From an optimization exercise on the open Yosys and OpenROAD flow, aimed at small area, a short achievable clock period and few clock cycles per item; shortcuts taken in it are not production practice.
At most, simulation tests tie the RTL to the original design; equivalence was not proved.
The series may have gaps, and a smaller design here may also do less where the tests do not look.
For runs 1 and 2, only the layout was checked, not whether the RTL still works.

--- flow/design.v: outline only ---
// module systolic_array: 2351 lines
module systolic_array #(
    parameter DATAWIDTH = 16,
    parameter N_SIZE = 4
) (
    input clk, rst_n,
    input valid_in,
    input [N_SIZE*DATAWIDTH-1:0] matrix_a_in,  
    input [N_SIZE*DATAWIDTH-1:0] matrix_b_in,  
    output reg valid_out,
    output [N_SIZE*DATAWIDTH*2-1:0] matrix_out  
);
  // ...
==> flow/flow/run.sh <==
#!/bin/bash
# Layout flow: the standard ORFS flow (standard.sh) with three changes:
#  - after the standard synthesis, flow/fixpol.py removes most of the inverters that
#    Yosys' full-adder extraction leaves between full adders (each full adder may be used
#    in its inverted form, since FA(~a,~b,~c) = ~FA(a,b,c)); registers are not touched;
#  - the repair steps aim for a larger setup slack margin, so that the paths end well
#    below the 10 ns clock period; the SDC and the period are the standard flow's own;
#  - port buffers are buf_2, and the clock tree uses larger sink clusters.
set -euo pipefail
R=orfs/results/sky130hd/systolic_array/base
ARGS="SETUP_SLACK_MARGIN=6.7 CORE_UTILIZATION=65 CTS_CLUSTER_SIZE=30 CTS_CLUSTER_DIAMETER=60"
bash standard.sh synth > standard_synth.log 2>&1
cp $R/1_2_yosys.v $R/1_2_yosys.standard.v
python3 flow/fixpol.py $R/1_2_yosys.standard.v $R/1_2_yosys.v > fixpol.log 2>&1
bash standard.sh $ARGS BUFFER_PORTS_ARGS='-buffer_cell sky130_fd_sc_hd__buf_2' finish > standard_flow.log 2>&1
==> flow/flow/fixpol.py <==
#!/usr/bin/env python3
"""Remove inverters around full adders in a sky130hd gate netlist.

A full adder is self-dual: FA(~a, ~b, ~c) = (~sum, ~carry).  Yosys' extract_fa leaves many
inverters between full adders; this script picks, for each full adder, whether to use it
as is or in its inverted form (all inputs and both outputs inverted) so that as few
inverters as possible are needed, and rewrites the netlist.  Only inverters and full
adders change (and xor2/xnor2 cells may swap with each other); registers are untouched.

usage: fixpol.py in.v out.v
"""
import random
import re
import sys
from collections import defaultdict

OUTPINS = {'X', 'Y', 'Q', 'Q_N', 'SUM', 'COUT', 'HI', 'LO'}
P = 'sky130_fd_sc_hd__'
# cells that can be replaced by their complement: new type, output pin renames
SWAP = {
    'xnor2_1': ('xor2_1', {'Y': 'X'}), 'xor2_1': ('xnor2_1', {'X': 'Y'}),
    'nand2_1': ('and2_1', {'Y': 'X'}), 'and2_1': ('nand2_1', {'X': 'Y'}),
    'nor2_1': ('or2_1', {'Y': 'X'}), 'or2_1': ('nor2_1', {'X': 'Y'}),
}


def parse(txt):
    cells = []
    for m in re.finditer(r'^(\s*)(sky130_fd_sc_hd__\w+)\s+(\S+)\s*\((.*?)\);\n', txt, re.S | re.M):
        typ, name, body = m.group(2), m.group(3), m.group(4)
        pins = [(p, n.strip()) for p, n in re.findall(r'\.(\w+)\(([^()]*)\)', body)]
        cells.append({'typ': typ, 'name': name, 'pins': pins, 'span': m.span()})
    return cells


def esc(n):
    return n + ' ' if n.startswith('\\') else n


def norm(n):
    # escaped identifiers keep their trailing space in the text; compare stripped
    return n.strip()


def main():
    src, dst = sys.argv[1], sys.argv[2]
    txt = open(src).read()
    cells = parse(txt)
    drv = {}
    loads = defaultdict(list)
    for ci, c in enumerate(cells):
        for p, n in c['pins']:
            if p in OUTPINS:
                drv[n] = (ci, p)
            else:
                loads[n].append((ci, p))
    ports = set()
    for m in re.finditer(r'^\s*(?:input|output)\s+(?:\[[^\]]*\]\s*)?(\S+);', txt, re.M):
        ports.add(m.group(1))

    assigned = set()
    for m in re.finditer(r'^\s*assign\s+(.*?);', txt, re.M | re.S):
        for t in re.findall(r'(\\\S+|[A-Za-z_][\w$]*(?:\s*\[\d+\])?)', m.group(1)):
            assigned.add(t.strip())
            assigned.add(t.strip().split('[')[0].strip())

    def frozen_net(n):
        return n in assigned or n.split('[')[0].strip() in assigned

    def is_fa(ci):
        return cells[ci]['typ'] in (P + 'fa_1', P + 'fa_2', P + 'fa_4')

    def is_inv(ci):
        return cells[ci]['typ'] in (P + 'inv_1', P + 'inv_2')

    def port_net(n):
        base = n.lstrip('\\').split('[')[0].strip()
        return base in ports

    # inverters we may remove: input not driven by an inverter, output not a port and
    # not driving an inverter
    removable = set()
    for ci, c in enumerate(cells):
        if not is_inv(ci):
            continue
        pins = dict(c['pins'])
        a, y = pins['A'], pins['Y']
        if a in drv and is_inv(drv[a][0]):
            continue
        if port_net(y) or port_net(a) or not loads[y] or frozen_net(y) or frozen_net(a):
            continue
        if any(is_inv(l[0]) for l in loads[y]):
            continue
        removable.add(ci)

    # sources: nets that feed removable inverters or full adders
    # each load pin: (cell, pin) wants value V(src) ^ w
    want = defaultdict(list)      # src net -> list of [cell, pin, w]
    for ci, c in enumerate(cells):
        if ci in removable:
            continue
        for p, n in c['pins']:
            if p in OUTPINS:
                continue
            if n in drv and drv[n][0] in removable:
                a = dict(cells[drv[n][0]]['pins'])['A']
                want[a].append([ci, p, 1])
            elif n in drv and is_fa(drv[n][0]):
                want[n].append([ci, p, 0])
            elif is_fa(ci):
                want[n].append([ci, p, 0])
    fas = [ci for ci in range(len(cells)) if is_fa(ci)
           and not any(p in OUTPINS and (port_net(n) or frozen_net(n)) for p, n in cells[ci]['pins'])]
    flip = {ci: 0 for ci in fas}

    def phi(n):
        d = drv.get(n)
        if d and d[0] in flip:
            return flip[d[0]]
        return 0

    def swappable(n):
        d = drv.get(n)
        if not d:
            return False
        t = cells[d[0]]['typ']
        if len(loads[n]) != len(want[n]) or port_net(n) or frozen_net(n):
            return False
        return t[len(P):] in SWAP

    def net_cost(n):
        ph = phi(n)
        need = [(w ^ flip.get(ci, 0) ^ ph) for ci, p, w in want[n]]
        if not any(need):
            return 0
        if all(need) and swappable(n):
            return 0
        return 1

    touch = defaultdict(set)
    for n, lst in want.items():
        d = drv.get(n)
        if d and d[0] in flip:
            touch[d[0]].add(n)
        for ci, p, w in lst:
            if ci in flip:
                touch[ci].add(n)

    base = sum(net_cost(n) for n in want)
    cur = base
    rng = random.Random(1)
    best = dict(flip)
    bestc = cur
    for rnd in range(60):
        improved = True
        while improved:
            improved = False
            order = list(fas)
            rng.shuffle(order)
            for v in order:
                nets = touch[v]
                before = sum(net_cost(n) for n in nets)
                flip[v] ^= 1
                after = sum(net_cost(n) for n in nets)
                if after < before:
                    cur += after - before
                    improved = True
                else:
                    flip[v] ^= 1
        if cur < bestc:
            bestc = cur
            best = dict(flip)
        # perturb
        flip = dict(best)
        cur = bestc
        for v in rng.sample(fas, max(1, len(fas) // 20)):
            nets = touch[v]
            before = sum(net_cost(n) for n in nets)
            flip[v] ^= 1
            cur += sum(net_cost(n) for n in nets) - before
    flip = best
    sys.stderr.write("fixpol: inverters on adder nets %d -> %d (%d full adders flipped)\n"
                     % (base, bestc, sum(flip.values())))

    # rewrite
    newpins = {ci: list(c['pins']) for ci, c in enumerate(cells)}
    newtyp = {ci: c['typ'] for ci, c in enumerate(cells)}
    added = []
    k = 0
    for n, lst in want.items():
        ph = phi(n)
        need = [(w ^ flip.get(ci, 0) ^ ph) for ci, p, w in lst]
        target = {}
        if any(need) and all(need) and swappable(n):
            d = drv[n][0]
            t = newtyp[d]
            nt, ren = SWAP[t[len(P):]]
            newtyp[d] = P + nt
            newpins[d] = [(ren.get(pp, pp), nn_) for pp, nn_ in newpins[d]]
            for (ci, p, w) in lst:
                target[(ci, p)] = n
        elif any(need):
            nn = 'fixpol_n%d' % k
            added.append((k, n, nn))
            k += 1
            for (ci, p, w), q in zip(lst, need):
                target[(ci, p)] = nn if q else n
        else:
            for (ci, p, w) in lst:
                target[(ci, p)] = n
        for (ci, p), t in target.items():
            newpins[ci] = [(pp, t if pp == p else nn_) for pp, nn_ in newpins[ci]]
    # flipped full adders keep their pins (inputs were rewired above); their outputs now
    # carry the inverted values, which the loads above account for
    out = []
    pos = 0
    for ci, c in enumerate(cells):
        s, e = c['span']
        out.append(txt[pos:s])
        pos = e
        if ci in removable:
            continue
        indent = re.match(r'\s*', txt[s:e]).group(0)
        body = ",\n".join("%s  .%s(%s)" % (indent.strip('\n'), p, esc(n)) for p, n in newpins[ci])
        out.append("%s%s %s (\n%s\n%s);\n" % (indent, newtyp[ci], c['name'], body, indent.strip('\n')))
    rest = txt[pos:]
    decl = "".join("  wire %s;\n" % nn for _, _, nn in added)
    insts = "".join("  %sinv_1 fixpol_inv%d (\n    .A(%s),\n    .Y(%s)\n  );\n" % (P, i, esc(n), nn)
                    for i, n, nn in added)
    rest = rest.replace("endmodule", insts + "endmodule", 1)
    res = "".join(out) + rest
    # declare the new wires after the module's port list
    m = re.search(r'\);\n', res)
    res = res[:m.end()] + decl + res[m.end():]
    open(dst, 'w').write(res)


if __name__ == '__main__':
    main()
==> flow/standard.sh <==
#!/bin/bash
# synth_recipe.tcl (not shown) runs the flow's synth.tcl, then flattens the netlist and writes it again
# the make line also repeats each setting of config.mk as NAME=value (left out here)
make -C /OpenROAD-flow-scripts/flow DESIGN_CONFIG=/design/flow/config.mk WORK_HOME=/design/flow/orfs CLKGATE_MAP_FILE= SYNTH_SCRIPT=/design/flow/synth_recipe.tcl "${@:-finish}"
==> flow/config.mk <==
export PLATFORM = sky130hd
export DESIGN_NAME = systolic_array
export DESIGN_NICKNAME = systolic_array
export VERILOG_FILES = /design/flow/design.v
export SDC_FILE = /design/flow/constraint.sdc
export NUM_CORES = 8
export LEC_CHECK = 0
export CAP_MARGIN = 20
export CORE_MARGIN = 2
export CORE_UTILIZATION = 40
export SLEW_MARGIN = 20
==> flow/constraint.sdc <==
create_clock -name core_clock -period 10.0 [get_ports {clk}]
set_input_delay 2.0000 -clock core_clock [delete_from_list [all_inputs] [get_ports {clk}]]
set_output_delay 2.0000 -clock core_clock [all_outputs]
set_load 0.01 [all_outputs]
run_1/port_nets.png
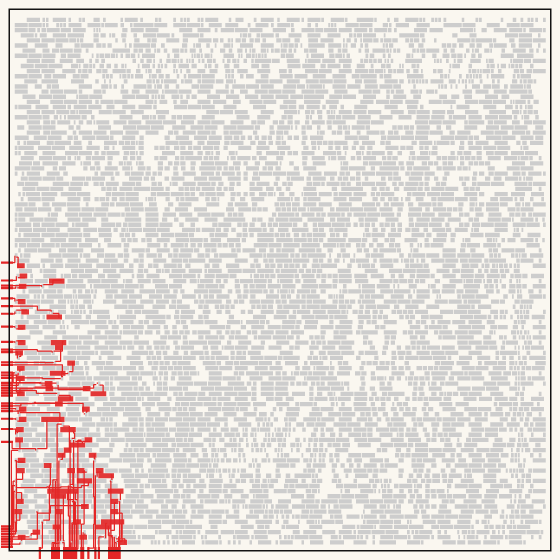
Red marks matrix_a_in, bits 64, direction input, edge 38 west, 26 south, end cells 64, buffers 64, wire 1,950 µm.

run_1/gate_families.png
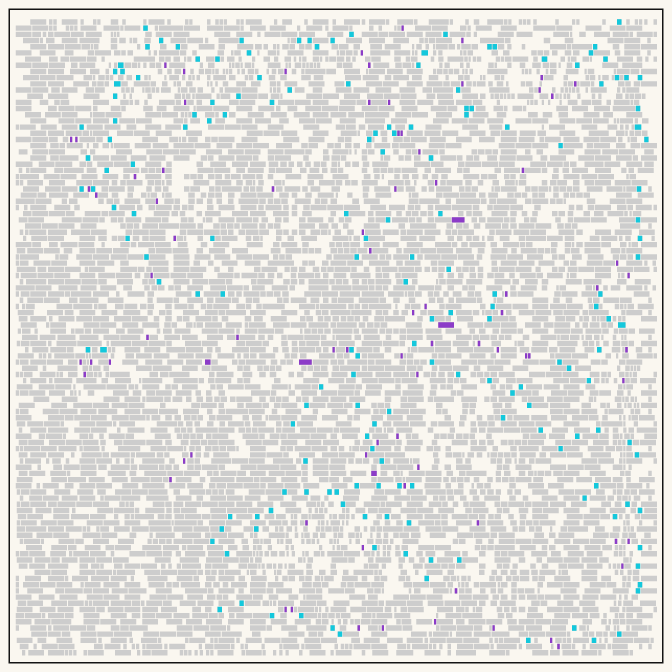
Cyan marks AND and OR gates, cells 173, where widely spread. Purple marks inverters, cells 85, where widely spread.

run_1/zoom.png
Region (190, 190) to (240, 240) µm. Cells in grey, sequential cells in the stronger grey; small squares are vias.
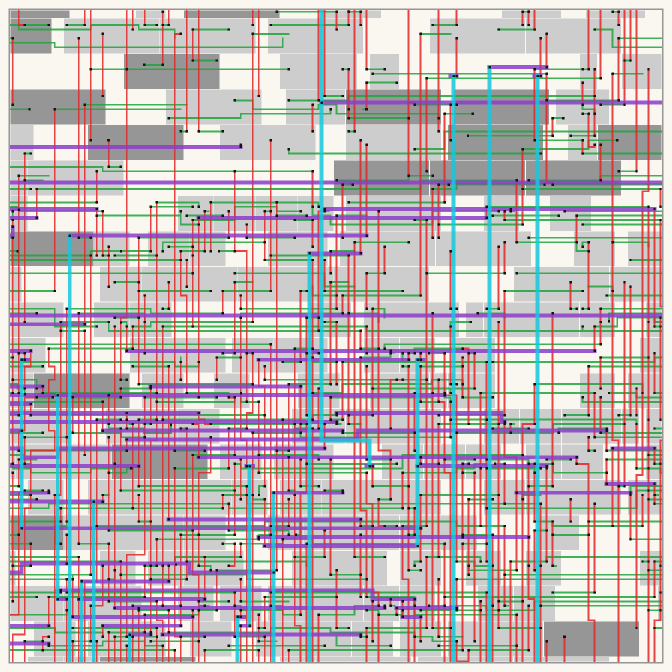
Purple marks met3. Green marks met1. Red marks met2. Cyan marks met4.
Sequential cells in the window: 15. Most frequent: a22oi_1 (31), fa_1 (31), xnor2_1 (27). 133 logic cells have their middle in the window.

==> flow_summary.toml, run 1 <==
[status]
outcome = "no timing/DRC/antenna violations"

[placed_design]
place_area_mm2 = 0.0536
io_buffers = 259
dp.final_hpwl_um = 89000
gp_congestion = 0.888

[floorplan]
die_w_um = 287
ioPinCount = 260
coreArea_mm2 = 0.0791
taps = 1050
die_h_um = 287
initial_utilization_pct = 65.7
core.rowCount = 103
die-area_mm2 = 0.0822

[clocking]
path_clk_slew_ns = 0.11
clkLatencyLatePin_ns = 0.69
cts_max_path_buffers = 3
h-tree-depth = 3
cts-hold-fix-buffers = 0
cts_buffers = 74
cts.sink_count = 982
root_buffer = "clkbuf_16"
tritoncts = "built"

[layout]
largest_class = "multi-input combinational cells"
seq_area_mm2 = 0.0199
n_antenna_cell = 5
fin_nets = 5440
multi_input_area_share_pct = 52.8
areaGrowthSynthToFinish_pct = 12.2
buffers_excl_clock = 381
final_cell_mix = "dfxtp_1 (901), fa_1 (538), xnor2_1 (502), a22oi_1 (478), buf_2 (259)"
fin_util_pct = 73.7
final.fill_count = 5521
mostFrequentLayoutCell = "dfxtp_1"
seq_share_pct = 34.1
num-multi-input-gates = 3037
drive_gt1_share_pct = 17.8
seq_cell_count = 982
stdcell_area_mm2 = 0.0583
inv_count = 85
clock_area_share_pct = 4.69
multi_input_area_mm2 = 0.0308
nClkBuffers = 77
final-nonclk-buf-share_pct = 5.51

[grt]
antenna_found_initial = 14
grt_pass1_wl_um = 212000
grt_pass1_vias = 36200
overflow = 0
grt_max_degree = 65
grtUsageTotal_pct = 33.6

[min_path]
min_path_type = "register to register"
hold_depth = 0

[sta]
post-route-period-util_pct = 32.6
finalSetupViolCount = 0
fmax_mhz = 307
rsz0062_at_grt = "yes"
fin_skew_ns = 0.0611
relSlewSlack_pct = 34.8
tightestPinTransition_ns = 0.979
final_max_slew_viol_count = 0
fin_crit_ns = 3.26
hold_violations = 0
setup_tns_ns = 0

[synthesis]
avgSynthCellArea_um2 = 11.6
syn_area_mm2 = 0.0520
yosys_warnings = 1
syn_inst = 4488
syn_nets = 5367

[setup_path]
end_kind = "register"
crit_type = "register to register"
r2r_cells = 6
cp-start-kind = "register"
arrival_ns = 3.79
rrSetupSlack_ns = 6.74
cp_max_fo = 23
cp.required_ns = 10.53

[routing]
ant_nets = 0
drcViolationCount = 0
viasPerCell = 6.23
m1WireLength_um = 57700
wire_per_inst_um = 25.6
met2RoutedLength_um = 63300
drtPass1Iterations = 8
dr_wl_met3_um = 16900
top_layer = "met5"
wl_um = 145000
drt-initial-drc-count = 3619
vias = 35400

[job]
drv_cap = 0
[run 1: critical path, cell delays in order, from the launching register on]
cell and delay [ns]:
dfxtp_4 0.64, buf_16 0.29, xnor2_1 0.17, fa_1 0.50, fa_1 0.45, fa_1 0.51, fa_1 0.48
[run 1: layer usage]
| layer | GRT usage [%] | vias to the layer above |
|---|---|---|
| li1 | - | 15400 |
| met5 | 0 | - |
| met1 | 45.5 | 17500 |
| met4 | 14.0 | 18 |
| met2 | 52.3 | 2009 |
| met3 | 7.87 | 518 |
[run 1: metrics by stage]
step,hold slack [ns],setup WS [ns],instances
floorplan,0.310,6.70,4488
global placement,0.310,5.81,5466
detailed placement,0.312,5.73,5466
CTS,0.318,6.65,5625
global route,0.322,6.61,5672
finish,0.315,6.74,5677
[run 1: repair_timing]
item,in CTS,in global routing
resized for setup,164,95
setup endpoints to repair,301,111
pin swaps,6,19
gates cloned,3,18
setup buffers,19,29
==> run 2, diff against run 1 <==
--- a/flow/design.v
+++ b/flow/design.v
@@ -35,7 +35,7 @@
     reg [15:0] ra3_0, ra3_1, ra3_2, ra3_3;
     reg [63:0] rb0, rb1, rb2, rb3;
     always @(posedge clk) begin
-        ra1_0 <= ld ? matrix_a_in[16 +: 16] : ra1_3;
+        ra1_0 <= matrix_a_in[16 +: 16];
         ra2_0 <= ld ? matrix_a_in[32 +: 16] : ra2_3;
         ra3_0 <= ld ? matrix_a_in[48 +: 16] : ra3_3;
         rb0 <= ld ? matrix_b_in : rb3;
run_2/zoom.png
Region (189, 189) to (239, 239) µm. Cells in grey, sequential cells in the stronger grey; small squares are vias.
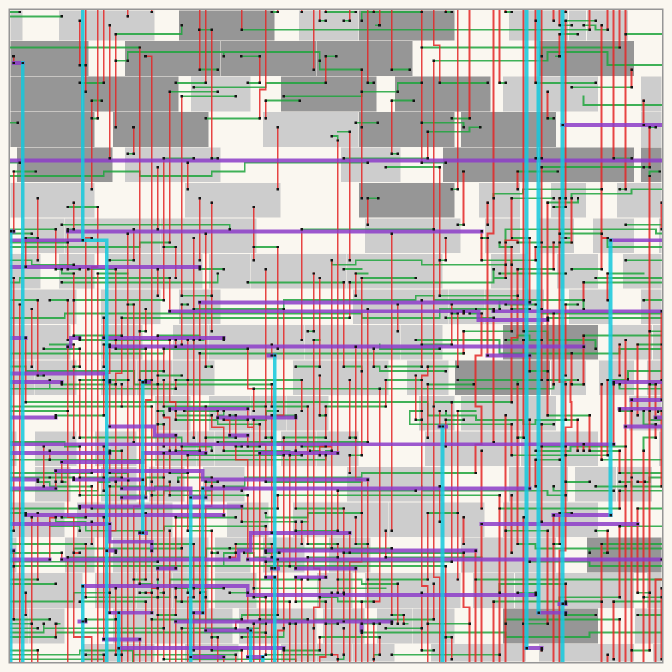
Green marks met1. Red marks met2. Cyan marks met4. Purple marks met3.
135 logic cells have their middle in the window. Most frequent: a22oi_1 (32), fa_1 (31), dfxtp_1 (23). Sequential cells in the window: 23.

run_2/gate_families.png
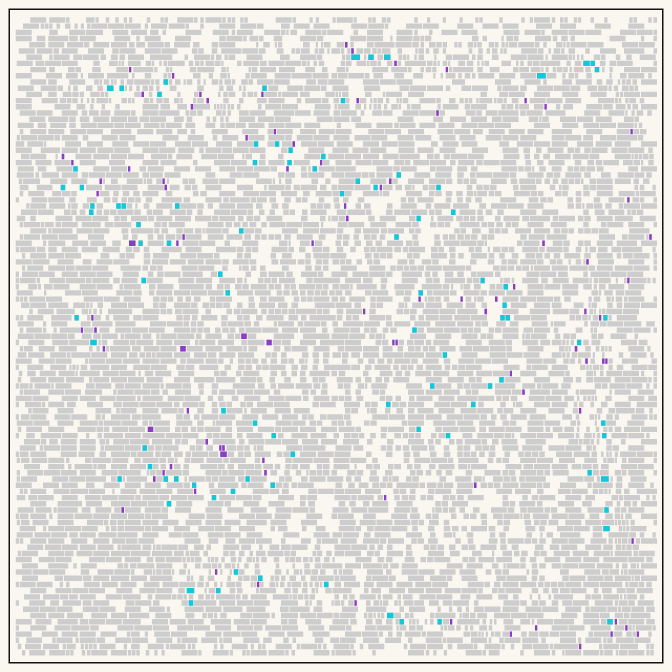
Purple marks inverters, cells 92, where widely spread. Cyan marks AND and OR gates, cells 93, where widely spread.

==> run 2 against run 1 <==
  * Still clean on timing, DRC and antenna
  * Die area fell by 0.63%
  * Register-to-register slack got worse by 0.11 ns
  * Critical path depth rose by 4
  * Synthesized area fell by 0.64%
  * Count of clock-buffer cells in the layout rose by 1
  * Clock skew fell by 0.016 ns
  * Sequential share of layout area fell by 0.056 points
  * Wire length fell by 1.7%
  * Critical path type unchanged
  * Critical endpoint is now acc1[27]
  * Highest routed layer unchanged
==> flow_summary.toml, run 2 <==
[status]
outcome = "no timing/DRC/antenna violations"

[routing]
drt-initial-drc-count = 3381
met2RoutedLength_um = 63300
drtPass1Iterations = 9
vias = 35200
viasPerCell = 6.19
drcViolationCount = 0
m1WireLength_um = 55400
dr_wl_met3_um = 16700
wl_um = 143000
wire_per_inst_um = 25.2
top_layer = "met5"

[layout]
stdcell_count = 5679
fin_nets = 5445
final_cell_mix = "dfxtp_1 (903), fa_1 (533), xnor2_1 (501), a22oi_1 (480), buf_2 (259)"
stdcell_area_mm2 = 0.0584

[placed_design]
place_area_mm2 = 0.0533
gp_congestion = 0.883
dp.final_hpwl_um = 85800
placedCellCount = 5432

[clocking]
cts_buffers = 71
clkLatencyLatePin_ns = 0.68
cts-hold-fix-buffers = 0
path_clk_slew_ns = 0.09
h-tree-depth = 3

[grt]
grtUsageTotal_pct = 34.2
met2_usage_pct = 53.0
grt_pass1_vias = 36600
overflow = 0
use_met3_pct = 8.48

[floorplan]
core.rowCount = 103
coreArea_mm2 = 0.0789
die_w_um = 286
die_h_um = 286
die-area_mm2 = 0.0817

[setup_path]
cp-start-kind = "register"
rrSetupSlack_ns = 6.63
end_kind = "register"
cp.required_ns = 10.54
crit_top_cell = "fa_2"
crit_path_max_incr_delay_ns = 0.50

[sta]
fmax_mhz = 297
fin_crit_ns = 3.37
hold_violations = 0
post-route-period-util_pct = 33.7
tightestPinTransition_ns = 0.971
setup_tns_ns = 0
final_max_slew_viol_count = 0
relSlewSlack_pct = 35.3
rsz0062_at_grt = "yes"

[synthesis]
syn_nets = 5322
yosys_warnings = 1
avgSynthCellArea_um2 = 11.6
syn_inst = 4443

[min_path]
min_path_type = "register to register"
run_2/port_nets.png
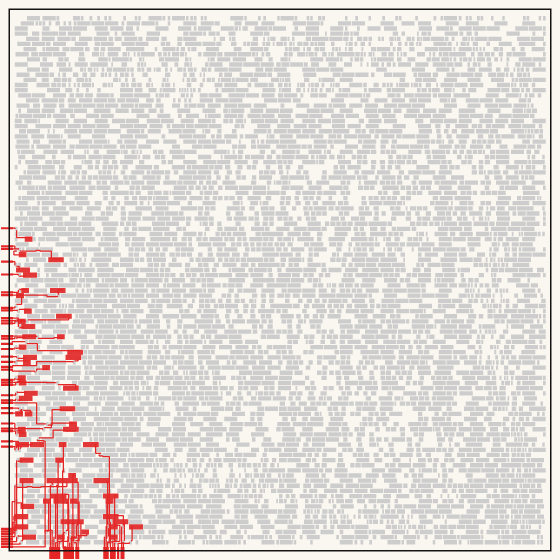
Red marks matrix_a_in, bits 64, direction input, edge 41 west, 23 south, end cells 64, buffers 64, wire 1,540 µm.

run_2/met3.png
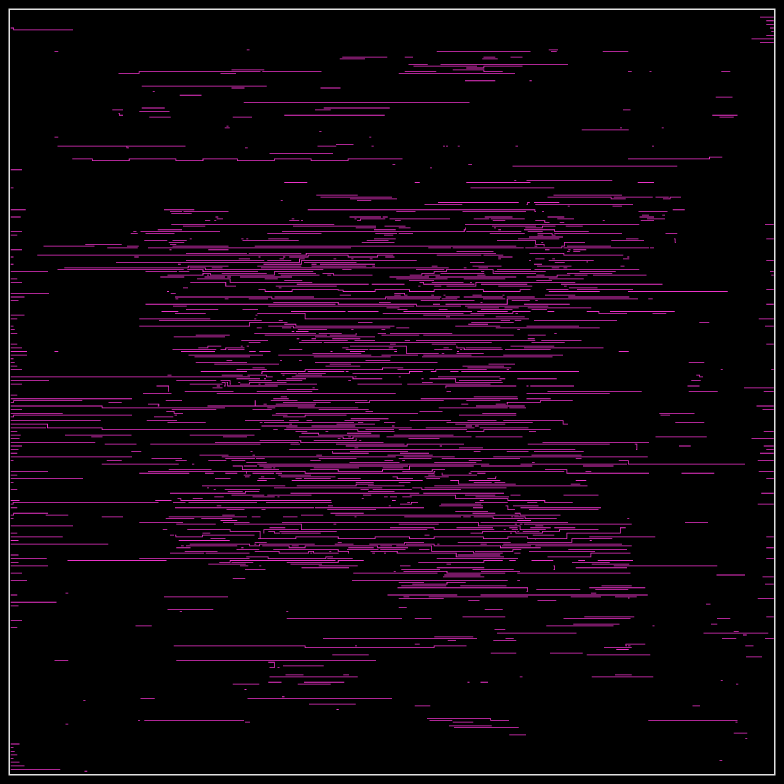
The layer holds 12% of the routed length. The longest straight run is 107 µm. 489 nets have wire on it. The layer carries 16,700 µm of wire.

run 2: layout make-up:
cell class | instances | area (µm²)
Sequential cell | 982 | 19900
Clock buffer | 78 | 1860
Timing Repair Buffer | 417 | 3460
Inverter | 92 | 370
Fill cell | 5565 | 20500
Clock inverter | 52 | 836
Tap cell | 1050 | 1310
Antenna cell | 6 | 15.0
Multi-Input combinational cell | 3002 | 30600
run 2: what timing repair did:
item                                    in CTS  in global routing
gates resized for setup                    147                 89
buffers inserted                            68                 30
gates cloned                                 4                  9
endpoints found under the setup margin     283                127
hold endpoints to repair                     0                  0
pin swaps                                   22                 33
run 2: per-stage QoR:
step                      util [%]  setup WS (ns)
final                         74.0           6.63
after global placement        67.6           5.73
after floorplan                  -           6.70
after detailed placement      67.6           5.62
after CTS                     72.7           6.64
after global routing          74.0           6.57
==> run 3: too many edits to list; what changed since run 2 <==
flow/design.v: 2351 -> 2351 lines; modules unchanged: 0
  systolic_array: edited, 2351 -> 2351 lines
--- a/flow/flow/run.sh
+++ b/flow/flow/run.sh
@@ -9,5 +9,5 @@
 set -euo pipefail
 R=orfs/results/sky130hd/systolic_array/base
-ARGS="SETUP_SLACK_MARGIN=6.7 CORE_UTILIZATION=65 CTS_CLUSTER_SIZE=30 CTS_CLUSTER_DIAMETER=60"
+ARGS="SETUP_SLACK_MARGIN=6.6 CORE_UTILIZATION=65 CTS_CLUSTER_SIZE=30 CTS_CLUSTER_DIAMETER=60"
 bash standard.sh synth > standard_synth.log 2>&1
 cp $R/1_2_yosys.v $R/1_2_yosys.standard.v
run_3/layout.png
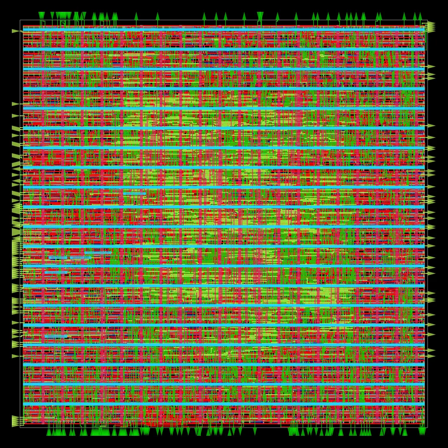
Die ar.: 0.0792 mm²
# rows: 101
Core Util, Final: 73.8%
die height: 281 µm

run_3/port_nets.png
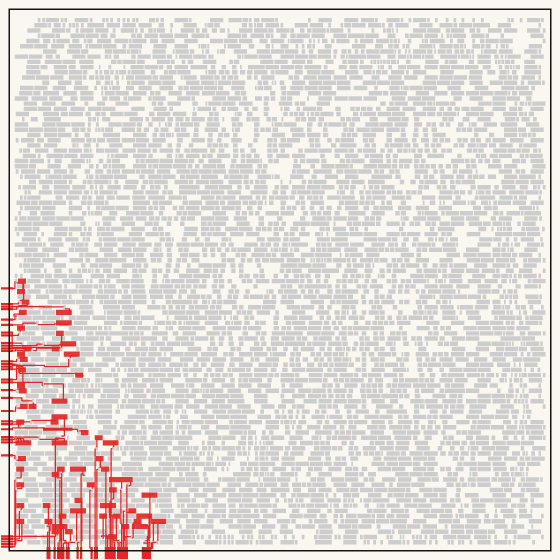
Red marks matrix_a_in, bits 64, direction input, edge 33 west, 31 south, end cells 64, buffers 64, wire 1,620 µm.

==> run 3 against run 2 <==
  * Final cell count shrank 6.1%
  * Cell area shrank 3.8%
  * First-iteration DRC count shrank 19%
  * Via count shrank 9.2%
  * Sequential cell count is the same
  * Non-clock buffer count shrank 25
  * Critical path type unchanged
  * Critical endpoint is now out3[30]
==> flow_summary.toml, run 3 <==
[status]
outcome = "no timing/DRC/antenna violations"

[sta]
final_max_slew_viol_count = 0
tightestPinTransition_ns = 1.08
relSlewSlack_pct = 27.8
finalSetupViolCount = 0
whs_ns = 0.315
setup_ws_ns = 6.58
fin_crit_ns = 3.42
fmax_mhz = 293
hold_violations = 0
fin_skew_ns = 0.0532
post-route-period-util_pct = 34.2
setup_tns_ns = 0

[synthesis]
syn_nets = 5012
avgSynthCellArea_um2 = 12.1
syn_inst = 4121
syn_area_mm2 = 0.0500
yosys_warnings = 1

[clocking]
cts-hold-fix-buffers = 0
tritoncts = "built"
postCtsSetupRepairBufs = 22
path_clk_slew_ns = 0.09
h-tree-depth = 3
cts_buffers = 68
cts_resized = 124
cts_max_path_buffers = 3
root_buffer = "clkbuf_16"
cts.sink_count = 982
clkLatencyLatePin_ns = 0.68

[grt]
grt_pass1_vias = 33200
grt_pass1_wl_um = 193000
overflow = 0
grt_max_degree = 92
grtUsageTotal_pct = 32.1
antenna_found_initial = 6

[floorplan]
die_w_um = 281
initial_utilization_pct = 65.7
ioPinCount = 260
coreArea_mm2 = 0.0761

[placed_design]
place_area_mm2 = 0.0518
gp_congestion = 0.897
io_buffers = 259
dp.final_hpwl_um = 78100
placedCellCount = 5128

[setup_path]
cp.required_ns = 10.52
arrival_ns = 3.93
cp_max_fo = 4
cp-start-kind = "register"
r2r_cells = 12
crit_type = "register to register"
end_kind = "register"
rrSetupSlack_ns = 6.58

[job]
drv_cap = 0

[routing]
vias = 31900
wl_um = 128000
ant_nets = 0
drtPass1Iterations = 6
wire_per_inst_um = 24.0
drcViolationCount = 0
drt-initial-drc-count = 2740

[layout]
stdcell_count = 5332
fin_nets = 5138
mostFrequentLayoutCell = "dfxtp_1"
areaGrowthSynthToFinish_pct = 12.3
drive_gt1_share_pct = 18.6
stdcell_area_mm2 = 0.0562
final_cell_mix = "dfxtp_1 (904), fa_1 (548), a22oi_1 (480), xnor2_1 (476), buf_2 (259)"

[min_path]
hold_depth = 0
Testbench counts for the RTL of run 3, summed over its fixed seeds: cycles 14,592, matrices 768.
run_3/gate_families.png
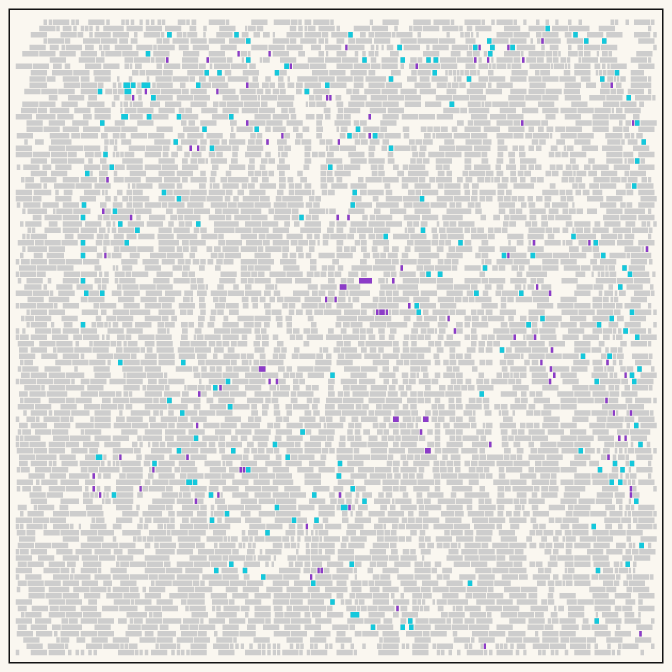
Cyan marks AND and OR gates, cells 174, where widely spread. Purple marks inverters, cells 102, where widely spread.

run_3/zoom.png
Region (186, 186) to (236, 236) µm. Cells in grey, sequential cells in the stronger grey; small squares are vias.
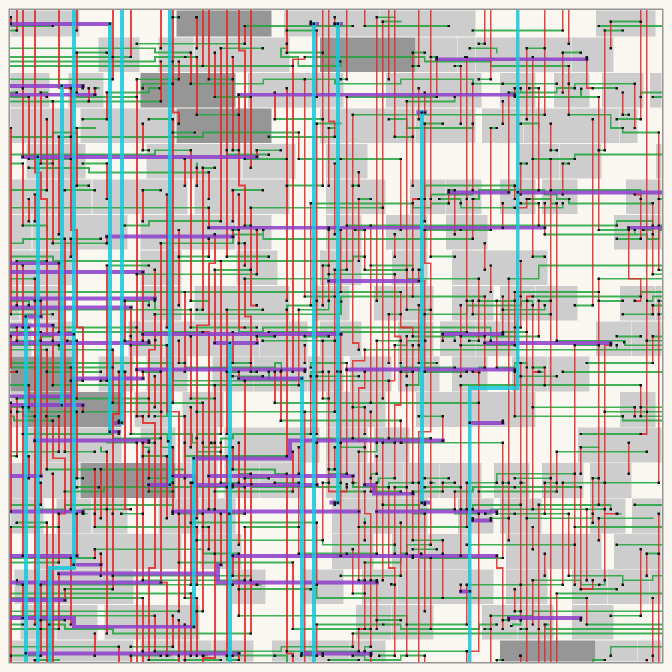
Green marks met1. Purple marks met3. Cyan marks met4. Red marks met2.
Most frequent: a22oi_1 (51), xnor2_1 (43), fa_1 (29). 156 logic cells have their middle in the window. Sequential cells in the window: 8.

## run 3: layer usage
metal	wire length [µm]	GRT usage, %	vias up
met3	13400	8.83	344
met1	51900	42.9	16000
li1	-	-	14100
met5	81	0	-
met2	57100	50.6	1563
met4	5360	11.0	12
## run 3: critical path, cell delays in order (launching register included)
cell and delay [ns]:
dfxtp_4 0.51, fa_2 0.52, ha_4 0.28, a21o_1 0.13, nand4_1 0.19, a31oi_4 0.23, o211ai_1 0.10, buf_4 0.17
a211oi_4 0.30, o2111ai_4 0.22, a211oi_4 0.35, o21a_1 0.22, nor2_1 0.06
## run 3: area by class of cell
class,count,area [µm²]
Multi-Input combinational cell,2701,29000
Inverter,102,420
Antenna cell,1,2.50
Tap cell,1030,1290
Clock buffer,72,1720
Clock inverter,52,900
Timing Repair Buffer,392,2980
Fill cell,5272,19900
Sequential cell,982,19800
==> run 4, diff against run 3 <==
--- a/flow/flow/run.sh
+++ b/flow/flow/run.sh
@@ -8,7 +8,7 @@
 #  - port buffers are buf_2, and the clock tree uses larger sink clusters.
 set -euo pipefail
 R=orfs/results/sky130hd/systolic_array/base
-ARGS="SETUP_SLACK_MARGIN=6.6 CORE_UTILIZATION=65 CTS_CLUSTER_SIZE=30 CTS_CLUSTER_DIAMETER=60"
+ARGS="SETUP_SLACK_MARGIN=6.6 CORE_UTILIZATION=75 CTS_CLUSTER_SIZE=30 CTS_CLUSTER_DIAMETER=60"
 bash standard.sh synth > standard_synth.log 2>&1
 cp $R/1_2_yosys.v $R/1_2_yosys.standard.v
 python3 flow/fixpol.py $R/1_2_yosys.standard.v $R/1_2_yosys.v > fixpol.log 2>&1
run_4/port_nets.png
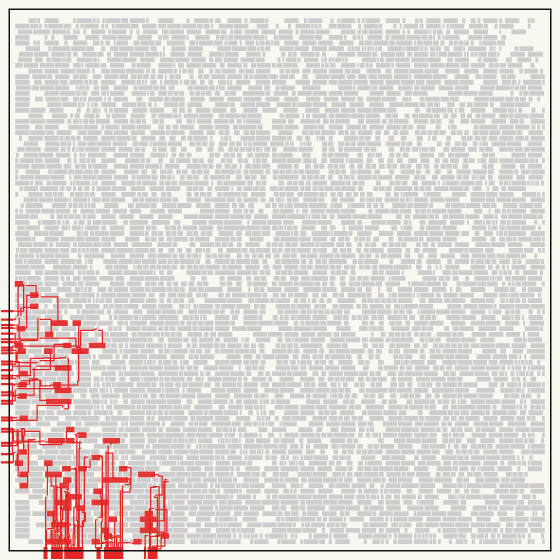
Red marks matrix_a_in, bits 64, direction input, edge 36 south, 28 west, end cells 64, buffers 64, wire 2,140 µm.

run_4/zoom.png
Region (172, 172) to (222, 222) µm. Cells in grey, sequential cells in the stronger grey; small squares are vias.
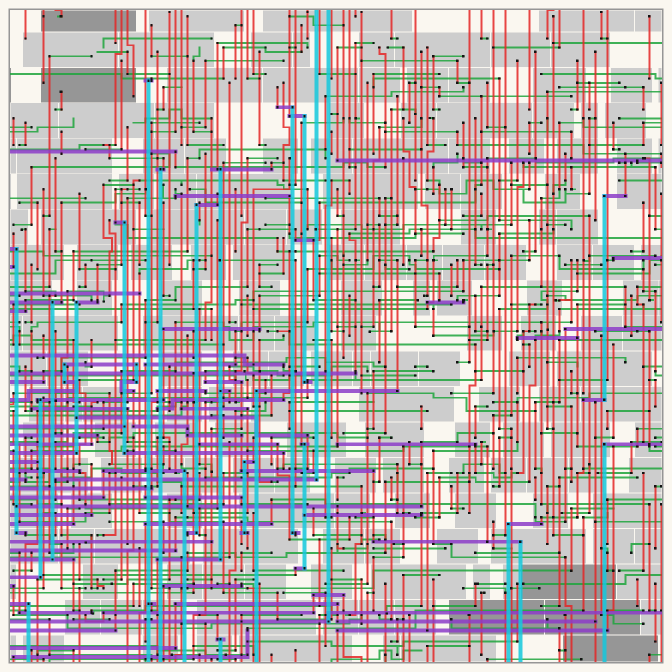
Cyan marks met4. Green marks met1. Purple marks met3. Red marks met2.
Most frequent: a22oi_1 (55), xnor2_1 (50), fa_1 (34). Sequential cells in the window: 6. 180 logic cells have their middle in the window.

==> run 4 against run 3 <==
  * Still clean on timing, DRC and antenna
  * Sequential cell count is the same
  * Non-clock buffer count fell by 8
  * Count of clock-buffer cells in the layout decreased by 3
  * First-iteration DRC count increased by 47%
  * Register-to-register slack lost 0.09 ns
  * Synthesized cell count stayed put
  * Global-route usage is 5.8 points higher
  * Hold slack improved by 0.0066 ns
  * Highest routed layer unchanged
==> flow_summary.toml, run 4 <==
[status]
outcome = "no timing/DRC/antenna violations"

[placed_design]
dp.final_hpwl_um = 78200
io_buffers = 259
place_area_mm2 = 0.0516

[sta]
tightestPinTransition_ns = 1.03
fin_crit_ns = 3.50
setup_ws_ns = 6.50
hold_violations = 0
whs_ns = 0.321
post-route-period-util_pct = 35.0
relSlewSlack_pct = 31.5
rsz0062_at_grt = "yes"
setup_tns_ns = 0
final_max_slew_viol_count = 0

[setup_path]
rrSetupSlack_ns = 6.50
crit_slowest_cell = "dfxtp_4"
cp_top_family = "compound AO/OA/AOI/OAI gates"
cp.required_ns = 10.61
cp-start-kind = "register"
cp_max_fo = 4
crit_path_max_incr_delay_ns = 0.50
crit_top_cell = "a21oi_2"
cp_num_cells = 12

[grt]
use_met3_pct = 10.3
top_usage_layer = "met2"
grt_pass1_vias = 35000
grtUsageTotal_pct = 37.8
grt_pass1_wl_um = 197000

[routing]
ant_nets = 0
drtPass1Iterations = 10
viasPerCell = 6.46
drt-initial-drc-count = 4026
vias = 33300
m1WireLength_um = 48200

[synthesis]
syn_nets = 5012
syn_area_mm2 = 0.0500
syn_inst = 4121

[floorplan]
core.rowCount = 94
ioPinCount = 260
die-area_mm2 = 0.0687
coreArea_mm2 = 0.0659

[layout]
areaGrowthSynthToFinish_pct = 11.0
final.fill_count = 3468
drive_gt1_share_pct = 18.2

[clocking]
cts.sink_count = 982
h-tree-depth = 2
tritoncts = "built"
clkLatencyLatePin_ns = 0.68
path_clk_slew_ns = 0.11

[job]
drv_cap = 0
run_4/met3.png
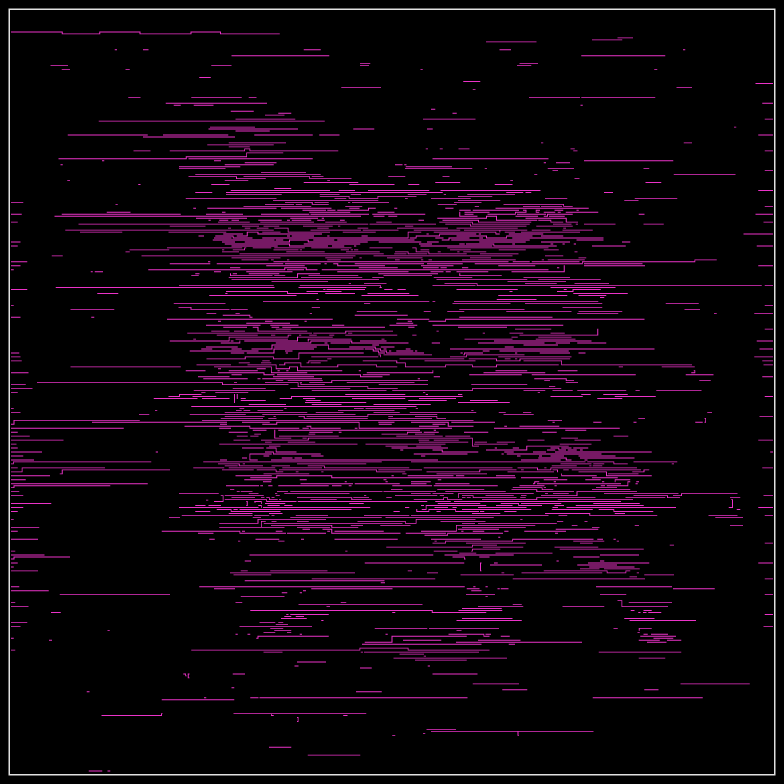
The wires run mostly horizontal. 475 nets have wire on it. The layer holds 12% of the routed length.

run_4/layout.png
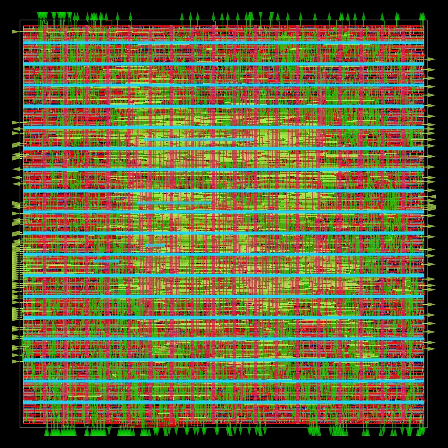
Final Cell Area: 0.0555 mm²
Die W: 262 µm
Layout Cells excl Fill: 5,146
Core Util, Final: 84.2%
die height: 262 µm

==> run 4: cell types whose count changed in the layout (fill, tap and decap cells not counted), sizes merged <==
cell	change
buf	-5
bufbuf	-1
bufinv	-2
clkbuf	-5
clkinv	-3
clkinvlp	+1
diode	+6
inv	-11
==> run 4: repair_timing <==
action,4_1_cts,5_1_grt
resized for setup,107,101
cloned,0,7
hold buffers,0,0
endpoints found under the setup margin,270,143
pin swaps,5,55
setup buffers,27,40
==> run 4: final cells by class <==
| cell class | instances | area, µm² | share of cell area [%] |
|---|---|---|---|
| antenna | 7 | 17.5 | 0.0316 |
| tap | 864 | 1080 | 1.95 |
| timing repair buffer | 384 | 2860 | 5.16 |
| inverter | 102 | 407 | 0.733 |
| multi-input combinational | 2701 | 29000 | 52.3 |
| clock buffer | 69 | 1560 | 2.82 |
| clock inverter | 37 | 682 | 1.23 |
| sequential | 982 | 19800 | 35.7 |
==> run 5, diff against run 4 <==
--- a/flow/flow/run.sh
+++ b/flow/flow/run.sh
@@ -8,7 +8,7 @@
 #  - port buffers are buf_2, and the clock tree uses larger sink clusters.
 set -euo pipefail
 R=orfs/results/sky130hd/systolic_array/base
-ARGS="SETUP_SLACK_MARGIN=6.6 CORE_UTILIZATION=75 CTS_CLUSTER_SIZE=30 CTS_CLUSTER_DIAMETER=60"
+ARGS="SETUP_SLACK_MARGIN=6.6 CORE_UTILIZATION=65 CTS_CLUSTER_SIZE=35 CTS_CLUSTER_DIAMETER=50"
 bash standard.sh synth > standard_synth.log 2>&1
 cp $R/1_2_yosys.v $R/1_2_yosys.standard.v
 python3 flow/fixpol.py $R/1_2_yosys.standard.v $R/1_2_yosys.v > fixpol.log 2>&1
run_5/gate_families.png
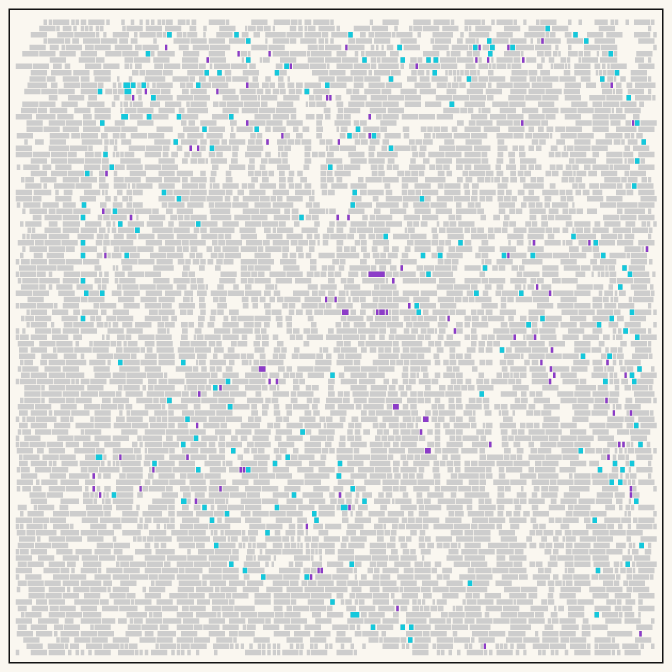
Cyan marks AND and OR gates, cells 174, where widely spread. Purple marks inverters, cells 102, where widely spread.

run_5/port_nets.png
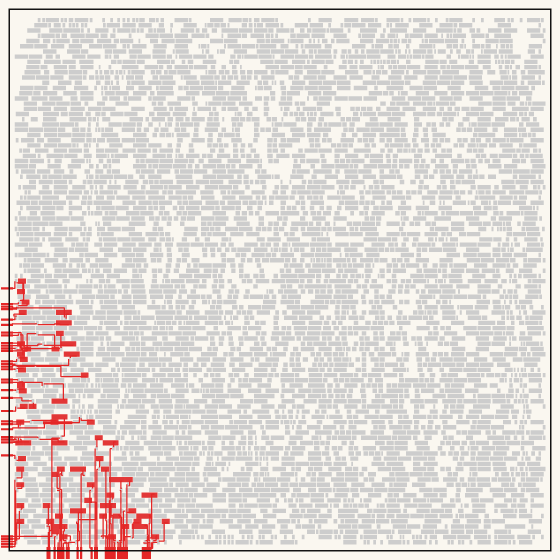
Red marks matrix_a_in, bits 64, direction input, edge 33 west, 31 south, end cells 64, buffers 64, wire 1,640 µm.

==> run 5 against run 4 <==
  * Count of clock-buffer cells in the layout rose by 24
  * Via count shrank 3.5%
  * Sequential cell count stayed put
  * Synthesized cell count did not move
  * Cell area is 2.5% higher
  * First-iteration DRC count down 27%
  * Sequential share of layout area down 0.87 points
  * Synthesized area unchanged
  * Highest routed layer unchanged
==> flow_summary.toml, run 5 <==
[sta]
fin_skew_ns = 0.0599
setup_tns_ns = 0
rsz0062_at_grt = "yes"
final_max_slew_viol_count = 0
fmax_mhz = 294
whs_ns = 0.318
tightestPinTransition_ns = 1.08
finalSetupViolCount = 0
fin_crit_ns = 3.41
hold_violations = 0
relSlewSlack_pct = 28.1
post-route-period-util_pct = 34.1

[setup_path]
rrSetupSlack_ns = 6.59
cp_cell_sequence = "fa_2 -> ha_4 -> a21o_1 -> nand4_1 -> a31oi_4 -> buf_4 -> o21ai_2 -> a21boi_2 -> o31ai_4 -> a21oi_2 -> a21oi_2 -> fa_2 -> xnor2_1 -> and2_1"
arrival_ns = 3.98
crit_path_max_incr_delay_ns = 0.52
cp_top_family = "adder cells"
cp-start-kind = "register"
cp_num_cells = 14
path_buf_inv = 1
cp.required_ns = 10.58
r2r_cells = 14
crit_type = "register to register"
crit_slowest_cell = "fa_2"
cp_max_fo = 4
end_kind = "register"

[clocking]
cts_buffers = 90
clkLatencyLatePin_ns = 0.70
root_buffer = "clkbuf_16"
path_clk_slew_ns = 0.08
h-tree-depth = 3
tritoncts = "built"
cts.sink_count = 982
cts_max_path_buffers = 3

[grt]
top_usage_layer = "met2"
use_met3_pct = 8.62
grt_pass1_vias = 33400
overflow = 0
antenna_found_initial = 7
grt_pass1_wl_um = 194000
grt.met1_usage_pct = 42.8
grtUsageTotal_pct = 32.2
met2_usage_pct = 51.5
grt_max_degree = 92

[floorplan]
initial_utilization_pct = 65.7
die_w_um = 281
coreArea_mm2 = 0.0761
die_h_um = 281
die-area_mm2 = 0.0792
core.rowCount = 101

[placed_design]
gp_congestion = 0.897
io_buffers = 259
place_area_mm2 = 0.0518

[synthesis]
yosys_warnings = 1
syn_nets = 5012
avgSynthCellArea_um2 = 12.1
syn_inst = 4121
syn_area_mm2 = 0.0500

[routing]
top_layer = "met5"
m1WireLength_um = 52200
wire_per_inst_um = 24.0
wl_um = 129000
met2RoutedLength_um = 58000
drtPass1Iterations = 7
ant_nets = 0
dr_wl_met3_um = 14000
vias = 32100
drcViolationCount = 0
drt-initial-drc-count = 2944
viasPerCell = 5.96

[layout]
drive_gt1_share_pct = 19.5
final.fill_count = 5172
areaGrowthSynthToFinish_pct = 13.8
seq_area_mm2 = 0.0198
fin_nets = 5164
final_cell_mix = "dfxtp_1 (904), fa_1 (550), a22oi_1 (480), xnor2_1 (476), buf_2 (259)"
fin_util_pct = 74.8
mostFrequentLayoutCell = "dfxtp_1"
multi_input_area_mm2 = 0.0290

[status]
outcome = "no timing/DRC/antenna violations"

[min_path]
min_path_type = "register to register"
run_5/layout.png
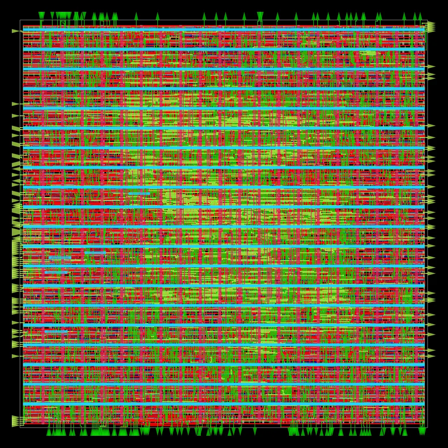
Layout Cells excl Fill: 5,382
IO Pins: 260
Final Cell Area: 0.0569 mm²

run_5/met3.png
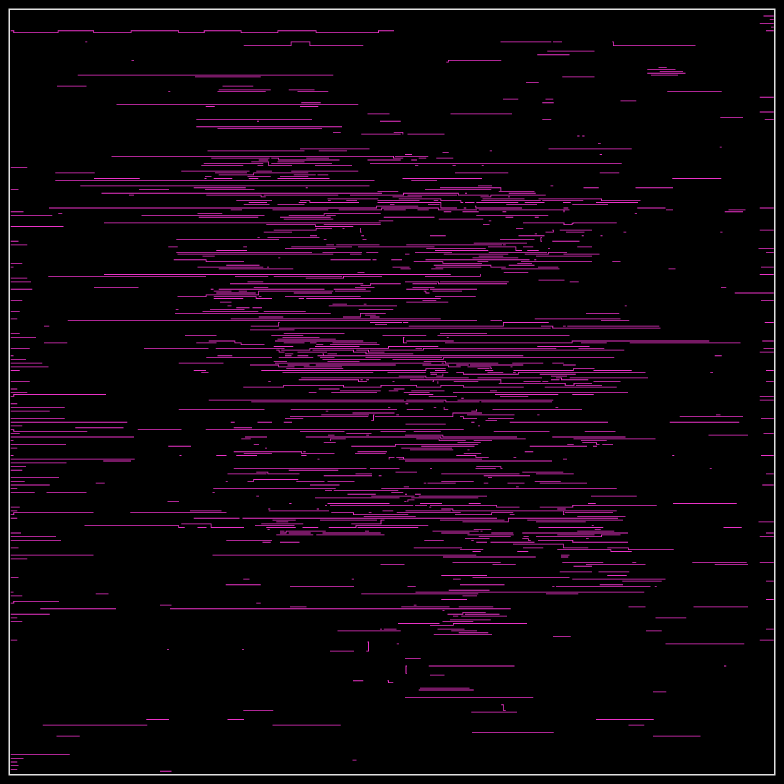
The longest straight run is 150 µm. The wires run mostly horizontal. The layer holds 11% of the routed length. 392 nets have wire on it.

run 5: cell types whose count changed in the layout (fill, tap and decap cells not counted), moves of 5 or more:
cell / before / now
clkbuf_16: 66 / 102
inv_6: 2 / 17
clkinv_2: 1 / 9
buf_4: 79 / 85
diode_2: 7 / 1
ha_1: 201 / 206
run 5: timing repair:
action / in CTS / in global routing
setup endpoints to repair: 301 / 124
gates cloned: 1 / 12
hold buffers: 0 / 0
buffers inserted: 22 / 48
pin swaps: 15 / 35
gates resized for setup: 128 / 94
run 5: area by class of cell:
cell class / count / share of cell area, %
multi-input combinational: 2701 / 50.9
sequential: 982 / 34.9
tap: 1030 / 2.27
inverter: 102 / 0.746
timing repair buffer: 396 / 5.35
clock buffer: 93 / 4.00
clock inverter: 77 / 1.87
antenna: 1 / 0.00440
run 5: metrics by stage:
| step | worst slack (ns) | std cells |
|---|---|---|
| floorplan | 6.47 | 4121 |
| global placement | 5.77 | 5128 |
| detailed placement | 5.72 | 5128 |
| CTS | 6.60 | 5321 |
| global route | 6.48 | 5382 |
| finish | 6.59 | 5382 |
==> run 6, diff against run 5 <==
--- a/flow/flow/run.sh
+++ b/flow/flow/run.sh
@@ -8,7 +8,7 @@
 #  - port buffers are buf_2, and the clock tree uses larger sink clusters.
 set -euo pipefail
 R=orfs/results/sky130hd/systolic_array/base
-ARGS="SETUP_SLACK_MARGIN=6.6 CORE_UTILIZATION=65 CTS_CLUSTER_SIZE=35 CTS_CLUSTER_DIAMETER=50"
+ARGS="SLEW_MARGIN=70 SETUP_SLACK_MARGIN=6.6 CORE_UTILIZATION=65 CTS_CLUSTER_SIZE=30 CTS_CLUSTER_DIAMETER=60"
 bash standard.sh synth > standard_synth.log 2>&1
 cp $R/1_2_yosys.v $R/1_2_yosys.standard.v
 python3 flow/fixpol.py $R/1_2_yosys.standard.v $R/1_2_yosys.v > fixpol.log 2>&1
run_6/port_nets.png
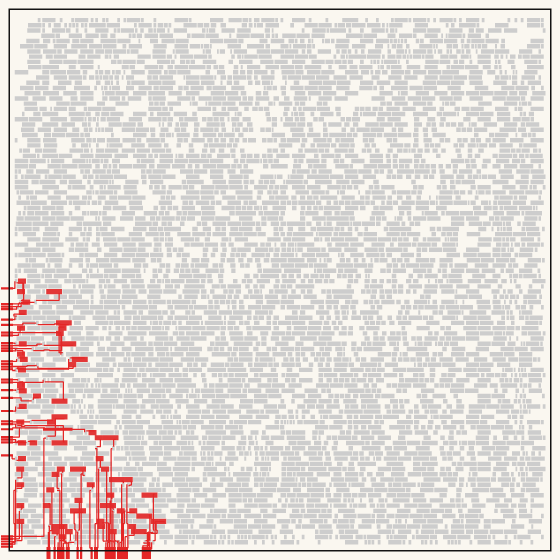
Red marks matrix_a_in, bits 64, direction input, edge 33 west, 31 south, end cells 64, buffers 64, wire 1,630 µm.

run_6/gate_families.png
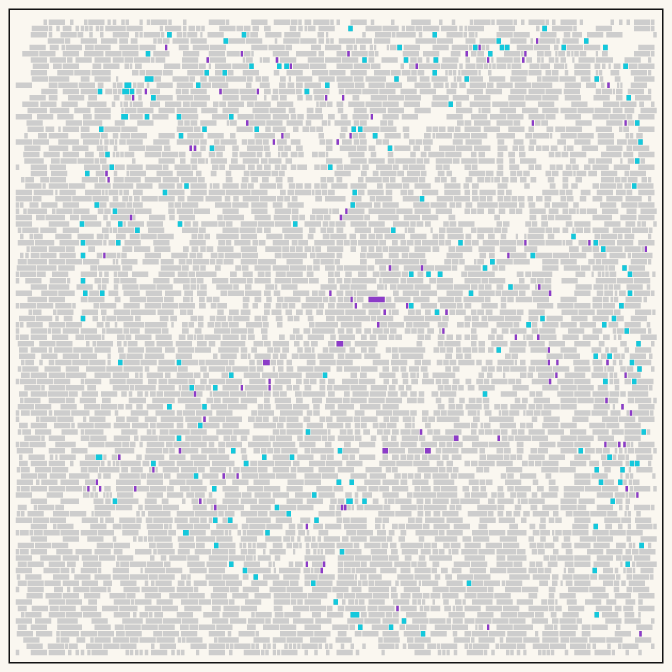
Cyan marks AND and OR gates, cells 174, where widely spread. Purple marks inverters, cells 102, where widely spread.

==> run 6 against run 5 <==
  * Still clean on timing, DRC and antenna
  * Count of clock-buffer cells in the layout fell by 26
  * Non-clock buffer count rose by 13
  * Clock skew fell by 0.030 ns
  * Critical path depth fell by 2
  * Wire length fell by 0.40%
  * Cell area barely moved
  * Sequential cell count did not move
  * Synthesized area did not move
  * Global-route usage fell by 0.36 points
  * Largest cell class unchanged
  * Highest routed layer unchanged
==> flow_summary.toml, run 6 <==
[setup_path]
end_kind = "register"
arrival_ns = 3.95
crit_type = "register to register"

[clocking]
tritoncts = "built"
clkLatencyLatePin_ns = 0.71
cts_max_path_buffers = 3
root_buffer = "clkbuf_16"
h-tree-depth = 2
cts_buffers = 60

[floorplan]
coreArea_mm2 = 0.0761
ioPinCount = 260
die_h_um = 281

[layout]
stdcell_area_mm2 = 0.0569
mostFrequentLayoutCell = "dfxtp_1"
seq_area_mm2 = 0.0199
num-multi-input-gates = 2701
seq_share_pct = 35.0
drive_gt1_share_pct = 19.0
seq_cell_count = 982
fin_util_pct = 74.8
multi_input_area_share_pct = 50.9
largest_class = "multi-input combinational cells"
final_cell_mix = "dfxtp_1 (902), fa_1 (544), xnor2_1 (476), a22oi_1 (474), buf_2 (260)"
areaGrowthSynthToFinish_pct = 13.9
fin_nets = 5147
nClkBuffers = 67
n_antenna_cell = 1
clock_area_share_pct = 4.13
inv_count = 102

[sta]
fin_crit_ns = 3.36
post-route-period-util_pct = 33.6
setup_ws_ns = 6.64
finalSetupViolCount = 0
fmax_mhz = 298
rsz0062_at_grt = "yes"
hold_violations = 0
relSlewSlack_pct = 68.7

[routing]
drcViolationCount = 0
ant_nets = 0
met2RoutedLength_um = 57600
dr_wl_met3_um = 13400
m1WireLength_um = 52600
top_layer = "met5"
viasPerCell = 5.99
wire_per_inst_um = 24.1

[min_path]
hold_depth = 0

[placed_design]
dp.final_hpwl_um = 84000
gp_congestion = 0.897
pre_cts_ws_ns = 6.17

[grt]
grtUsageTotal_pct = 31.8
grt_pass1_vias = 33200

[synthesis]
syn_inst = 4121
syn_area_mm2 = 0.0500
yosys_warnings = 1
syn_nets = 5012

[status]
outcome = "no timing/DRC/antenna violations"
run_6/zoom.png
Region (186, 186) to (236, 236) µm. Cells in grey, sequential cells in the stronger grey; small squares are vias.
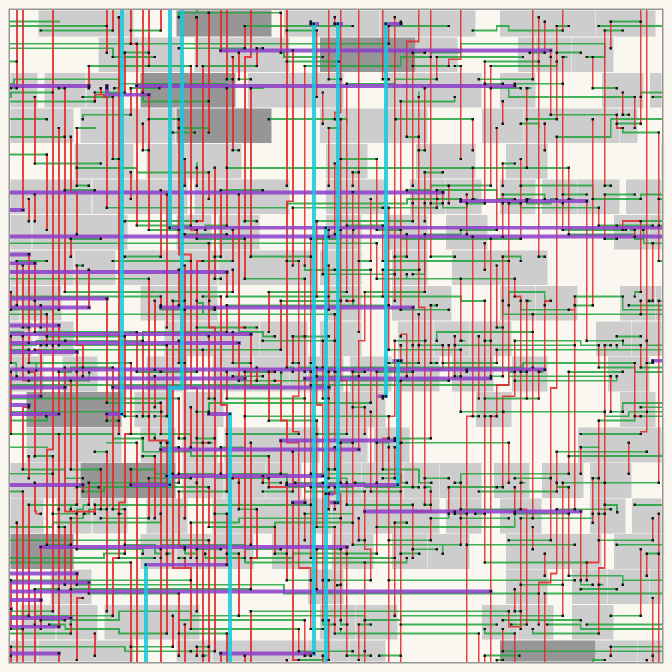
Red marks met2. Green marks met1. Purple marks met3. Cyan marks met4.
Sequential cells in the window: 8. Most frequent: a22oi_1 (49), xnor2_1 (44), fa_1 (28). 153 logic cells have their middle in the window.

run_6/met3.png
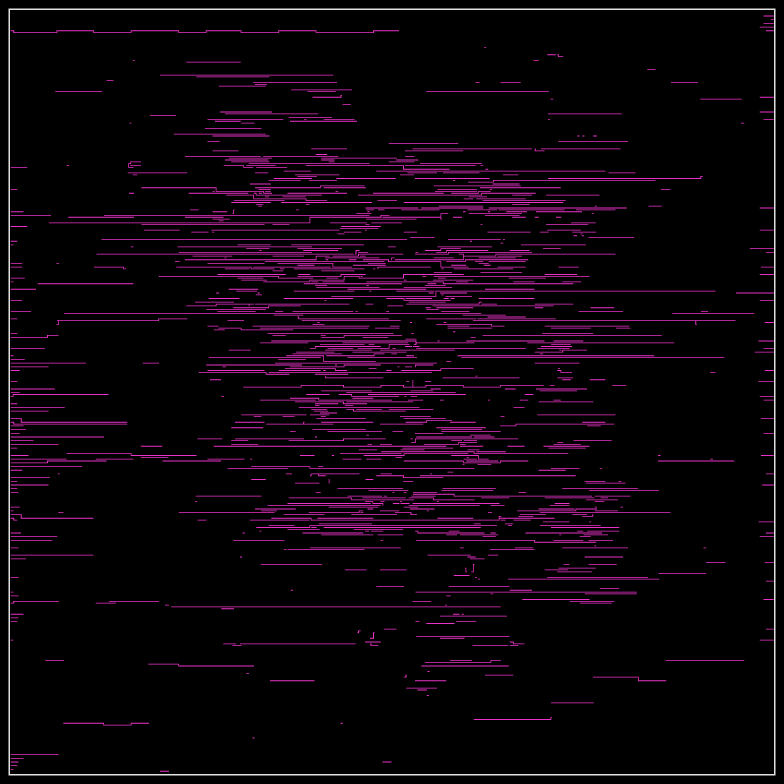
The longest straight run is 153 µm. 408 nets have wire on it. The layer holds 10% of the routed length. The layer carries 13,400 µm of wire.

run 6: critical path: stages, from the launching register on:
cell      delay (ns)
dfxtp_4         0.38
buf_12          0.14
fa_1            0.48
ha_1            0.30
a21o_1          0.19
a21o_1          0.19
a41o_1          0.28
nand4_1         0.18
a21oi_2         0.13
o211ai_1        0.32
nand3_1         0.19
o31a_1          0.33
xnor2_1         0.14
run 6: layer usage:
| metal | global-route usage (%) | up-vias |
|---|---|---|
| met3 | 7.76 | 360 |
| met1 | 43.1 | 15900 |
| met5 | 0 | - |
| li1 | - | 14100 |
| met4 | 10.3 | 12 |
| met2 | 50.6 | 1600 |
run 6: repair_timing:
action | 4_1_cts | 5_1_grt
endpoints found under the setup margin | 117 | 109
hold endpoints to repair | 0 | 0
buffers inserted | 9 | 24
gates cloned | 4 | 16
pin swaps | 9 | 59
hold buffers | 0 | 0
resized for setup | 37 | 99
==> run 7, diff against run 6 <==
--- a/flow/flow/run.sh
+++ b/flow/flow/run.sh
@@ -8,7 +8,7 @@
 #  - port buffers are buf_2, and the clock tree uses larger sink clusters.
 set -euo pipefail
 R=orfs/results/sky130hd/systolic_array/base
-ARGS="SLEW_MARGIN=70 SETUP_SLACK_MARGIN=6.6 CORE_UTILIZATION=65 CTS_CLUSTER_SIZE=30 CTS_CLUSTER_DIAMETER=60"
+ARGS="SETUP_SLACK_MARGIN=6.7 CORE_UTILIZATION=65 CTS_CLUSTER_SIZE=45 CTS_CLUSTER_DIAMETER=50"
 bash standard.sh synth > standard_synth.log 2>&1
 cp $R/1_2_yosys.v $R/1_2_yosys.standard.v
 python3 flow/fixpol.py $R/1_2_yosys.standard.v $R/1_2_yosys.v > fixpol.log 2>&1
run_7/port_nets.png
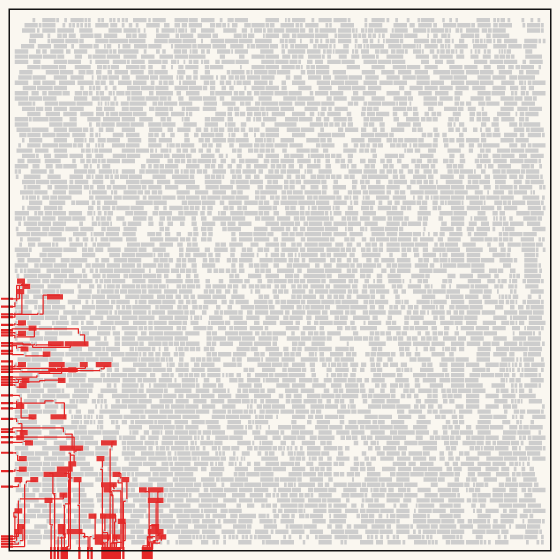
Red marks matrix_a_in, bits 64, direction input, edge 36 west, 28 south, end cells 64, buffers 64, wire 1,600 µm.

run_7/gate_families.png
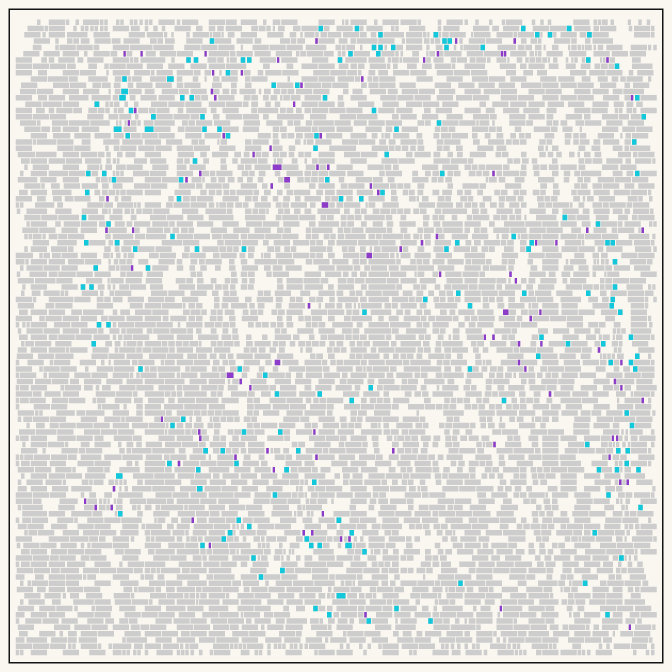
Purple marks inverters, cells 102, where widely spread. Cyan marks AND and OR gates, cells 174, where widely spread.

==> run 7 against run 6 <==
  * Hold slack worse by 0.0026 ns
  * Core utilization is 1.9 points higher
  * Via count is 3.8% higher
  * Die area stayed put
  * Sequential cell count stayed put
  * Synthesized cell count stayed put
  * Final cell count is 2.1% higher
  * Synthesized area stayed put
  * Largest cell class unchanged
==> flow_summary.toml, run 7 <==
[setup_path]
crit_type = "register to register"
cp-start-kind = "register"
cp_cell_sequence = "buf_12 -> fa_1 -> ha_1 -> a21o_1 -> nand4_1 -> a31oi_2 -> o211ai_1 -> buf_4 -> a211oi_4 -> o2111ai_4 -> a211oi_4 -> a21oi_2 -> mux2i_1"
crit_slowest_cell = "fa_1"
crit_path_max_incr_delay_ns = 0.45
r2r_cells = 13
crit_top_cell = "a211oi_4"
cp.required_ns = 10.54

[grt]
antenna_found_initial = 10
grt_pass1_wl_um = 198000
overflow = 0
grtUsageTotal_pct = 33.1
grt_pass1_vias = 34100

[layout]
drive_gt1_share_pct = 21.1
fin_util_pct = 76.7
stdcell_area_mm2 = 0.0584
fin_nets = 5223
final.fill_count = 4939
final_cell_mix = "dfxtp_1 (907), fa_1 (549), a22oi_1 (478), xnor2_1 (473), buf_2 (259)"
areaGrowthSynthToFinish_pct = 16.7

[clocking]
h-tree-depth = 3
path_clk_slew_ns = 0.08
postCtsSetupRepairBufs = 45
clkLatencyLatePin_ns = 0.71
tritoncts = "built"
cts-hold-fix-buffers = 0
root_buffer = "clkbuf_16"

[synthesis]
yosys_warnings = 1
syn_nets = 5012
avgSynthCellArea_um2 = 12.1
syn_area_mm2 = 0.0500

[sta]
post-route-period-util_pct = 33.9
tightestPinTransition_ns = 1.11
fin_crit_ns = 3.39
hold_violations = 0
setup_tns_ns = 0
fin_skew_ns = 0.0539
fmax_mhz = 295
final_max_slew_viol_count = 0

[routing]
vias = 33200
drt-initial-drc-count = 3569
drcViolationCount = 0
ant_nets = 0

[floorplan]
ioPinCount = 260
initial_utilization_pct = 65.7
die-area_mm2 = 0.0792
coreArea_mm2 = 0.0761
die_w_um = 281

[job]
drv_cap = 0

[min_path]
min_path_type = "register to register"

[placed_design]
io_buffers = 259
dp.final_hpwl_um = 78100
place_area_mm2 = 0.0518

[status]
outcome = "no timing/DRC/antenna violations"
run_7/layout.png
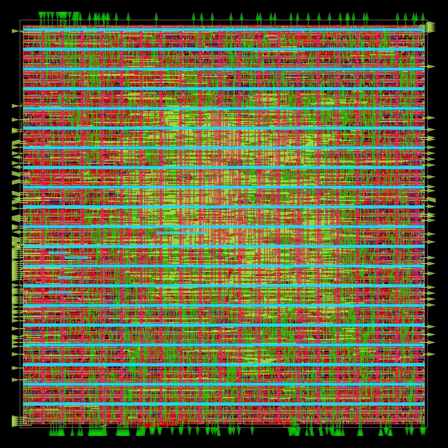
die height: 281 µm
Layout Cells excl Fill: 5,449
routed wire length: 139,000 µm

run_7/met3.png
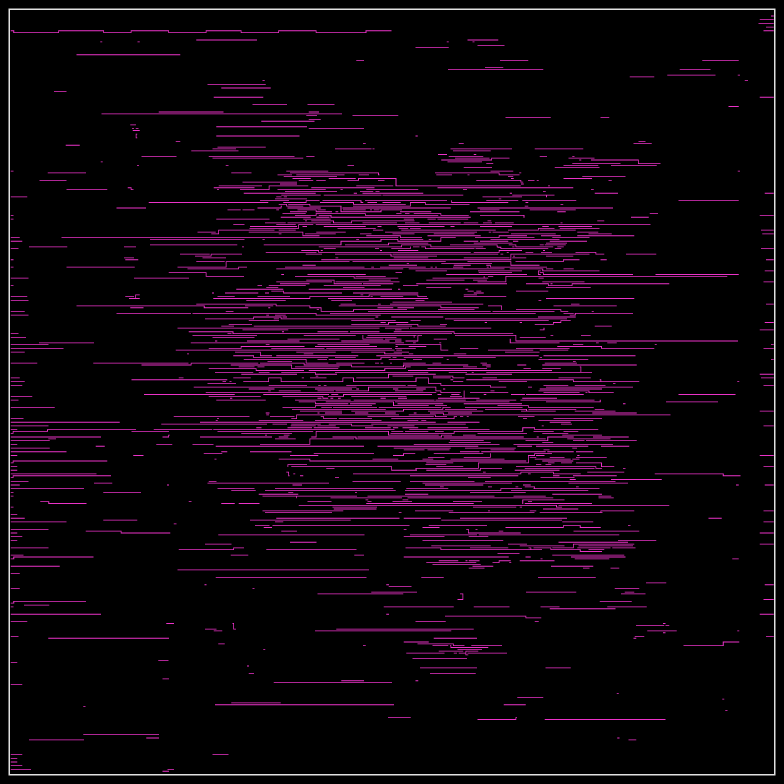
The layer holds 12% of the routed length. The longest straight run is 124 µm. 439 nets have wire on it. The wires run mostly horizontal. The layer carries 17,100 µm of wire.

-- run 7: layer usage --
layer	GRT usage (%)	part of all wire [%]	vias to the layer above
li1	-	-	14300
met1	43.7	38	16300
met2	52.0	44	1992
met3	8.73	12	574
met4	13.7	6.3	10
met5	0	0.057	-
-- run 7: layout make-up --
class,instances,area [µm²],share of cell area (%)
multi-input combinational,2701,29100,49.9
sequential,982,19900,34.1
timing repair buffer,449,3990,6.84
clock buffer,103,2480,4.25
tap,1030,1290,2.21
clock inverter,78,1190,2.04
inverter,102,415,0.712
antenna,4,10.0,0.0172
-- run 7: per-stage QoR --
stage | hold WS [ns] | cells | setup slack [ns]
6_report | 0.315 | 5449 | 6.61
5_1_grt | 0.322 | 5446 | 6.51
4_1_cts | 0.309 | 5361 | 6.61
3_5_place_dp | 0.312 | 5130 | 5.52
3_3_place_gp | 0.309 | 5130 | 5.55
2_1_floorplan | 0.310 | 4121 | 6.72
==> run 8, diff against run 7 <==
--- a/flow/flow/run.sh
+++ b/flow/flow/run.sh
@@ -8,7 +8,7 @@
 #  - port buffers are buf_2, and the clock tree uses larger sink clusters.
 set -euo pipefail
 R=orfs/results/sky130hd/systolic_array/base
-ARGS="SETUP_SLACK_MARGIN=6.7 CORE_UTILIZATION=65 CTS_CLUSTER_SIZE=45 CTS_CLUSTER_DIAMETER=50"
+ARGS="SETUP_SLACK_MARGIN=6.7 CORE_UTILIZATION=65 CTS_CLUSTER_SIZE=40 CTS_CLUSTER_DIAMETER=40"
 bash standard.sh synth > standard_synth.log 2>&1
 cp $R/1_2_yosys.v $R/1_2_yosys.standard.v
 python3 flow/fixpol.py $R/1_2_yosys.standard.v $R/1_2_yosys.v > fixpol.log 2>&1
run_8/port_nets.png
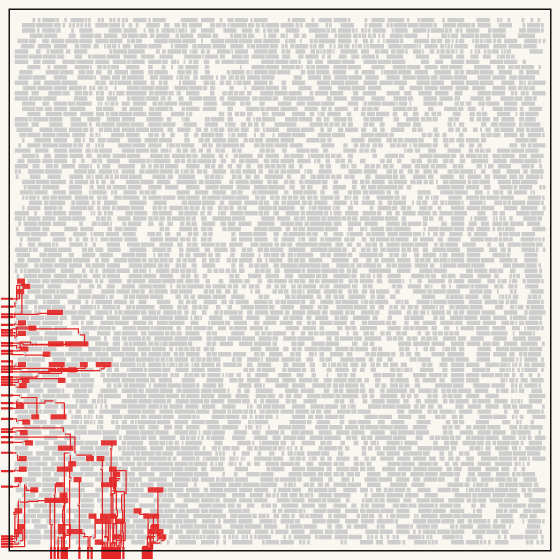
Red marks matrix_a_in, bits 64, direction input, edge 36 west, 28 south, end cells 64, buffers 64, wire 1,590 µm.

run_8/layout.png
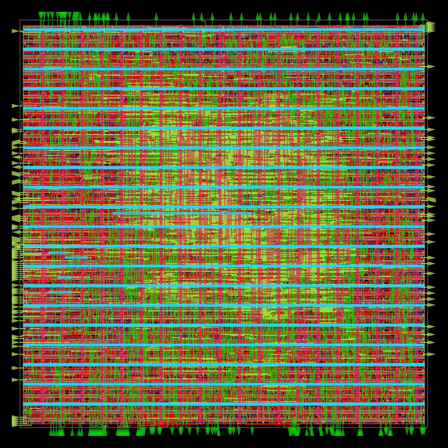
Die W: 281 µm
Final Cell Area: 0.0590 mm²
Layout Cells excl Fill: 5,481
routed wire length: 140,000 µm

==> run 8 against run 7 <==
  * Sequential cell count unchanged
  * Synthesized cell count unchanged
  * Non-clock buffer count down 3
  * Fmax down 0.19%
  * Wire length up 0.44%
  * Cell area up 1.0%
  * Core utilization up 0.80 points
  * Sequential share of layout area down 0.34 points
  * Via count up 0.52%
  * Global-route usage up 0.36 points
  * Count of clock-buffer cells in the layout up 24
  * Critical endpoint is now out0[31]
  * Largest cell class unchanged
  * Highest routed layer unchanged
==> flow_summary.toml, run 8 <==
[setup_path]
r2r_cells = 12
cp_cell_sequence = "buf_6 -> fa_1 -> ha_1 -> a21o_1 -> a21o_4 -> a41o_1 -> nand4_1 -> a21oi_2 -> o211ai_1 -> nand3_1 -> o31a_1 -> xnor2_1"
crit_path_max_incr_delay_ns = 0.46
rrSetupSlack_ns = 6.60
cp.required_ns = 10.55
crit_type = "register to register"
crit_slowest_cell = "dfxtp_4"
cp-start-kind = "register"
cp_max_fo = 4
arrival_ns = 3.95
end_kind = "register"

[sta]
post-route-period-util_pct = 34.0
rsz0062_at_grt = "yes"
whs_ns = 0.321
fin_crit_ns = 3.40
finalSetupViolCount = 0
tightestPinTransition_ns = 1.05
final_max_slew_viol_count = 0
relSlewSlack_pct = 30.3
hold_violations = 0
setup_tns_ns = 0
fmax_mhz = 294
setup_ws_ns = 6.60
fin_skew_ns = 0.0691

[layout]
fin_util_pct = 77.5
areaGrowthSynthToFinish_pct = 17.9
mostFrequentLayoutCell = "dfxtp_1"
final_cell_mix = "dfxtp_1 (907), fa_1 (550), a22oi_1 (477), xnor2_1 (471), buf_2 (259)"
drive_gt1_share_pct = 21.7
fin_nets = 5238

[synthesis]
syn_area_mm2 = 0.0500
avgSynthCellArea_um2 = 12.1
syn_nets = 5012
yosys_warnings = 1
syn_inst = 4121

[grt]
grt_max_degree = 92
grtUsageTotal_pct = 33.5
antenna_found_initial = 8
grt_pass1_vias = 34300
grt_pass1_wl_um = 200000
use_met3_pct = 9.89
grt.met1_usage_pct = 43.6
met2_usage_pct = 52.2
overflow = 0
top_usage_layer = "met2"

[clocking]
tritoncts = "built"
root_buffer = "clkbuf_16"
path_clk_slew_ns = 0.06
h-tree-depth = 3
cts_buffers = 114
clkLatencyLatePin_ns = 0.73
cts.sink_count = 982
cts_max_path_buffers = 3
cts-hold-fix-buffers = 0

[routing]
met2RoutedLength_um = 61000
wire_per_inst_um = 25.6
m1WireLength_um = 52700
top_layer = "met5"
drtPass1Iterations = 7
dr_wl_met3_um = 17500
vias = 33300
drcViolationCount = 0
ant_nets = 0
viasPerCell = 6.08
drt-initial-drc-count = 3647

[placed_design]
place_area_mm2 = 0.0518
dp.final_hpwl_um = 78100
pre_cts_ws_ns = 5.52
io_buffers = 259
gp_congestion = 0.894

[min_path]
min_path_type = "register to register"
hold_depth = 0

[floorplan]
core.rowCount = 101
initial_utilization_pct = 65.7
ioPinCount = 260
coreArea_mm2 = 0.0761
die-area_mm2 = 0.0792

[job]
drv_cap = 0

[status]
outcome = "no timing/DRC/antenna violations"
run_8/gate_families.png
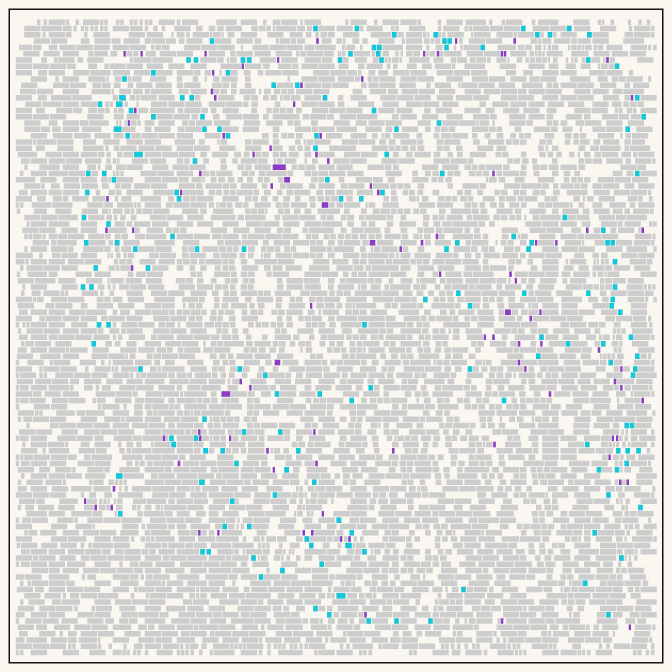
Purple marks inverters, cells 102, where widely spread. Cyan marks AND and OR gates, cells 174, where widely spread.

run_8/met3.png
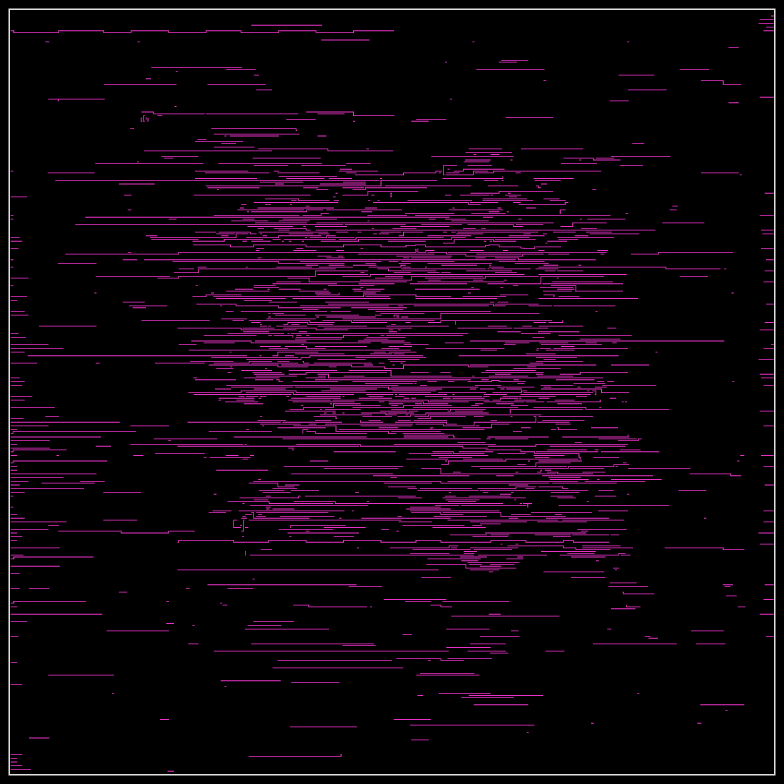
The layer holds 13% of the routed length. The longest straight run is 137 µm.

==> run 8: area by class of cell <==
class	count	area [µm²]
Antenna cell	3	7.51
Clock buffer	127	2990
Clock inverter	90	1280
Fill cell	4874	17100
Inverter	102	423
Multi-Input combinational cell	2701	29100
Sequential cell	982	19900
Tap cell	1030	1290
Timing Repair Buffer	446	3980
==> run 8: worst max-delay path: cells and delay by family (launching register included) <==
kind | cells | cell delay (ns)
compound gates | 6 | 1.45
flops | 1 | 0.46
simple gates | 2 | 0.35
buf+inv | 1 | 0.14
fa+ha+maj | 2 | 0.72
xor+xnor | 1 | 0.14
==> run 8: timing repair <==
action | CTS | global route
buffers inserted | 43 | 59
gates cloned | 6 | 23
endpoints found under the setup margin | 302 | 117
gates resized for setup | 154 | 114
pin swaps | 24 | 52
==> run 8: stage by stage <==
step / cells
after CTS: 5396
after global placement: 5130
after floorplan: 4121
after global routing: 5480
final: 5481
after detailed placement: 5130
==> run 9, diff against run 8 <==
--- a/flow/flow/run.sh
+++ b/flow/flow/run.sh
@@ -8,7 +8,7 @@
 #  - port buffers are buf_2, and the clock tree uses larger sink clusters.
 set -euo pipefail
 R=orfs/results/sky130hd/systolic_array/base
-ARGS="SETUP_SLACK_MARGIN=6.7 CORE_UTILIZATION=65 CTS_CLUSTER_SIZE=40 CTS_CLUSTER_DIAMETER=40"
+ARGS="SETUP_SLACK_MARGIN=6.7 CORE_UTILIZATION=65 CTS_CLUSTER_SIZE=25 CTS_CLUSTER_DIAMETER=80"
 bash standard.sh synth > standard_synth.log 2>&1
 cp $R/1_2_yosys.v $R/1_2_yosys.standard.v
 python3 flow/fixpol.py $R/1_2_yosys.standard.v $R/1_2_yosys.v > fixpol.log 2>&1
run_9/gate_families.png
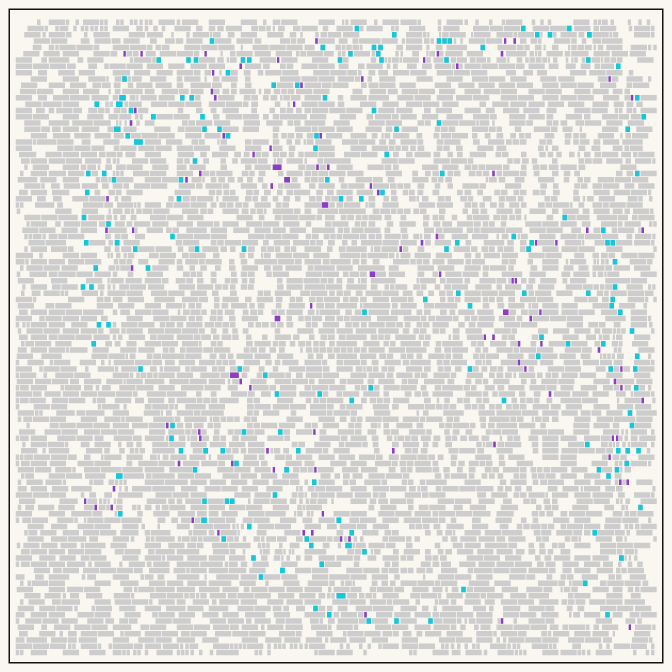
Purple marks inverters, cells 102, where widely spread. Cyan marks AND and OR gates, cells 174, where widely spread.

run_9/port_nets.png
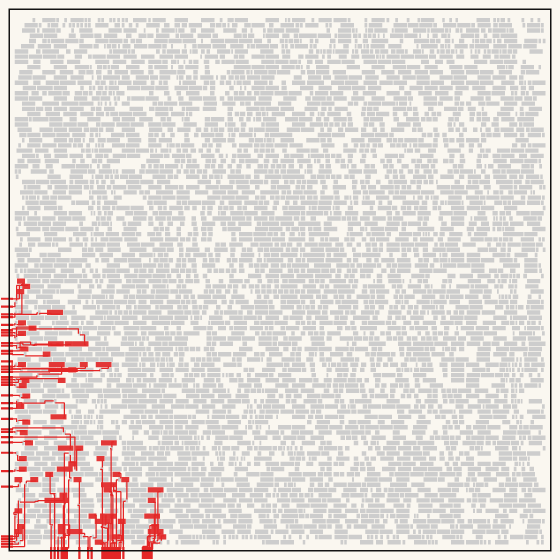
Red marks matrix_a_in, bits 64, direction input, edge 36 west, 28 south, end cells 64, buffers 64, wire 1,570 µm.

==> run 9 against run 8 <==
  * Synthesized cell count unchanged
  * Count of clock-buffer cells in the layout down 69
  * Critical path depth up 3
  * Non-clock buffer count up 14
  * Final cell count down 2.3%
  * Worst setup slack better by 0.022 ns
  * Via count down 1.7%
  * Clock skew down 0.012 ns
  * Wire length down 1.4%
  * Critical path type unchanged
==> flow_summary.toml, run 9 <==
[placed_design]
gp_congestion = 0.894
dp.final_hpwl_um = 78100
placedCellCount = 5130
io_buffers = 259

[routing]
drtPass1Iterations = 8
dr_wl_met3_um = 17100
drcViolationCount = 0
viasPerCell = 6.12
ant_nets = 0
vias = 32800
wire_per_inst_um = 25.8

[grt]
top_usage_layer = "met2"
grt_pass1_vias = 33100
antenna_found_initial = 11
grtUsageTotal_pct = 32.6

[setup_path]
end_kind = "register"
cp_max_fo = 4
rrSetupSlack_ns = 6.62
arrival_ns = 3.94
crit_type = "register to register"
cp-start-kind = "register"
cp_cell_sequence = "buf_12 -> fa_1 -> ha_1 -> a21o_1 -> nand4_1 -> a31oi_2 -> buf_4 -> o21ai_4 -> a21boi_2 -> o31ai_4 -> a21oi_2 -> a21oi_2 -> fa_2 -> xnor2_2 -> and2_1"
crit_path_max_incr_delay_ns = 0.48

[layout]
multi_input_area_mm2 = 0.0292
seq_area_mm2 = 0.0199
final_cell_mix = "dfxtp_1 (907), fa_1 (548), a22oi_1 (477), xnor2_1 (472), buf_2 (259)"

[floorplan]
die_w_um = 281
core.rowCount = 101
initial_utilization_pct = 65.7
die-area_mm2 = 0.0792
coreArea_mm2 = 0.0761
die_h_um = 281

[synthesis]
syn_inst = 4121
syn_area_mm2 = 0.0500
avgSynthCellArea_um2 = 12.1

[sta]
final_max_slew_viol_count = 0
rsz0062_at_grt = "yes"
fin_crit_ns = 3.38
tightestPinTransition_ns = 1.07
finalSetupViolCount = 0

[clocking]
cts_max_path_buffers = 3
h-tree-depth = 2
cts-hold-fix-buffers = 0
clkLatencyLatePin_ns = 0.68
tritoncts = "built"
root_buffer = "clkbuf_16"
cts.sink_count = 982
cts_buffers = 51

[min_path]
min_path_type = "register to register"
hold_depth = 0

[status]
outcome = "no timing/DRC/antenna violations"
run_9/met3.png
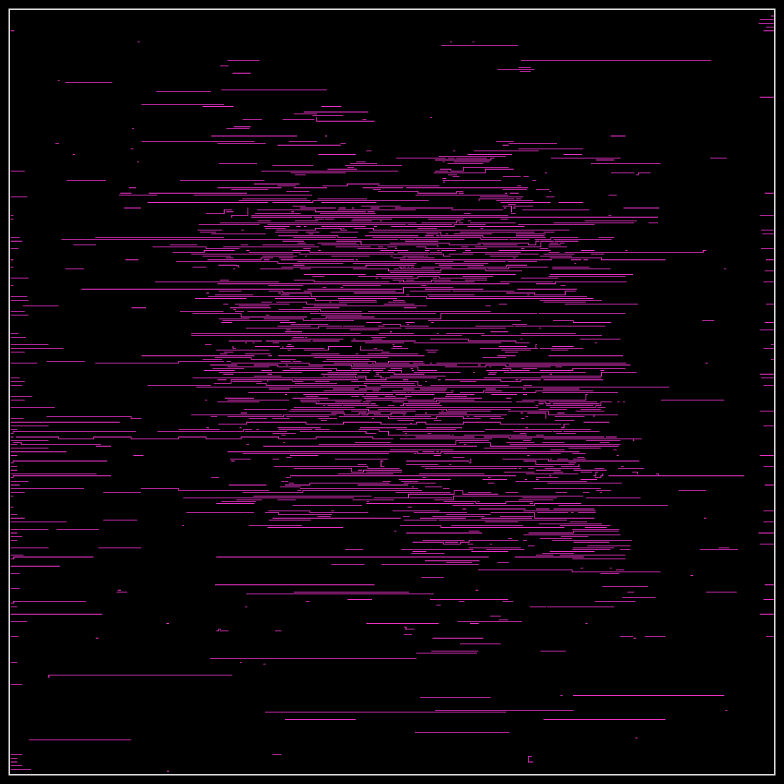
441 nets have wire on it. The longest straight run is 127 µm.

run_9/layout.png
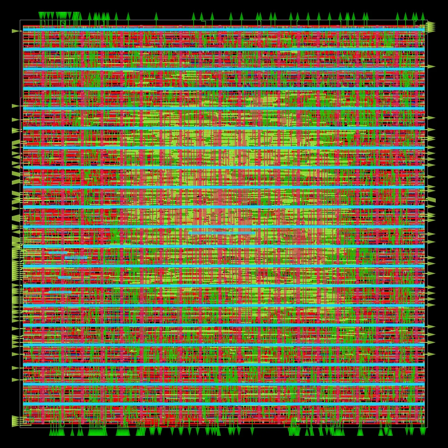
Layout Cells excl Fill: 5,356
Final Cell Area: 0.0565 mm²
Core Util, Final: 74.2%
routed wire length: 138,000 µm

[run 9: cell count changes in the layout (fill, tap and decap cells not counted), sizes merged, moves of 2 or more]
cell | before | now
inv | 141 | 105
clkinv | 38 | 8
clkinvlp | 9 | 7
buf | 417 | 428
bufinv | 4 | 1
clkbuf | 150 | 85
[run 9: what timing repair did]
action,CTS,global route
buffers inserted,53,60
gates cloned,5,27
gates resized for setup,163,113
setup endpoints to repair,311,140
pin swaps,47,55
[run 9: critical path, delay by kind of cell, from the launching register on]
kind | cells | cell delay (ns)
adders and majority gates | 3 | 1.13
and+or+nand+nor | 2 | 0.31
buffers and inverters | 2 | 0.30
xor gates and xnor gates | 1 | 0.14
AOI/OAI and AO/OA | 7 | 0.99
DFF | 1 | 0.41
[run 9: cell type report]
cell class                 instances  area share, %
antenna                            4         0.0177
clock buffer                      58           2.31
clock inverter                    19          0.543
inverter                         102          0.740
multi-input combinational       2701           51.7
sequential                       982           35.2
tap                             1030           2.28
timing repair buffer             460           7.25
[run 9: per-stage QoR]
step	hold slack (ns)
4_1_cts	0.329
2_1_floorplan	0.310
6_report	0.324
5_1_grt	0.330
3_5_place_dp	0.312
3_3_place_gp	0.309
==> run 10, diff against run 9 <==
--- a/flow/flow/run.sh
+++ b/flow/flow/run.sh
@@ -8,7 +8,7 @@
 #  - port buffers are buf_2, and the clock tree uses larger sink clusters.
 set -euo pipefail
 R=orfs/results/sky130hd/systolic_array/base
-ARGS="SETUP_SLACK_MARGIN=6.7 CORE_UTILIZATION=65 CTS_CLUSTER_SIZE=25 CTS_CLUSTER_DIAMETER=80"
+ARGS="SETUP_SLACK_MARGIN=6.7 CORE_UTILIZATION=65 CTS_CLUSTER_SIZE=30 CTS_CLUSTER_DIAMETER=70"
 bash standard.sh synth > standard_synth.log 2>&1
 cp $R/1_2_yosys.v $R/1_2_yosys.standard.v
 python3 flow/fixpol.py $R/1_2_yosys.standard.v $R/1_2_yosys.v > fixpol.log 2>&1
run_10/zoom.png
Region (186, 186) to (236, 236) µm. Cells in grey, sequential cells in the stronger grey; small squares are vias.
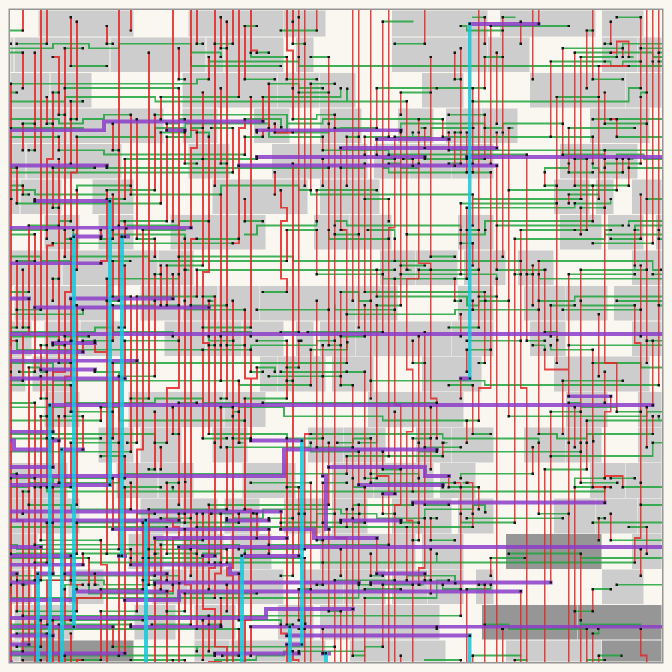
Green marks met1. Purple marks met3. Red marks met2. Cyan marks met4.
Sequential cells in the window: 5. 158 logic cells have their middle in the window. Most frequent: a22oi_1 (49), xnor2_1 (45), fa_1 (27).

run_10/met3.png
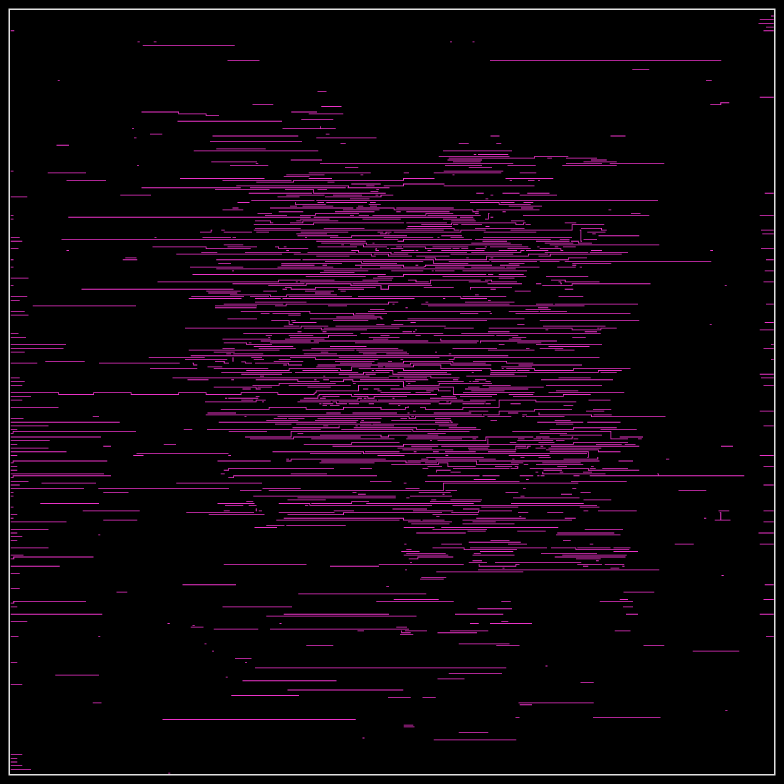
The longest straight run is 126 µm. 409 nets have wire on it. The layer holds 12% of the routed length. The wires run mostly horizontal.

==> run 10 against run 9 <==
  * Count of clock-buffer cells in the layout fell by 3
  * Synthesized cell count did not move
  * Fmax increased by 0.39%
  * Final cell count down 0.39%
  * Worst setup slack better by 0.013 ns
  * Hold slack better by 0.0010 ns
  * Synthesized area is the same
  * First-iteration DRC count grew 0.69%
  * Clock skew is 0.020 ns lower
==> flow_summary.toml, run 10 <==
[status]
outcome = "no timing/DRC/antenna violations"

[grt]
grt_pass1_wl_um = 194000
overflow = 0
grtUsageTotal_pct = 32.3
grt_max_degree = 92
antenna_found_initial = 9
grt_pass1_vias = 33000

[layout]
drive_gt1_share_pct = 19.0
areaGrowthSynthToFinish_pct = 12.3
mostFrequentLayoutCell = "dfxtp_1"
final_cell_mix = "dfxtp_1 (906), fa_1 (549), a22oi_1 (478), xnor2_1 (472), buf_2 (259)"
final.fill_count = 5286
fin_nets = 5164

[setup_path]
cp.required_ns = 10.55
end_kind = "register"
arrival_ns = 3.92
cp_max_fo = 4
cp-start-kind = "register"
rrSetupSlack_ns = 6.63
crit_type = "register to register"
r2r_cells = 12

[clocking]
root_buffer = "clkbuf_16"
h-tree-depth = 2
cts_resized = 154
cts_buffers = 49
cts_max_path_buffers = 3
postCtsSetupRepairBufs = 38
cts-hold-fix-buffers = 0
tritoncts = "built"
path_clk_slew_ns = 0.10
clkLatencyLatePin_ns = 0.68
cts.sink_count = 982

[sta]
relSlewSlack_pct = 30.8
hold_violations = 0
tightestPinTransition_ns = 1.04
fin_crit_ns = 3.37
setup_tns_ns = 0
post-route-period-util_pct = 33.7
finalSetupViolCount = 0
rsz0062_at_grt = "yes"
fin_skew_ns = 0.0368
final_max_slew_viol_count = 0
fmax_mhz = 297

[synthesis]
syn_nets = 5012
yosys_warnings = 1
avgSynthCellArea_um2 = 12.1
syn_inst = 4121
syn_area_mm2 = 0.0500

[routing]
wl_um = 136000
drt-initial-drc-count = 3644
drtPass1Iterations = 10
ant_nets = 0
wire_per_inst_um = 25.5
viasPerCell = 6.11
drcViolationCount = 0
vias = 32600

[floorplan]
ioPinCount = 260
initial_utilization_pct = 65.7
coreArea_mm2 = 0.0761
die_w_um = 281
core.rowCount = 101
die-area_mm2 = 0.0792
die_h_um = 281

[min_path]
hold_depth = 0
min_path_type = "register to register"

[placed_design]
dp.final_hpwl_um = 78100
placedCellCount = 5130
gp_congestion = 0.894
io_buffers = 259
place_area_mm2 = 0.0518

[job]
drv_cap = 0
run_10/gate_families.png
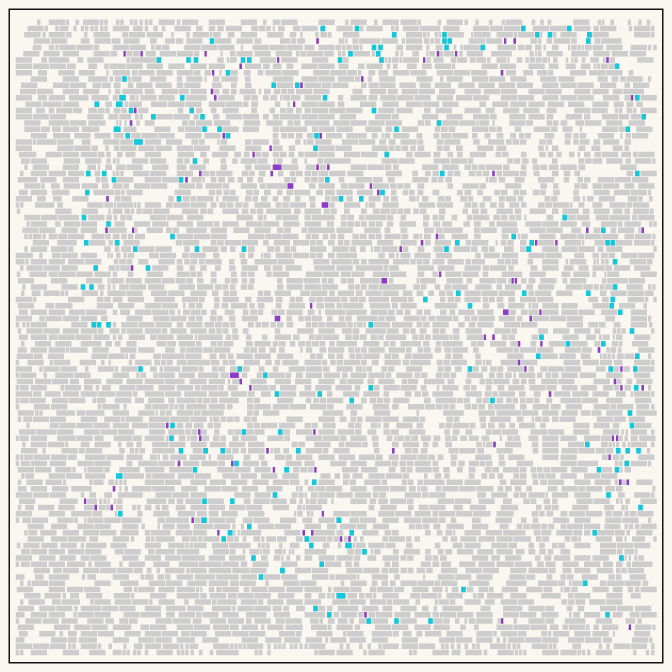
Cyan marks AND and OR gates, cells 174, where widely spread. Purple marks inverters, cells 102, where widely spread.

run_10/layout.png
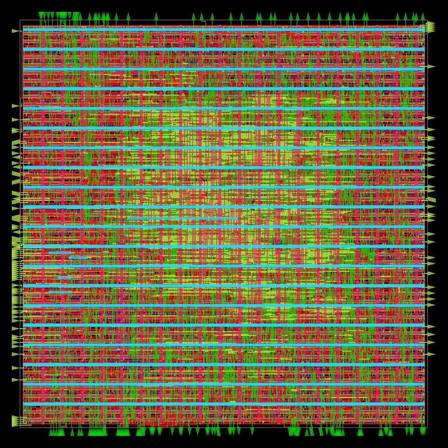
Final Cell Area: 0.0561 mm²
Core Util, Final: 73.8%
Layout Cells excl Fill: 5,335

==> run 10: worst max-delay path: stages (launching register included) <==
cell and delay, ns:
dfxtp_4 0.48, buf_4 0.16, fa_1 0.43, ha_1 0.29
a21o_1 0.17, a21o_4 0.23, a41o_1 0.27, nand4_1 0.17
a21oi_2 0.14, o211ai_1 0.28, nand3_1 0.16, o31a_1 0.33
xnor2_1 0.14
==> run 10: through the flow <==
step                setup WS, ns  hold slack, ns
floorplan                   6.72           0.310
global placement            5.55           0.309
detailed placement          5.52           0.312
CTS                         6.67           0.329
global route                6.54           0.335
finish                      6.63           0.325
==> run 10: area by class of cell <==
class / count / area (µm²) / share of cell area [%]
multi-input cells: 2701 / 29000 / 51.7
flip-flops and latches: 982 / 19900 / 35.4
repair buffers: 437 / 3830 / 6.83
well taps: 1030 / 1290 / 2.30
clock buffers: 55 / 1270 / 2.26
inverters: 102 / 418 / 0.744
clock inverters: 25 / 412 / 0.733
diodes: 3 / 7.51 / 0.0134
==> run 10: layer usage <==
layer  GRT usage, %  routed length, µm
met5              0                120
met4           11.9               7940
met3           7.49              16000
met2           50.9              59400
met1           44.0              52800
==> run 11, diff against run 10 <==
--- a/flow/flow/run.sh
+++ b/flow/flow/run.sh
@@ -8,7 +8,7 @@
 #  - port buffers are buf_2, and the clock tree uses larger sink clusters.
 set -euo pipefail
 R=orfs/results/sky130hd/systolic_array/base
-ARGS="SETUP_SLACK_MARGIN=6.7 CORE_UTILIZATION=65 CTS_CLUSTER_SIZE=30 CTS_CLUSTER_DIAMETER=70"
+ARGS="SETUP_SLACK_MARGIN=6.75 CORE_UTILIZATION=65 CTS_CLUSTER_SIZE=30 CTS_CLUSTER_DIAMETER=60"
 bash standard.sh synth > standard_synth.log 2>&1
 cp $R/1_2_yosys.v $R/1_2_yosys.standard.v
 python3 flow/fixpol.py $R/1_2_yosys.standard.v $R/1_2_yosys.v > fixpol.log 2>&1
run_11/met3.png
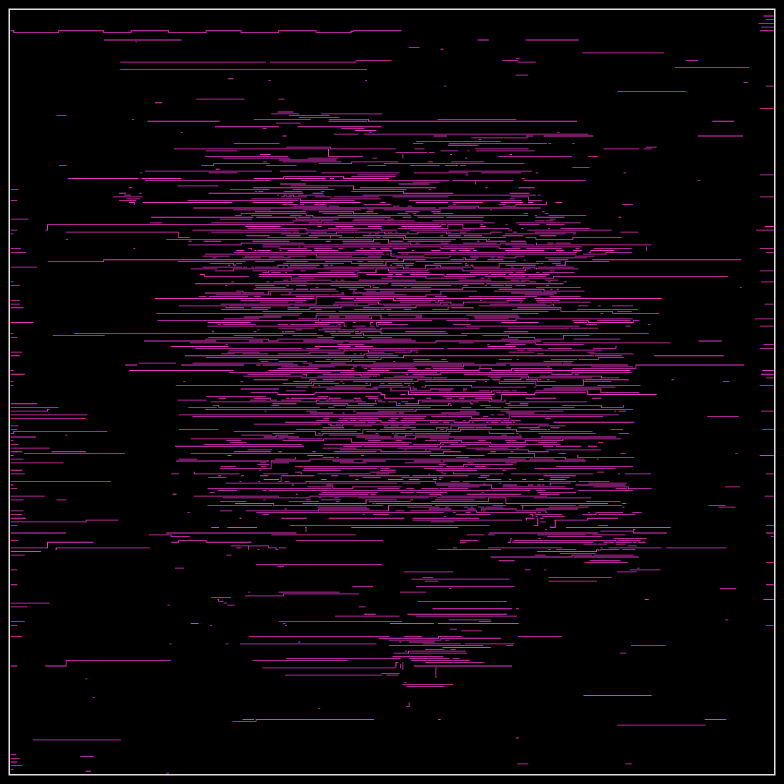
The layer holds 14% of the routed length. The longest straight run is 144 µm. 502 nets have wire on it.

run_11/gate_families.png
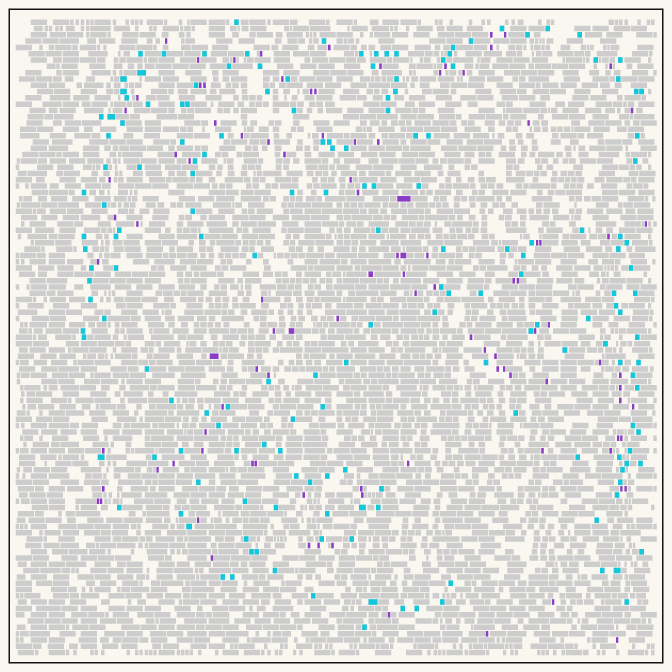
Cyan marks AND and OR gates, cells 174, where widely spread. Purple marks inverters, cells 102, where widely spread.

==> run 11 against run 10 <==
  * Die area did not move
  * Cell area rose by 4.1%
  * Critical path depth stayed put
  * Count of clock-buffer cells in the layout grew 20
  * Global-route usage up 1.8 points
  * Via count is 5.0% higher
  * Synthesized cell count stayed put
  * Wire length grew 12%
  * Sequential cell count is the same
  * Synthesized area is the same
==> flow_summary.toml, run 11 <==
[floorplan]
ioPinCount = 260
die_w_um = 281
coreArea_mm2 = 0.0761
initial_utilization_pct = 65.7

[sta]
final_max_slew_viol_count = 0
finalSetupViolCount = 0
fin_crit_ns = 3.42
whs_ns = 0.315
setup_tns_ns = 0
fin_skew_ns = 0.0501
tightestPinTransition_ns = 0.992
fmax_mhz = 292
relSlewSlack_pct = 33.9
setup_ws_ns = 6.58
hold_violations = 0
post-route-period-util_pct = 34.2
rsz0062_at_grt = "yes"

[clocking]
path_clk_slew_ns = 0.10
cts.sink_count = 982
tritoncts = "built"
clkLatencyLatePin_ns = 0.67
cts_buffers = 69
root_buffer = "clkbuf_16"
cts_max_path_buffers = 3

[setup_path]
cp_cell_sequence = "buf_12 -> fa_1 -> ha_1 -> a21o_1 -> a21o_4 -> a41o_1 -> nand4_1 -> a21oi_4 -> o211ai_1 -> nand3_1 -> o31a_1 -> xnor2_1"
crit_type = "register to register"
path_buf_inv = 1
cp-start-kind = "register"
end_kind = "register"
cp.required_ns = 10.52
cp_top_family = "compound AO/OA/AOI/OAI gates"
cp_num_cells = 12
arrival_ns = 3.95
crit_path_max_incr_delay_ns = 0.49
cp_max_fo = 3
r2r_cells = 12
crit_slowest_cell = "fa_1"

[grt]
grt_pass1_wl_um = 203000
grt_max_degree = 65
overflow = 0
grt_pass1_vias = 34200

[placed_design]
pre_cts_ws_ns = 5.62
io_buffers = 259
dp.final_hpwl_um = 77800
place_area_mm2 = 0.0518
gp_congestion = 0.879

[routing]
drcViolationCount = 0
wire_per_inst_um = 28.1
viasPerCell = 6.32
drt-initial-drc-count = 4204
drtPass1Iterations = 14

[status]
outcome = "no timing/DRC/antenna violations"

[synthesis]
avgSynthCellArea_um2 = 12.1
syn_nets = 5012
syn_area_mm2 = 0.0500
syn_inst = 4121

[min_path]
min_path_type = "register to register"

[layout]
final_cell_mix = "dfxtp_1 (901), fa_1 (511), xnor2_1 (466), a22oi_1 (461), buf_2 (259)"
areaGrowthSynthToFinish_pct = 16.9
fin_nets = 5216
drive_gt1_share_pct = 22.3
run_11/layout.png
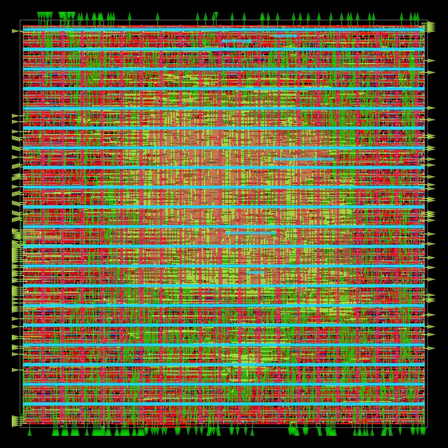
Core Util, Final: 76.8%
Final Cell Area: 0.0584 mm²
Layout Cells excl Fill: 5,414
routed wire length: 152,000 µm

run_11/port_nets.png
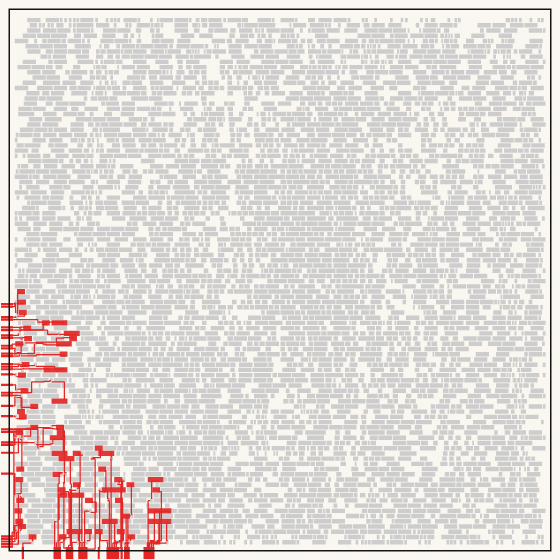
Red marks matrix_a_in, bits 64, direction input, edge 32 south, 32 west, end cells 64, buffers 64, wire 1,750 µm.

==> run 11: layout make-up <==
type / count / area (µm²)
clock inverters: 48 / 811
diodes: 7 / 17.5
well taps: 1030 / 1290
clock buffers: 75 / 1810
inverters: 102 / 413
flip-flops and latches: 982 / 19900
multi-input cells: 2701 / 29500
repair buffers: 469 / 4680
fillers: 4829 / 17600
==> run 11: per-layer routing <==
| metal | global-route usage (%) | wire (µm) | up-vias |
|---|---|---|---|
| li1 | - | - | 14200 |
| met4 | 15.3 | 12200 | 10 |
| met1 | 44.5 | 55200 | 16800 |
| met3 | 10.0 | 21200 | 910 |
| met2 | 53.1 | 63700 | 2327 |
| met5 | 0 | 113 | - |
==> run 11: timing repair <==
action | 4_1_cts | 5_1_grt
setup endpoints to repair | 316 | 143
gates resized for setup | 193 | 206
gates cloned | 11 | 42
pin swaps | 42 | 145
setup buffers | 42 | 59
==> run 12, diff against run 11 <==
--- a/flow/flow/run.sh
+++ b/flow/flow/run.sh
@@ -8,7 +8,7 @@
 #  - port buffers are buf_2, and the clock tree uses larger sink clusters.
 set -euo pipefail
 R=orfs/results/sky130hd/systolic_array/base
-ARGS="SETUP_SLACK_MARGIN=6.75 CORE_UTILIZATION=65 CTS_CLUSTER_SIZE=30 CTS_CLUSTER_DIAMETER=60"
+ARGS="GPL_ROUTABILITY_DRIVEN=0 SETUP_SLACK_MARGIN=6.7 CORE_UTILIZATION=65 CTS_CLUSTER_SIZE=30 CTS_CLUSTER_DIAMETER=60"
 bash standard.sh synth > standard_synth.log 2>&1
 cp $R/1_2_yosys.v $R/1_2_yosys.standard.v
 python3 flow/fixpol.py $R/1_2_yosys.standard.v $R/1_2_yosys.v > fixpol.log 2>&1
run_12/port_nets.png
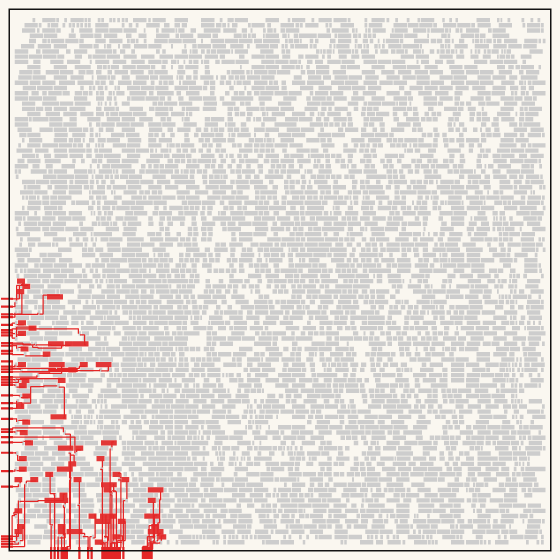
Red marks matrix_a_in, bits 64, direction input, edge 36 west, 28 south, end cells 64, buffers 64, wire 1,570 µm.

run_12/met3.png
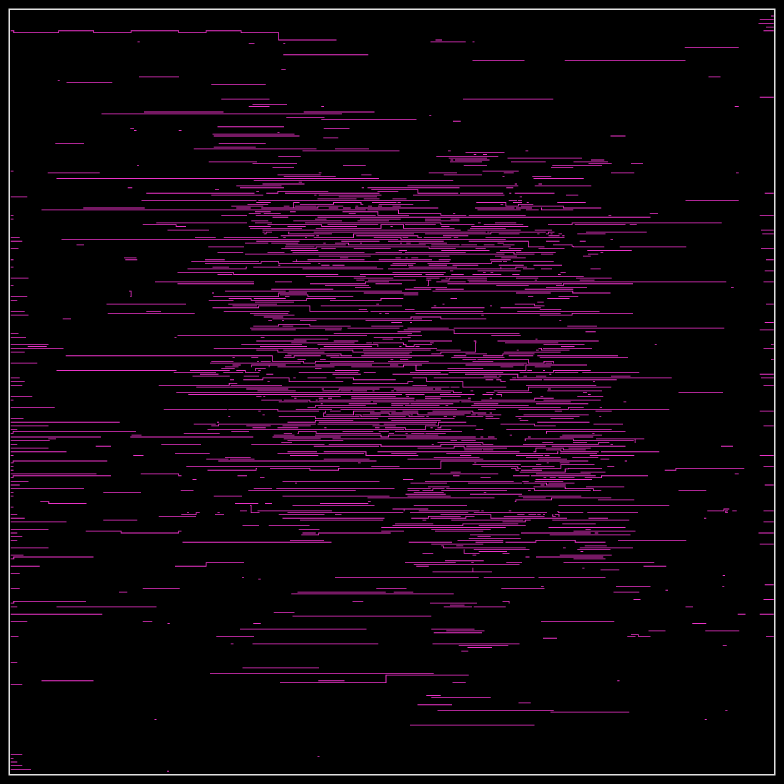
The layer carries 16,900 µm of wire. The layer holds 12% of the routed length. The longest straight run is 124 µm. The wires run mostly horizontal. 424 nets have wire on it.

==> run 12 against run 11 <==
  * Synthesized area unchanged
  * Sequential share of layout area up 0.72 points
  * Count of clock-buffer cells in the layout unchanged
  * Core utilization down 1.8 points
  * Die area unchanged
  * Via count down 4.6%
  * First-iteration DRC count down 10%
  * Hold slack better by 0.00058 ns
==> flow_summary.toml, run 12 <==
[layout]
seq_area_mm2 = 0.0199
inv_count = 102
seq_share_pct = 34.8
fin_nets = 5175
seq_cell_count = 982
buffers_excl_clock = 428
num-multi-input-gates = 2701
final_cell_mix = "dfxtp_1 (906), fa_1 (550), xnor2_1 (476), a22oi_1 (475), buf_2 (259)"
nClkBuffers = 75
final-nonclk-buf-share_pct = 6.65
largest_class = "multi-input combinational cells"
drive_gt1_share_pct = 19.4
clock_area_share_pct = 4.67
areaGrowthSynthToFinish_pct = 14.2
mostFrequentLayoutCell = "dfxtp_1"
multi_input_area_mm2 = 0.0290
final.fill_count = 5131

[sta]
relSlewSlack_pct = 27.5
final_max_slew_viol_count = 0
fin_crit_ns = 3.30
fmax_mhz = 303
rsz0062_at_grt = "yes"
tightestPinTransition_ns = 1.09
fin_skew_ns = 0.0660
setup_tns_ns = 0
whs_ns = 0.315
setup_ws_ns = 6.70
finalSetupViolCount = 0
post-route-period-util_pct = 33.0

[setup_path]
path_buf_inv = 0
crit_path_max_incr_delay_ns = 0.50
cp_top_family = "adder cells"
crit_slowest_cell = "dfxtp_4"
cp_cell_sequence = "fa_1 -> ha_1 -> a21o_1 -> nand4_1 -> a31oi_2 -> o21ai_2 -> a21boi_2 -> o31ai_4 -> a21oi_2 -> a21oi_2 -> fa_2 -> xnor2_2 -> and2_1"
cp_num_cells = 13
end_kind = "register"
crit_top_cell = "a21oi_2"
rrSetupSlack_ns = 6.70
crit_type = "register to register"
cp_max_fo = 4
r2r_cells = 13
arrival_ns = 3.87

[grt]
grtUsageTotal_pct = 32.8
grt_pass1_vias = 33400
grt_max_degree = 92
grt_pass1_wl_um = 196000
overflow = 0

[routing]
wl_um = 137000
ant_nets = 0
viasPerCell = 6.08
vias = 32700
drt-initial-drc-count = 3779
drtPass1Iterations = 7

[floorplan]
die-area_mm2 = 0.0792
die_h_um = 281
coreArea_mm2 = 0.0761
die_w_um = 281
ioPinCount = 260
core.rowCount = 101
taps = 1030

[clocking]
cts-hold-fix-buffers = 0
h-tree-depth = 3
cts.sink_count = 982
path_clk_slew_ns = 0.11
tritoncts = "built"
cts_max_path_buffers = 3
clkLatencyLatePin_ns = 0.68
cts_buffers = 69

[min_path]
min_path_type = "register to register"
hold_depth = 0

[synthesis]
syn_nets = 5012
syn_area_mm2 = 0.0500
syn_inst = 4121
avgSynthCellArea_um2 = 12.1
yosys_warnings = 1

[job]
drv_cap = 0

[placed_design]
pre_cts_ws_ns = 5.52
io_buffers = 259

[status]
outcome = "no timing/DRC/antenna violations"
run_12/zoom.png
Region (186, 186) to (236, 236) µm. Cells in grey, sequential cells in the stronger grey; small squares are vias.
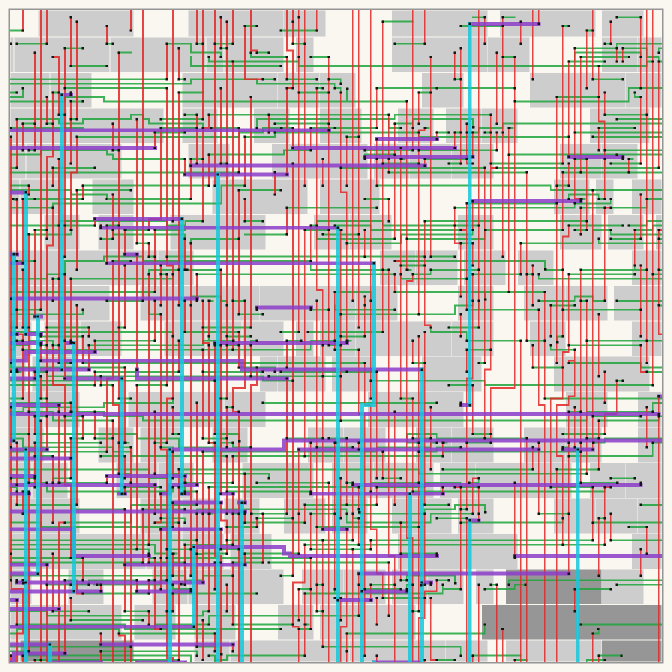
Cyan marks met4. Red marks met2. Purple marks met3. Green marks met1.
161 logic cells have their middle in the window. Sequential cells in the window: 5. Most frequent: a22oi_1 (49), xnor2_1 (45), fa_1 (27).

run_12/gate_families.png
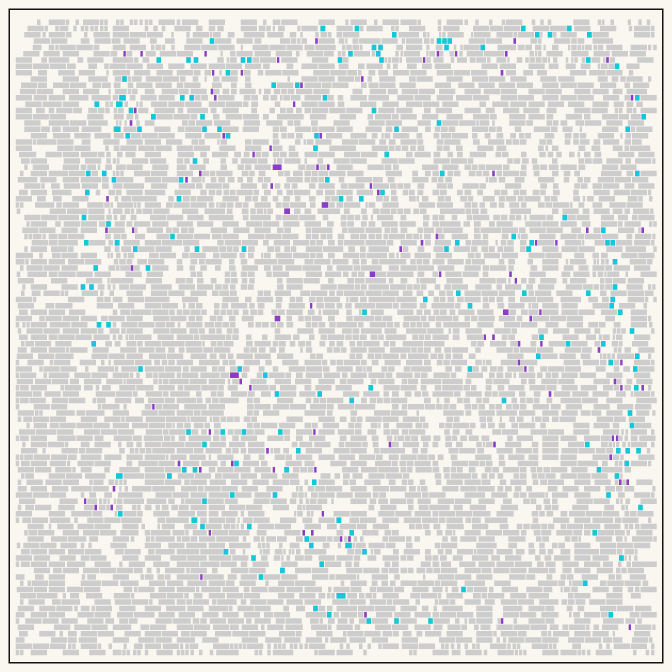
Cyan marks AND and OR gates, cells 174, where widely spread. Purple marks inverters, cells 102, where widely spread.

[run 12: cell types whose count changed in the layout (fill, tap and decap cells not counted), sizes merged]
cell	delta
buf	-27
diode	-6
clkinvlp	+5
clkinv	+1
clkbuf	-13
bufinv	-1
inv	-2
bufbuf	-1
[run 12: routing by layer]
metal | track usage, % | up-vias | wire [µm]
met5 | 0 | - | 53
met4 | 12.6 | 10 | 8030
met3 | 8.12 | 544 | 16900
met2 | 51.7 | 1918 | 59800
met1 | 43.9 | 16000 | 52600
li1 | - | 14100 | -
[run 12: repair_timing]
item / in CTS / in global routing
gates resized for setup: 144 / 106
setup buffers: 28 / 55
pin swaps: 22 / 32
setup endpoints to repair: 301 / 125
gates cloned: 6 / 24
[run 12: per-stage QoR]
stage	cells	util [%]	area (µm²)
after floorplan	4121	-	50000
final	5370	75.1	57100
after global placement	5130	68.1	51800
after detailed placement	5130	68.1	51800
after global routing	5370	75.1	57100
after CTS	5290	73.0	55500

==> notes/layouts.md <==
Pictures saved along the way, in no particular order.

The whole layout, all layers.
image #1
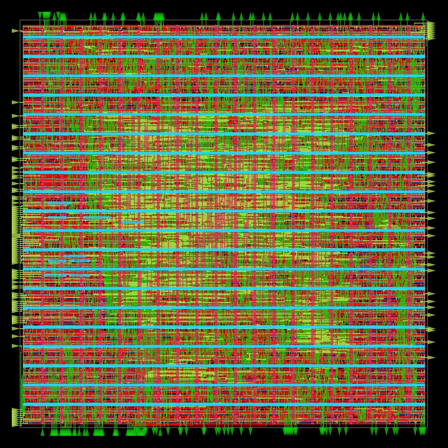
image #2
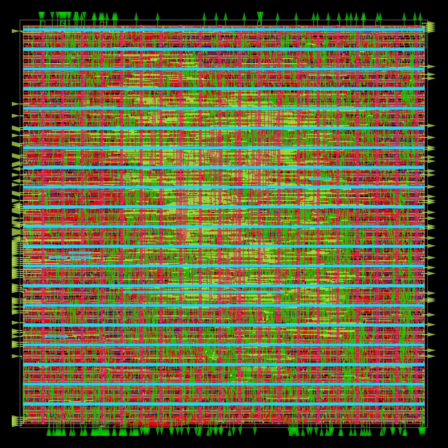
run 6 -> image #2
run 1 -> image #1


==> notes/layouts.md <==
Pictures saved along the way, in no particular order.

Close-up of the layout.
Region (186, 186) to (236, 236) µm. Cells in grey, sequential cells in the stronger grey; small squares are vias.
panel A
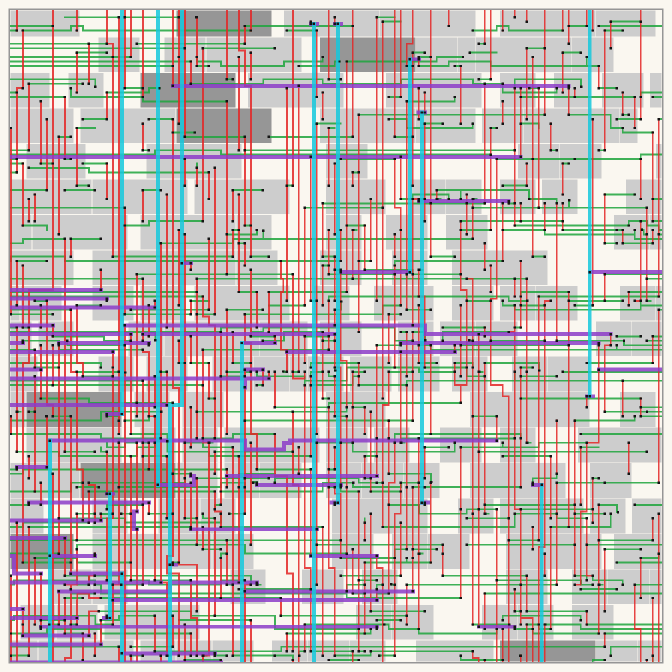
panel B
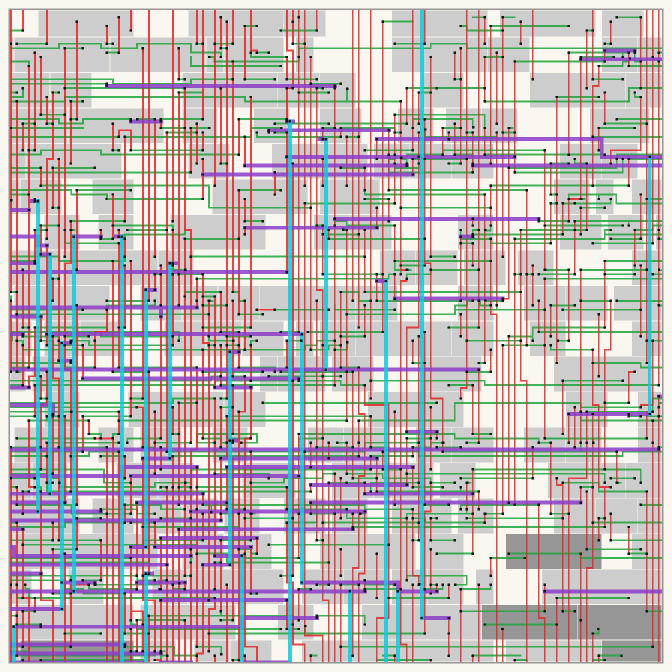
panel C
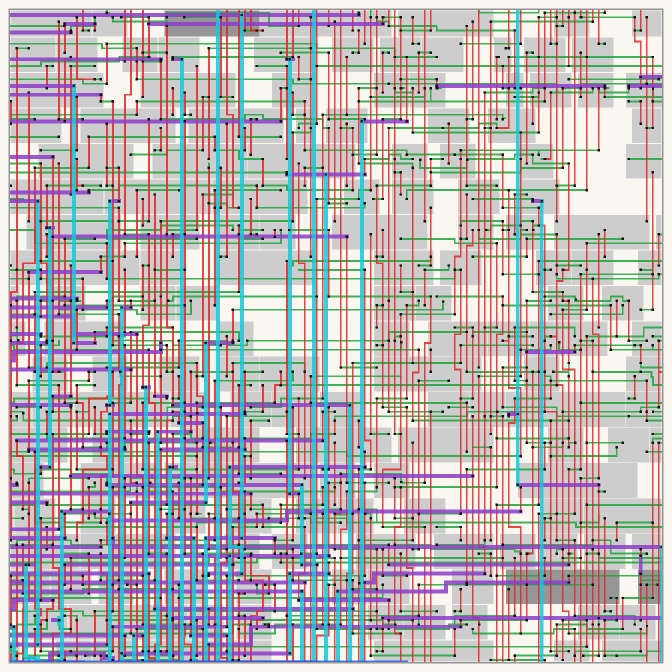
- run 7 = panel B
- run 11 = panel C
- run 5 = panel A

Key to panel A:
Green marks met1. Purple marks met3. Red marks met2. Cyan marks met4.
Most frequent: a22oi_1 (50), xnor2_1 (44), fa_1 (30). 158 logic cells have their middle in the window. Sequential cells in the window: 8.

-- re-timing with driven ports --
How much do the figures lean on ideal ports? The routed layouts below were timed once more, with nothing changed but the port constraints.
Step 1 (the two cells are an assumption about what drives the block):
set clk [get_ports {clk}]
set_driving_cell -lib_cell sky130_fd_sc_hd__clkbuf_16 $clk
set_driving_cell -lib_cell sky130_fd_sc_hd__buf_2 [delete_from_list [all_inputs] $clk]
Step 2 also shifts input and output timing later by t, the mid clock arrival at the registers, as if the neighbouring blocks saw the same clock.
Three values: ideal, step 1, step 2; two values: the first two.
run	t (ns)	setup slack, ns	worst setup path at the end	worst register clock-pin slew, ns	worst slew at a driven data input, ns
run 1	0.737	6.741 / 6.708 / 6.741	register to register	0.11 / 0.11	0.15
run 2	0.730	6.629 / 6.629 / 6.629	register to register	0.11 / 0.11	0.12
run 3	0.724	6.584 / 6.584 / 6.584	register to register	0.11 / 0.11	0.07
run 4	0.732	6.499 / 6.499 / 6.499	register to register	0.11 / 0.11	0.08
run 5	0.746	6.594 / 6.594 / 6.594	register to register	0.10 / 0.10	0.07
run 6	0.764	6.641 / 6.641 / 6.641	register to register	0.11 / 0.11	0.08
run 7	0.751	6.605 / 6.605 / 6.605	register to register	0.10 / 0.10	0.07
run 8	0.762	6.598 / 6.598 / 6.598	register to register	0.09 / 0.09	0.07
run 9	0.722	6.621 / 6.621 / 6.621	register to register	0.10 / 0.10	0.07
run 10	0.726	6.634 / 6.634 / 6.634	register to register	0.11 / 0.11	0.07
run 11	0.721	6.575 / 6.575 / 6.575	register to register	0.10 / 0.10	0.10
run 12	0.722	6.696 / 6.696 / 6.696	register to register	0.11 / 0.11	0.07
After both steps every run listed still meets setup and hold.
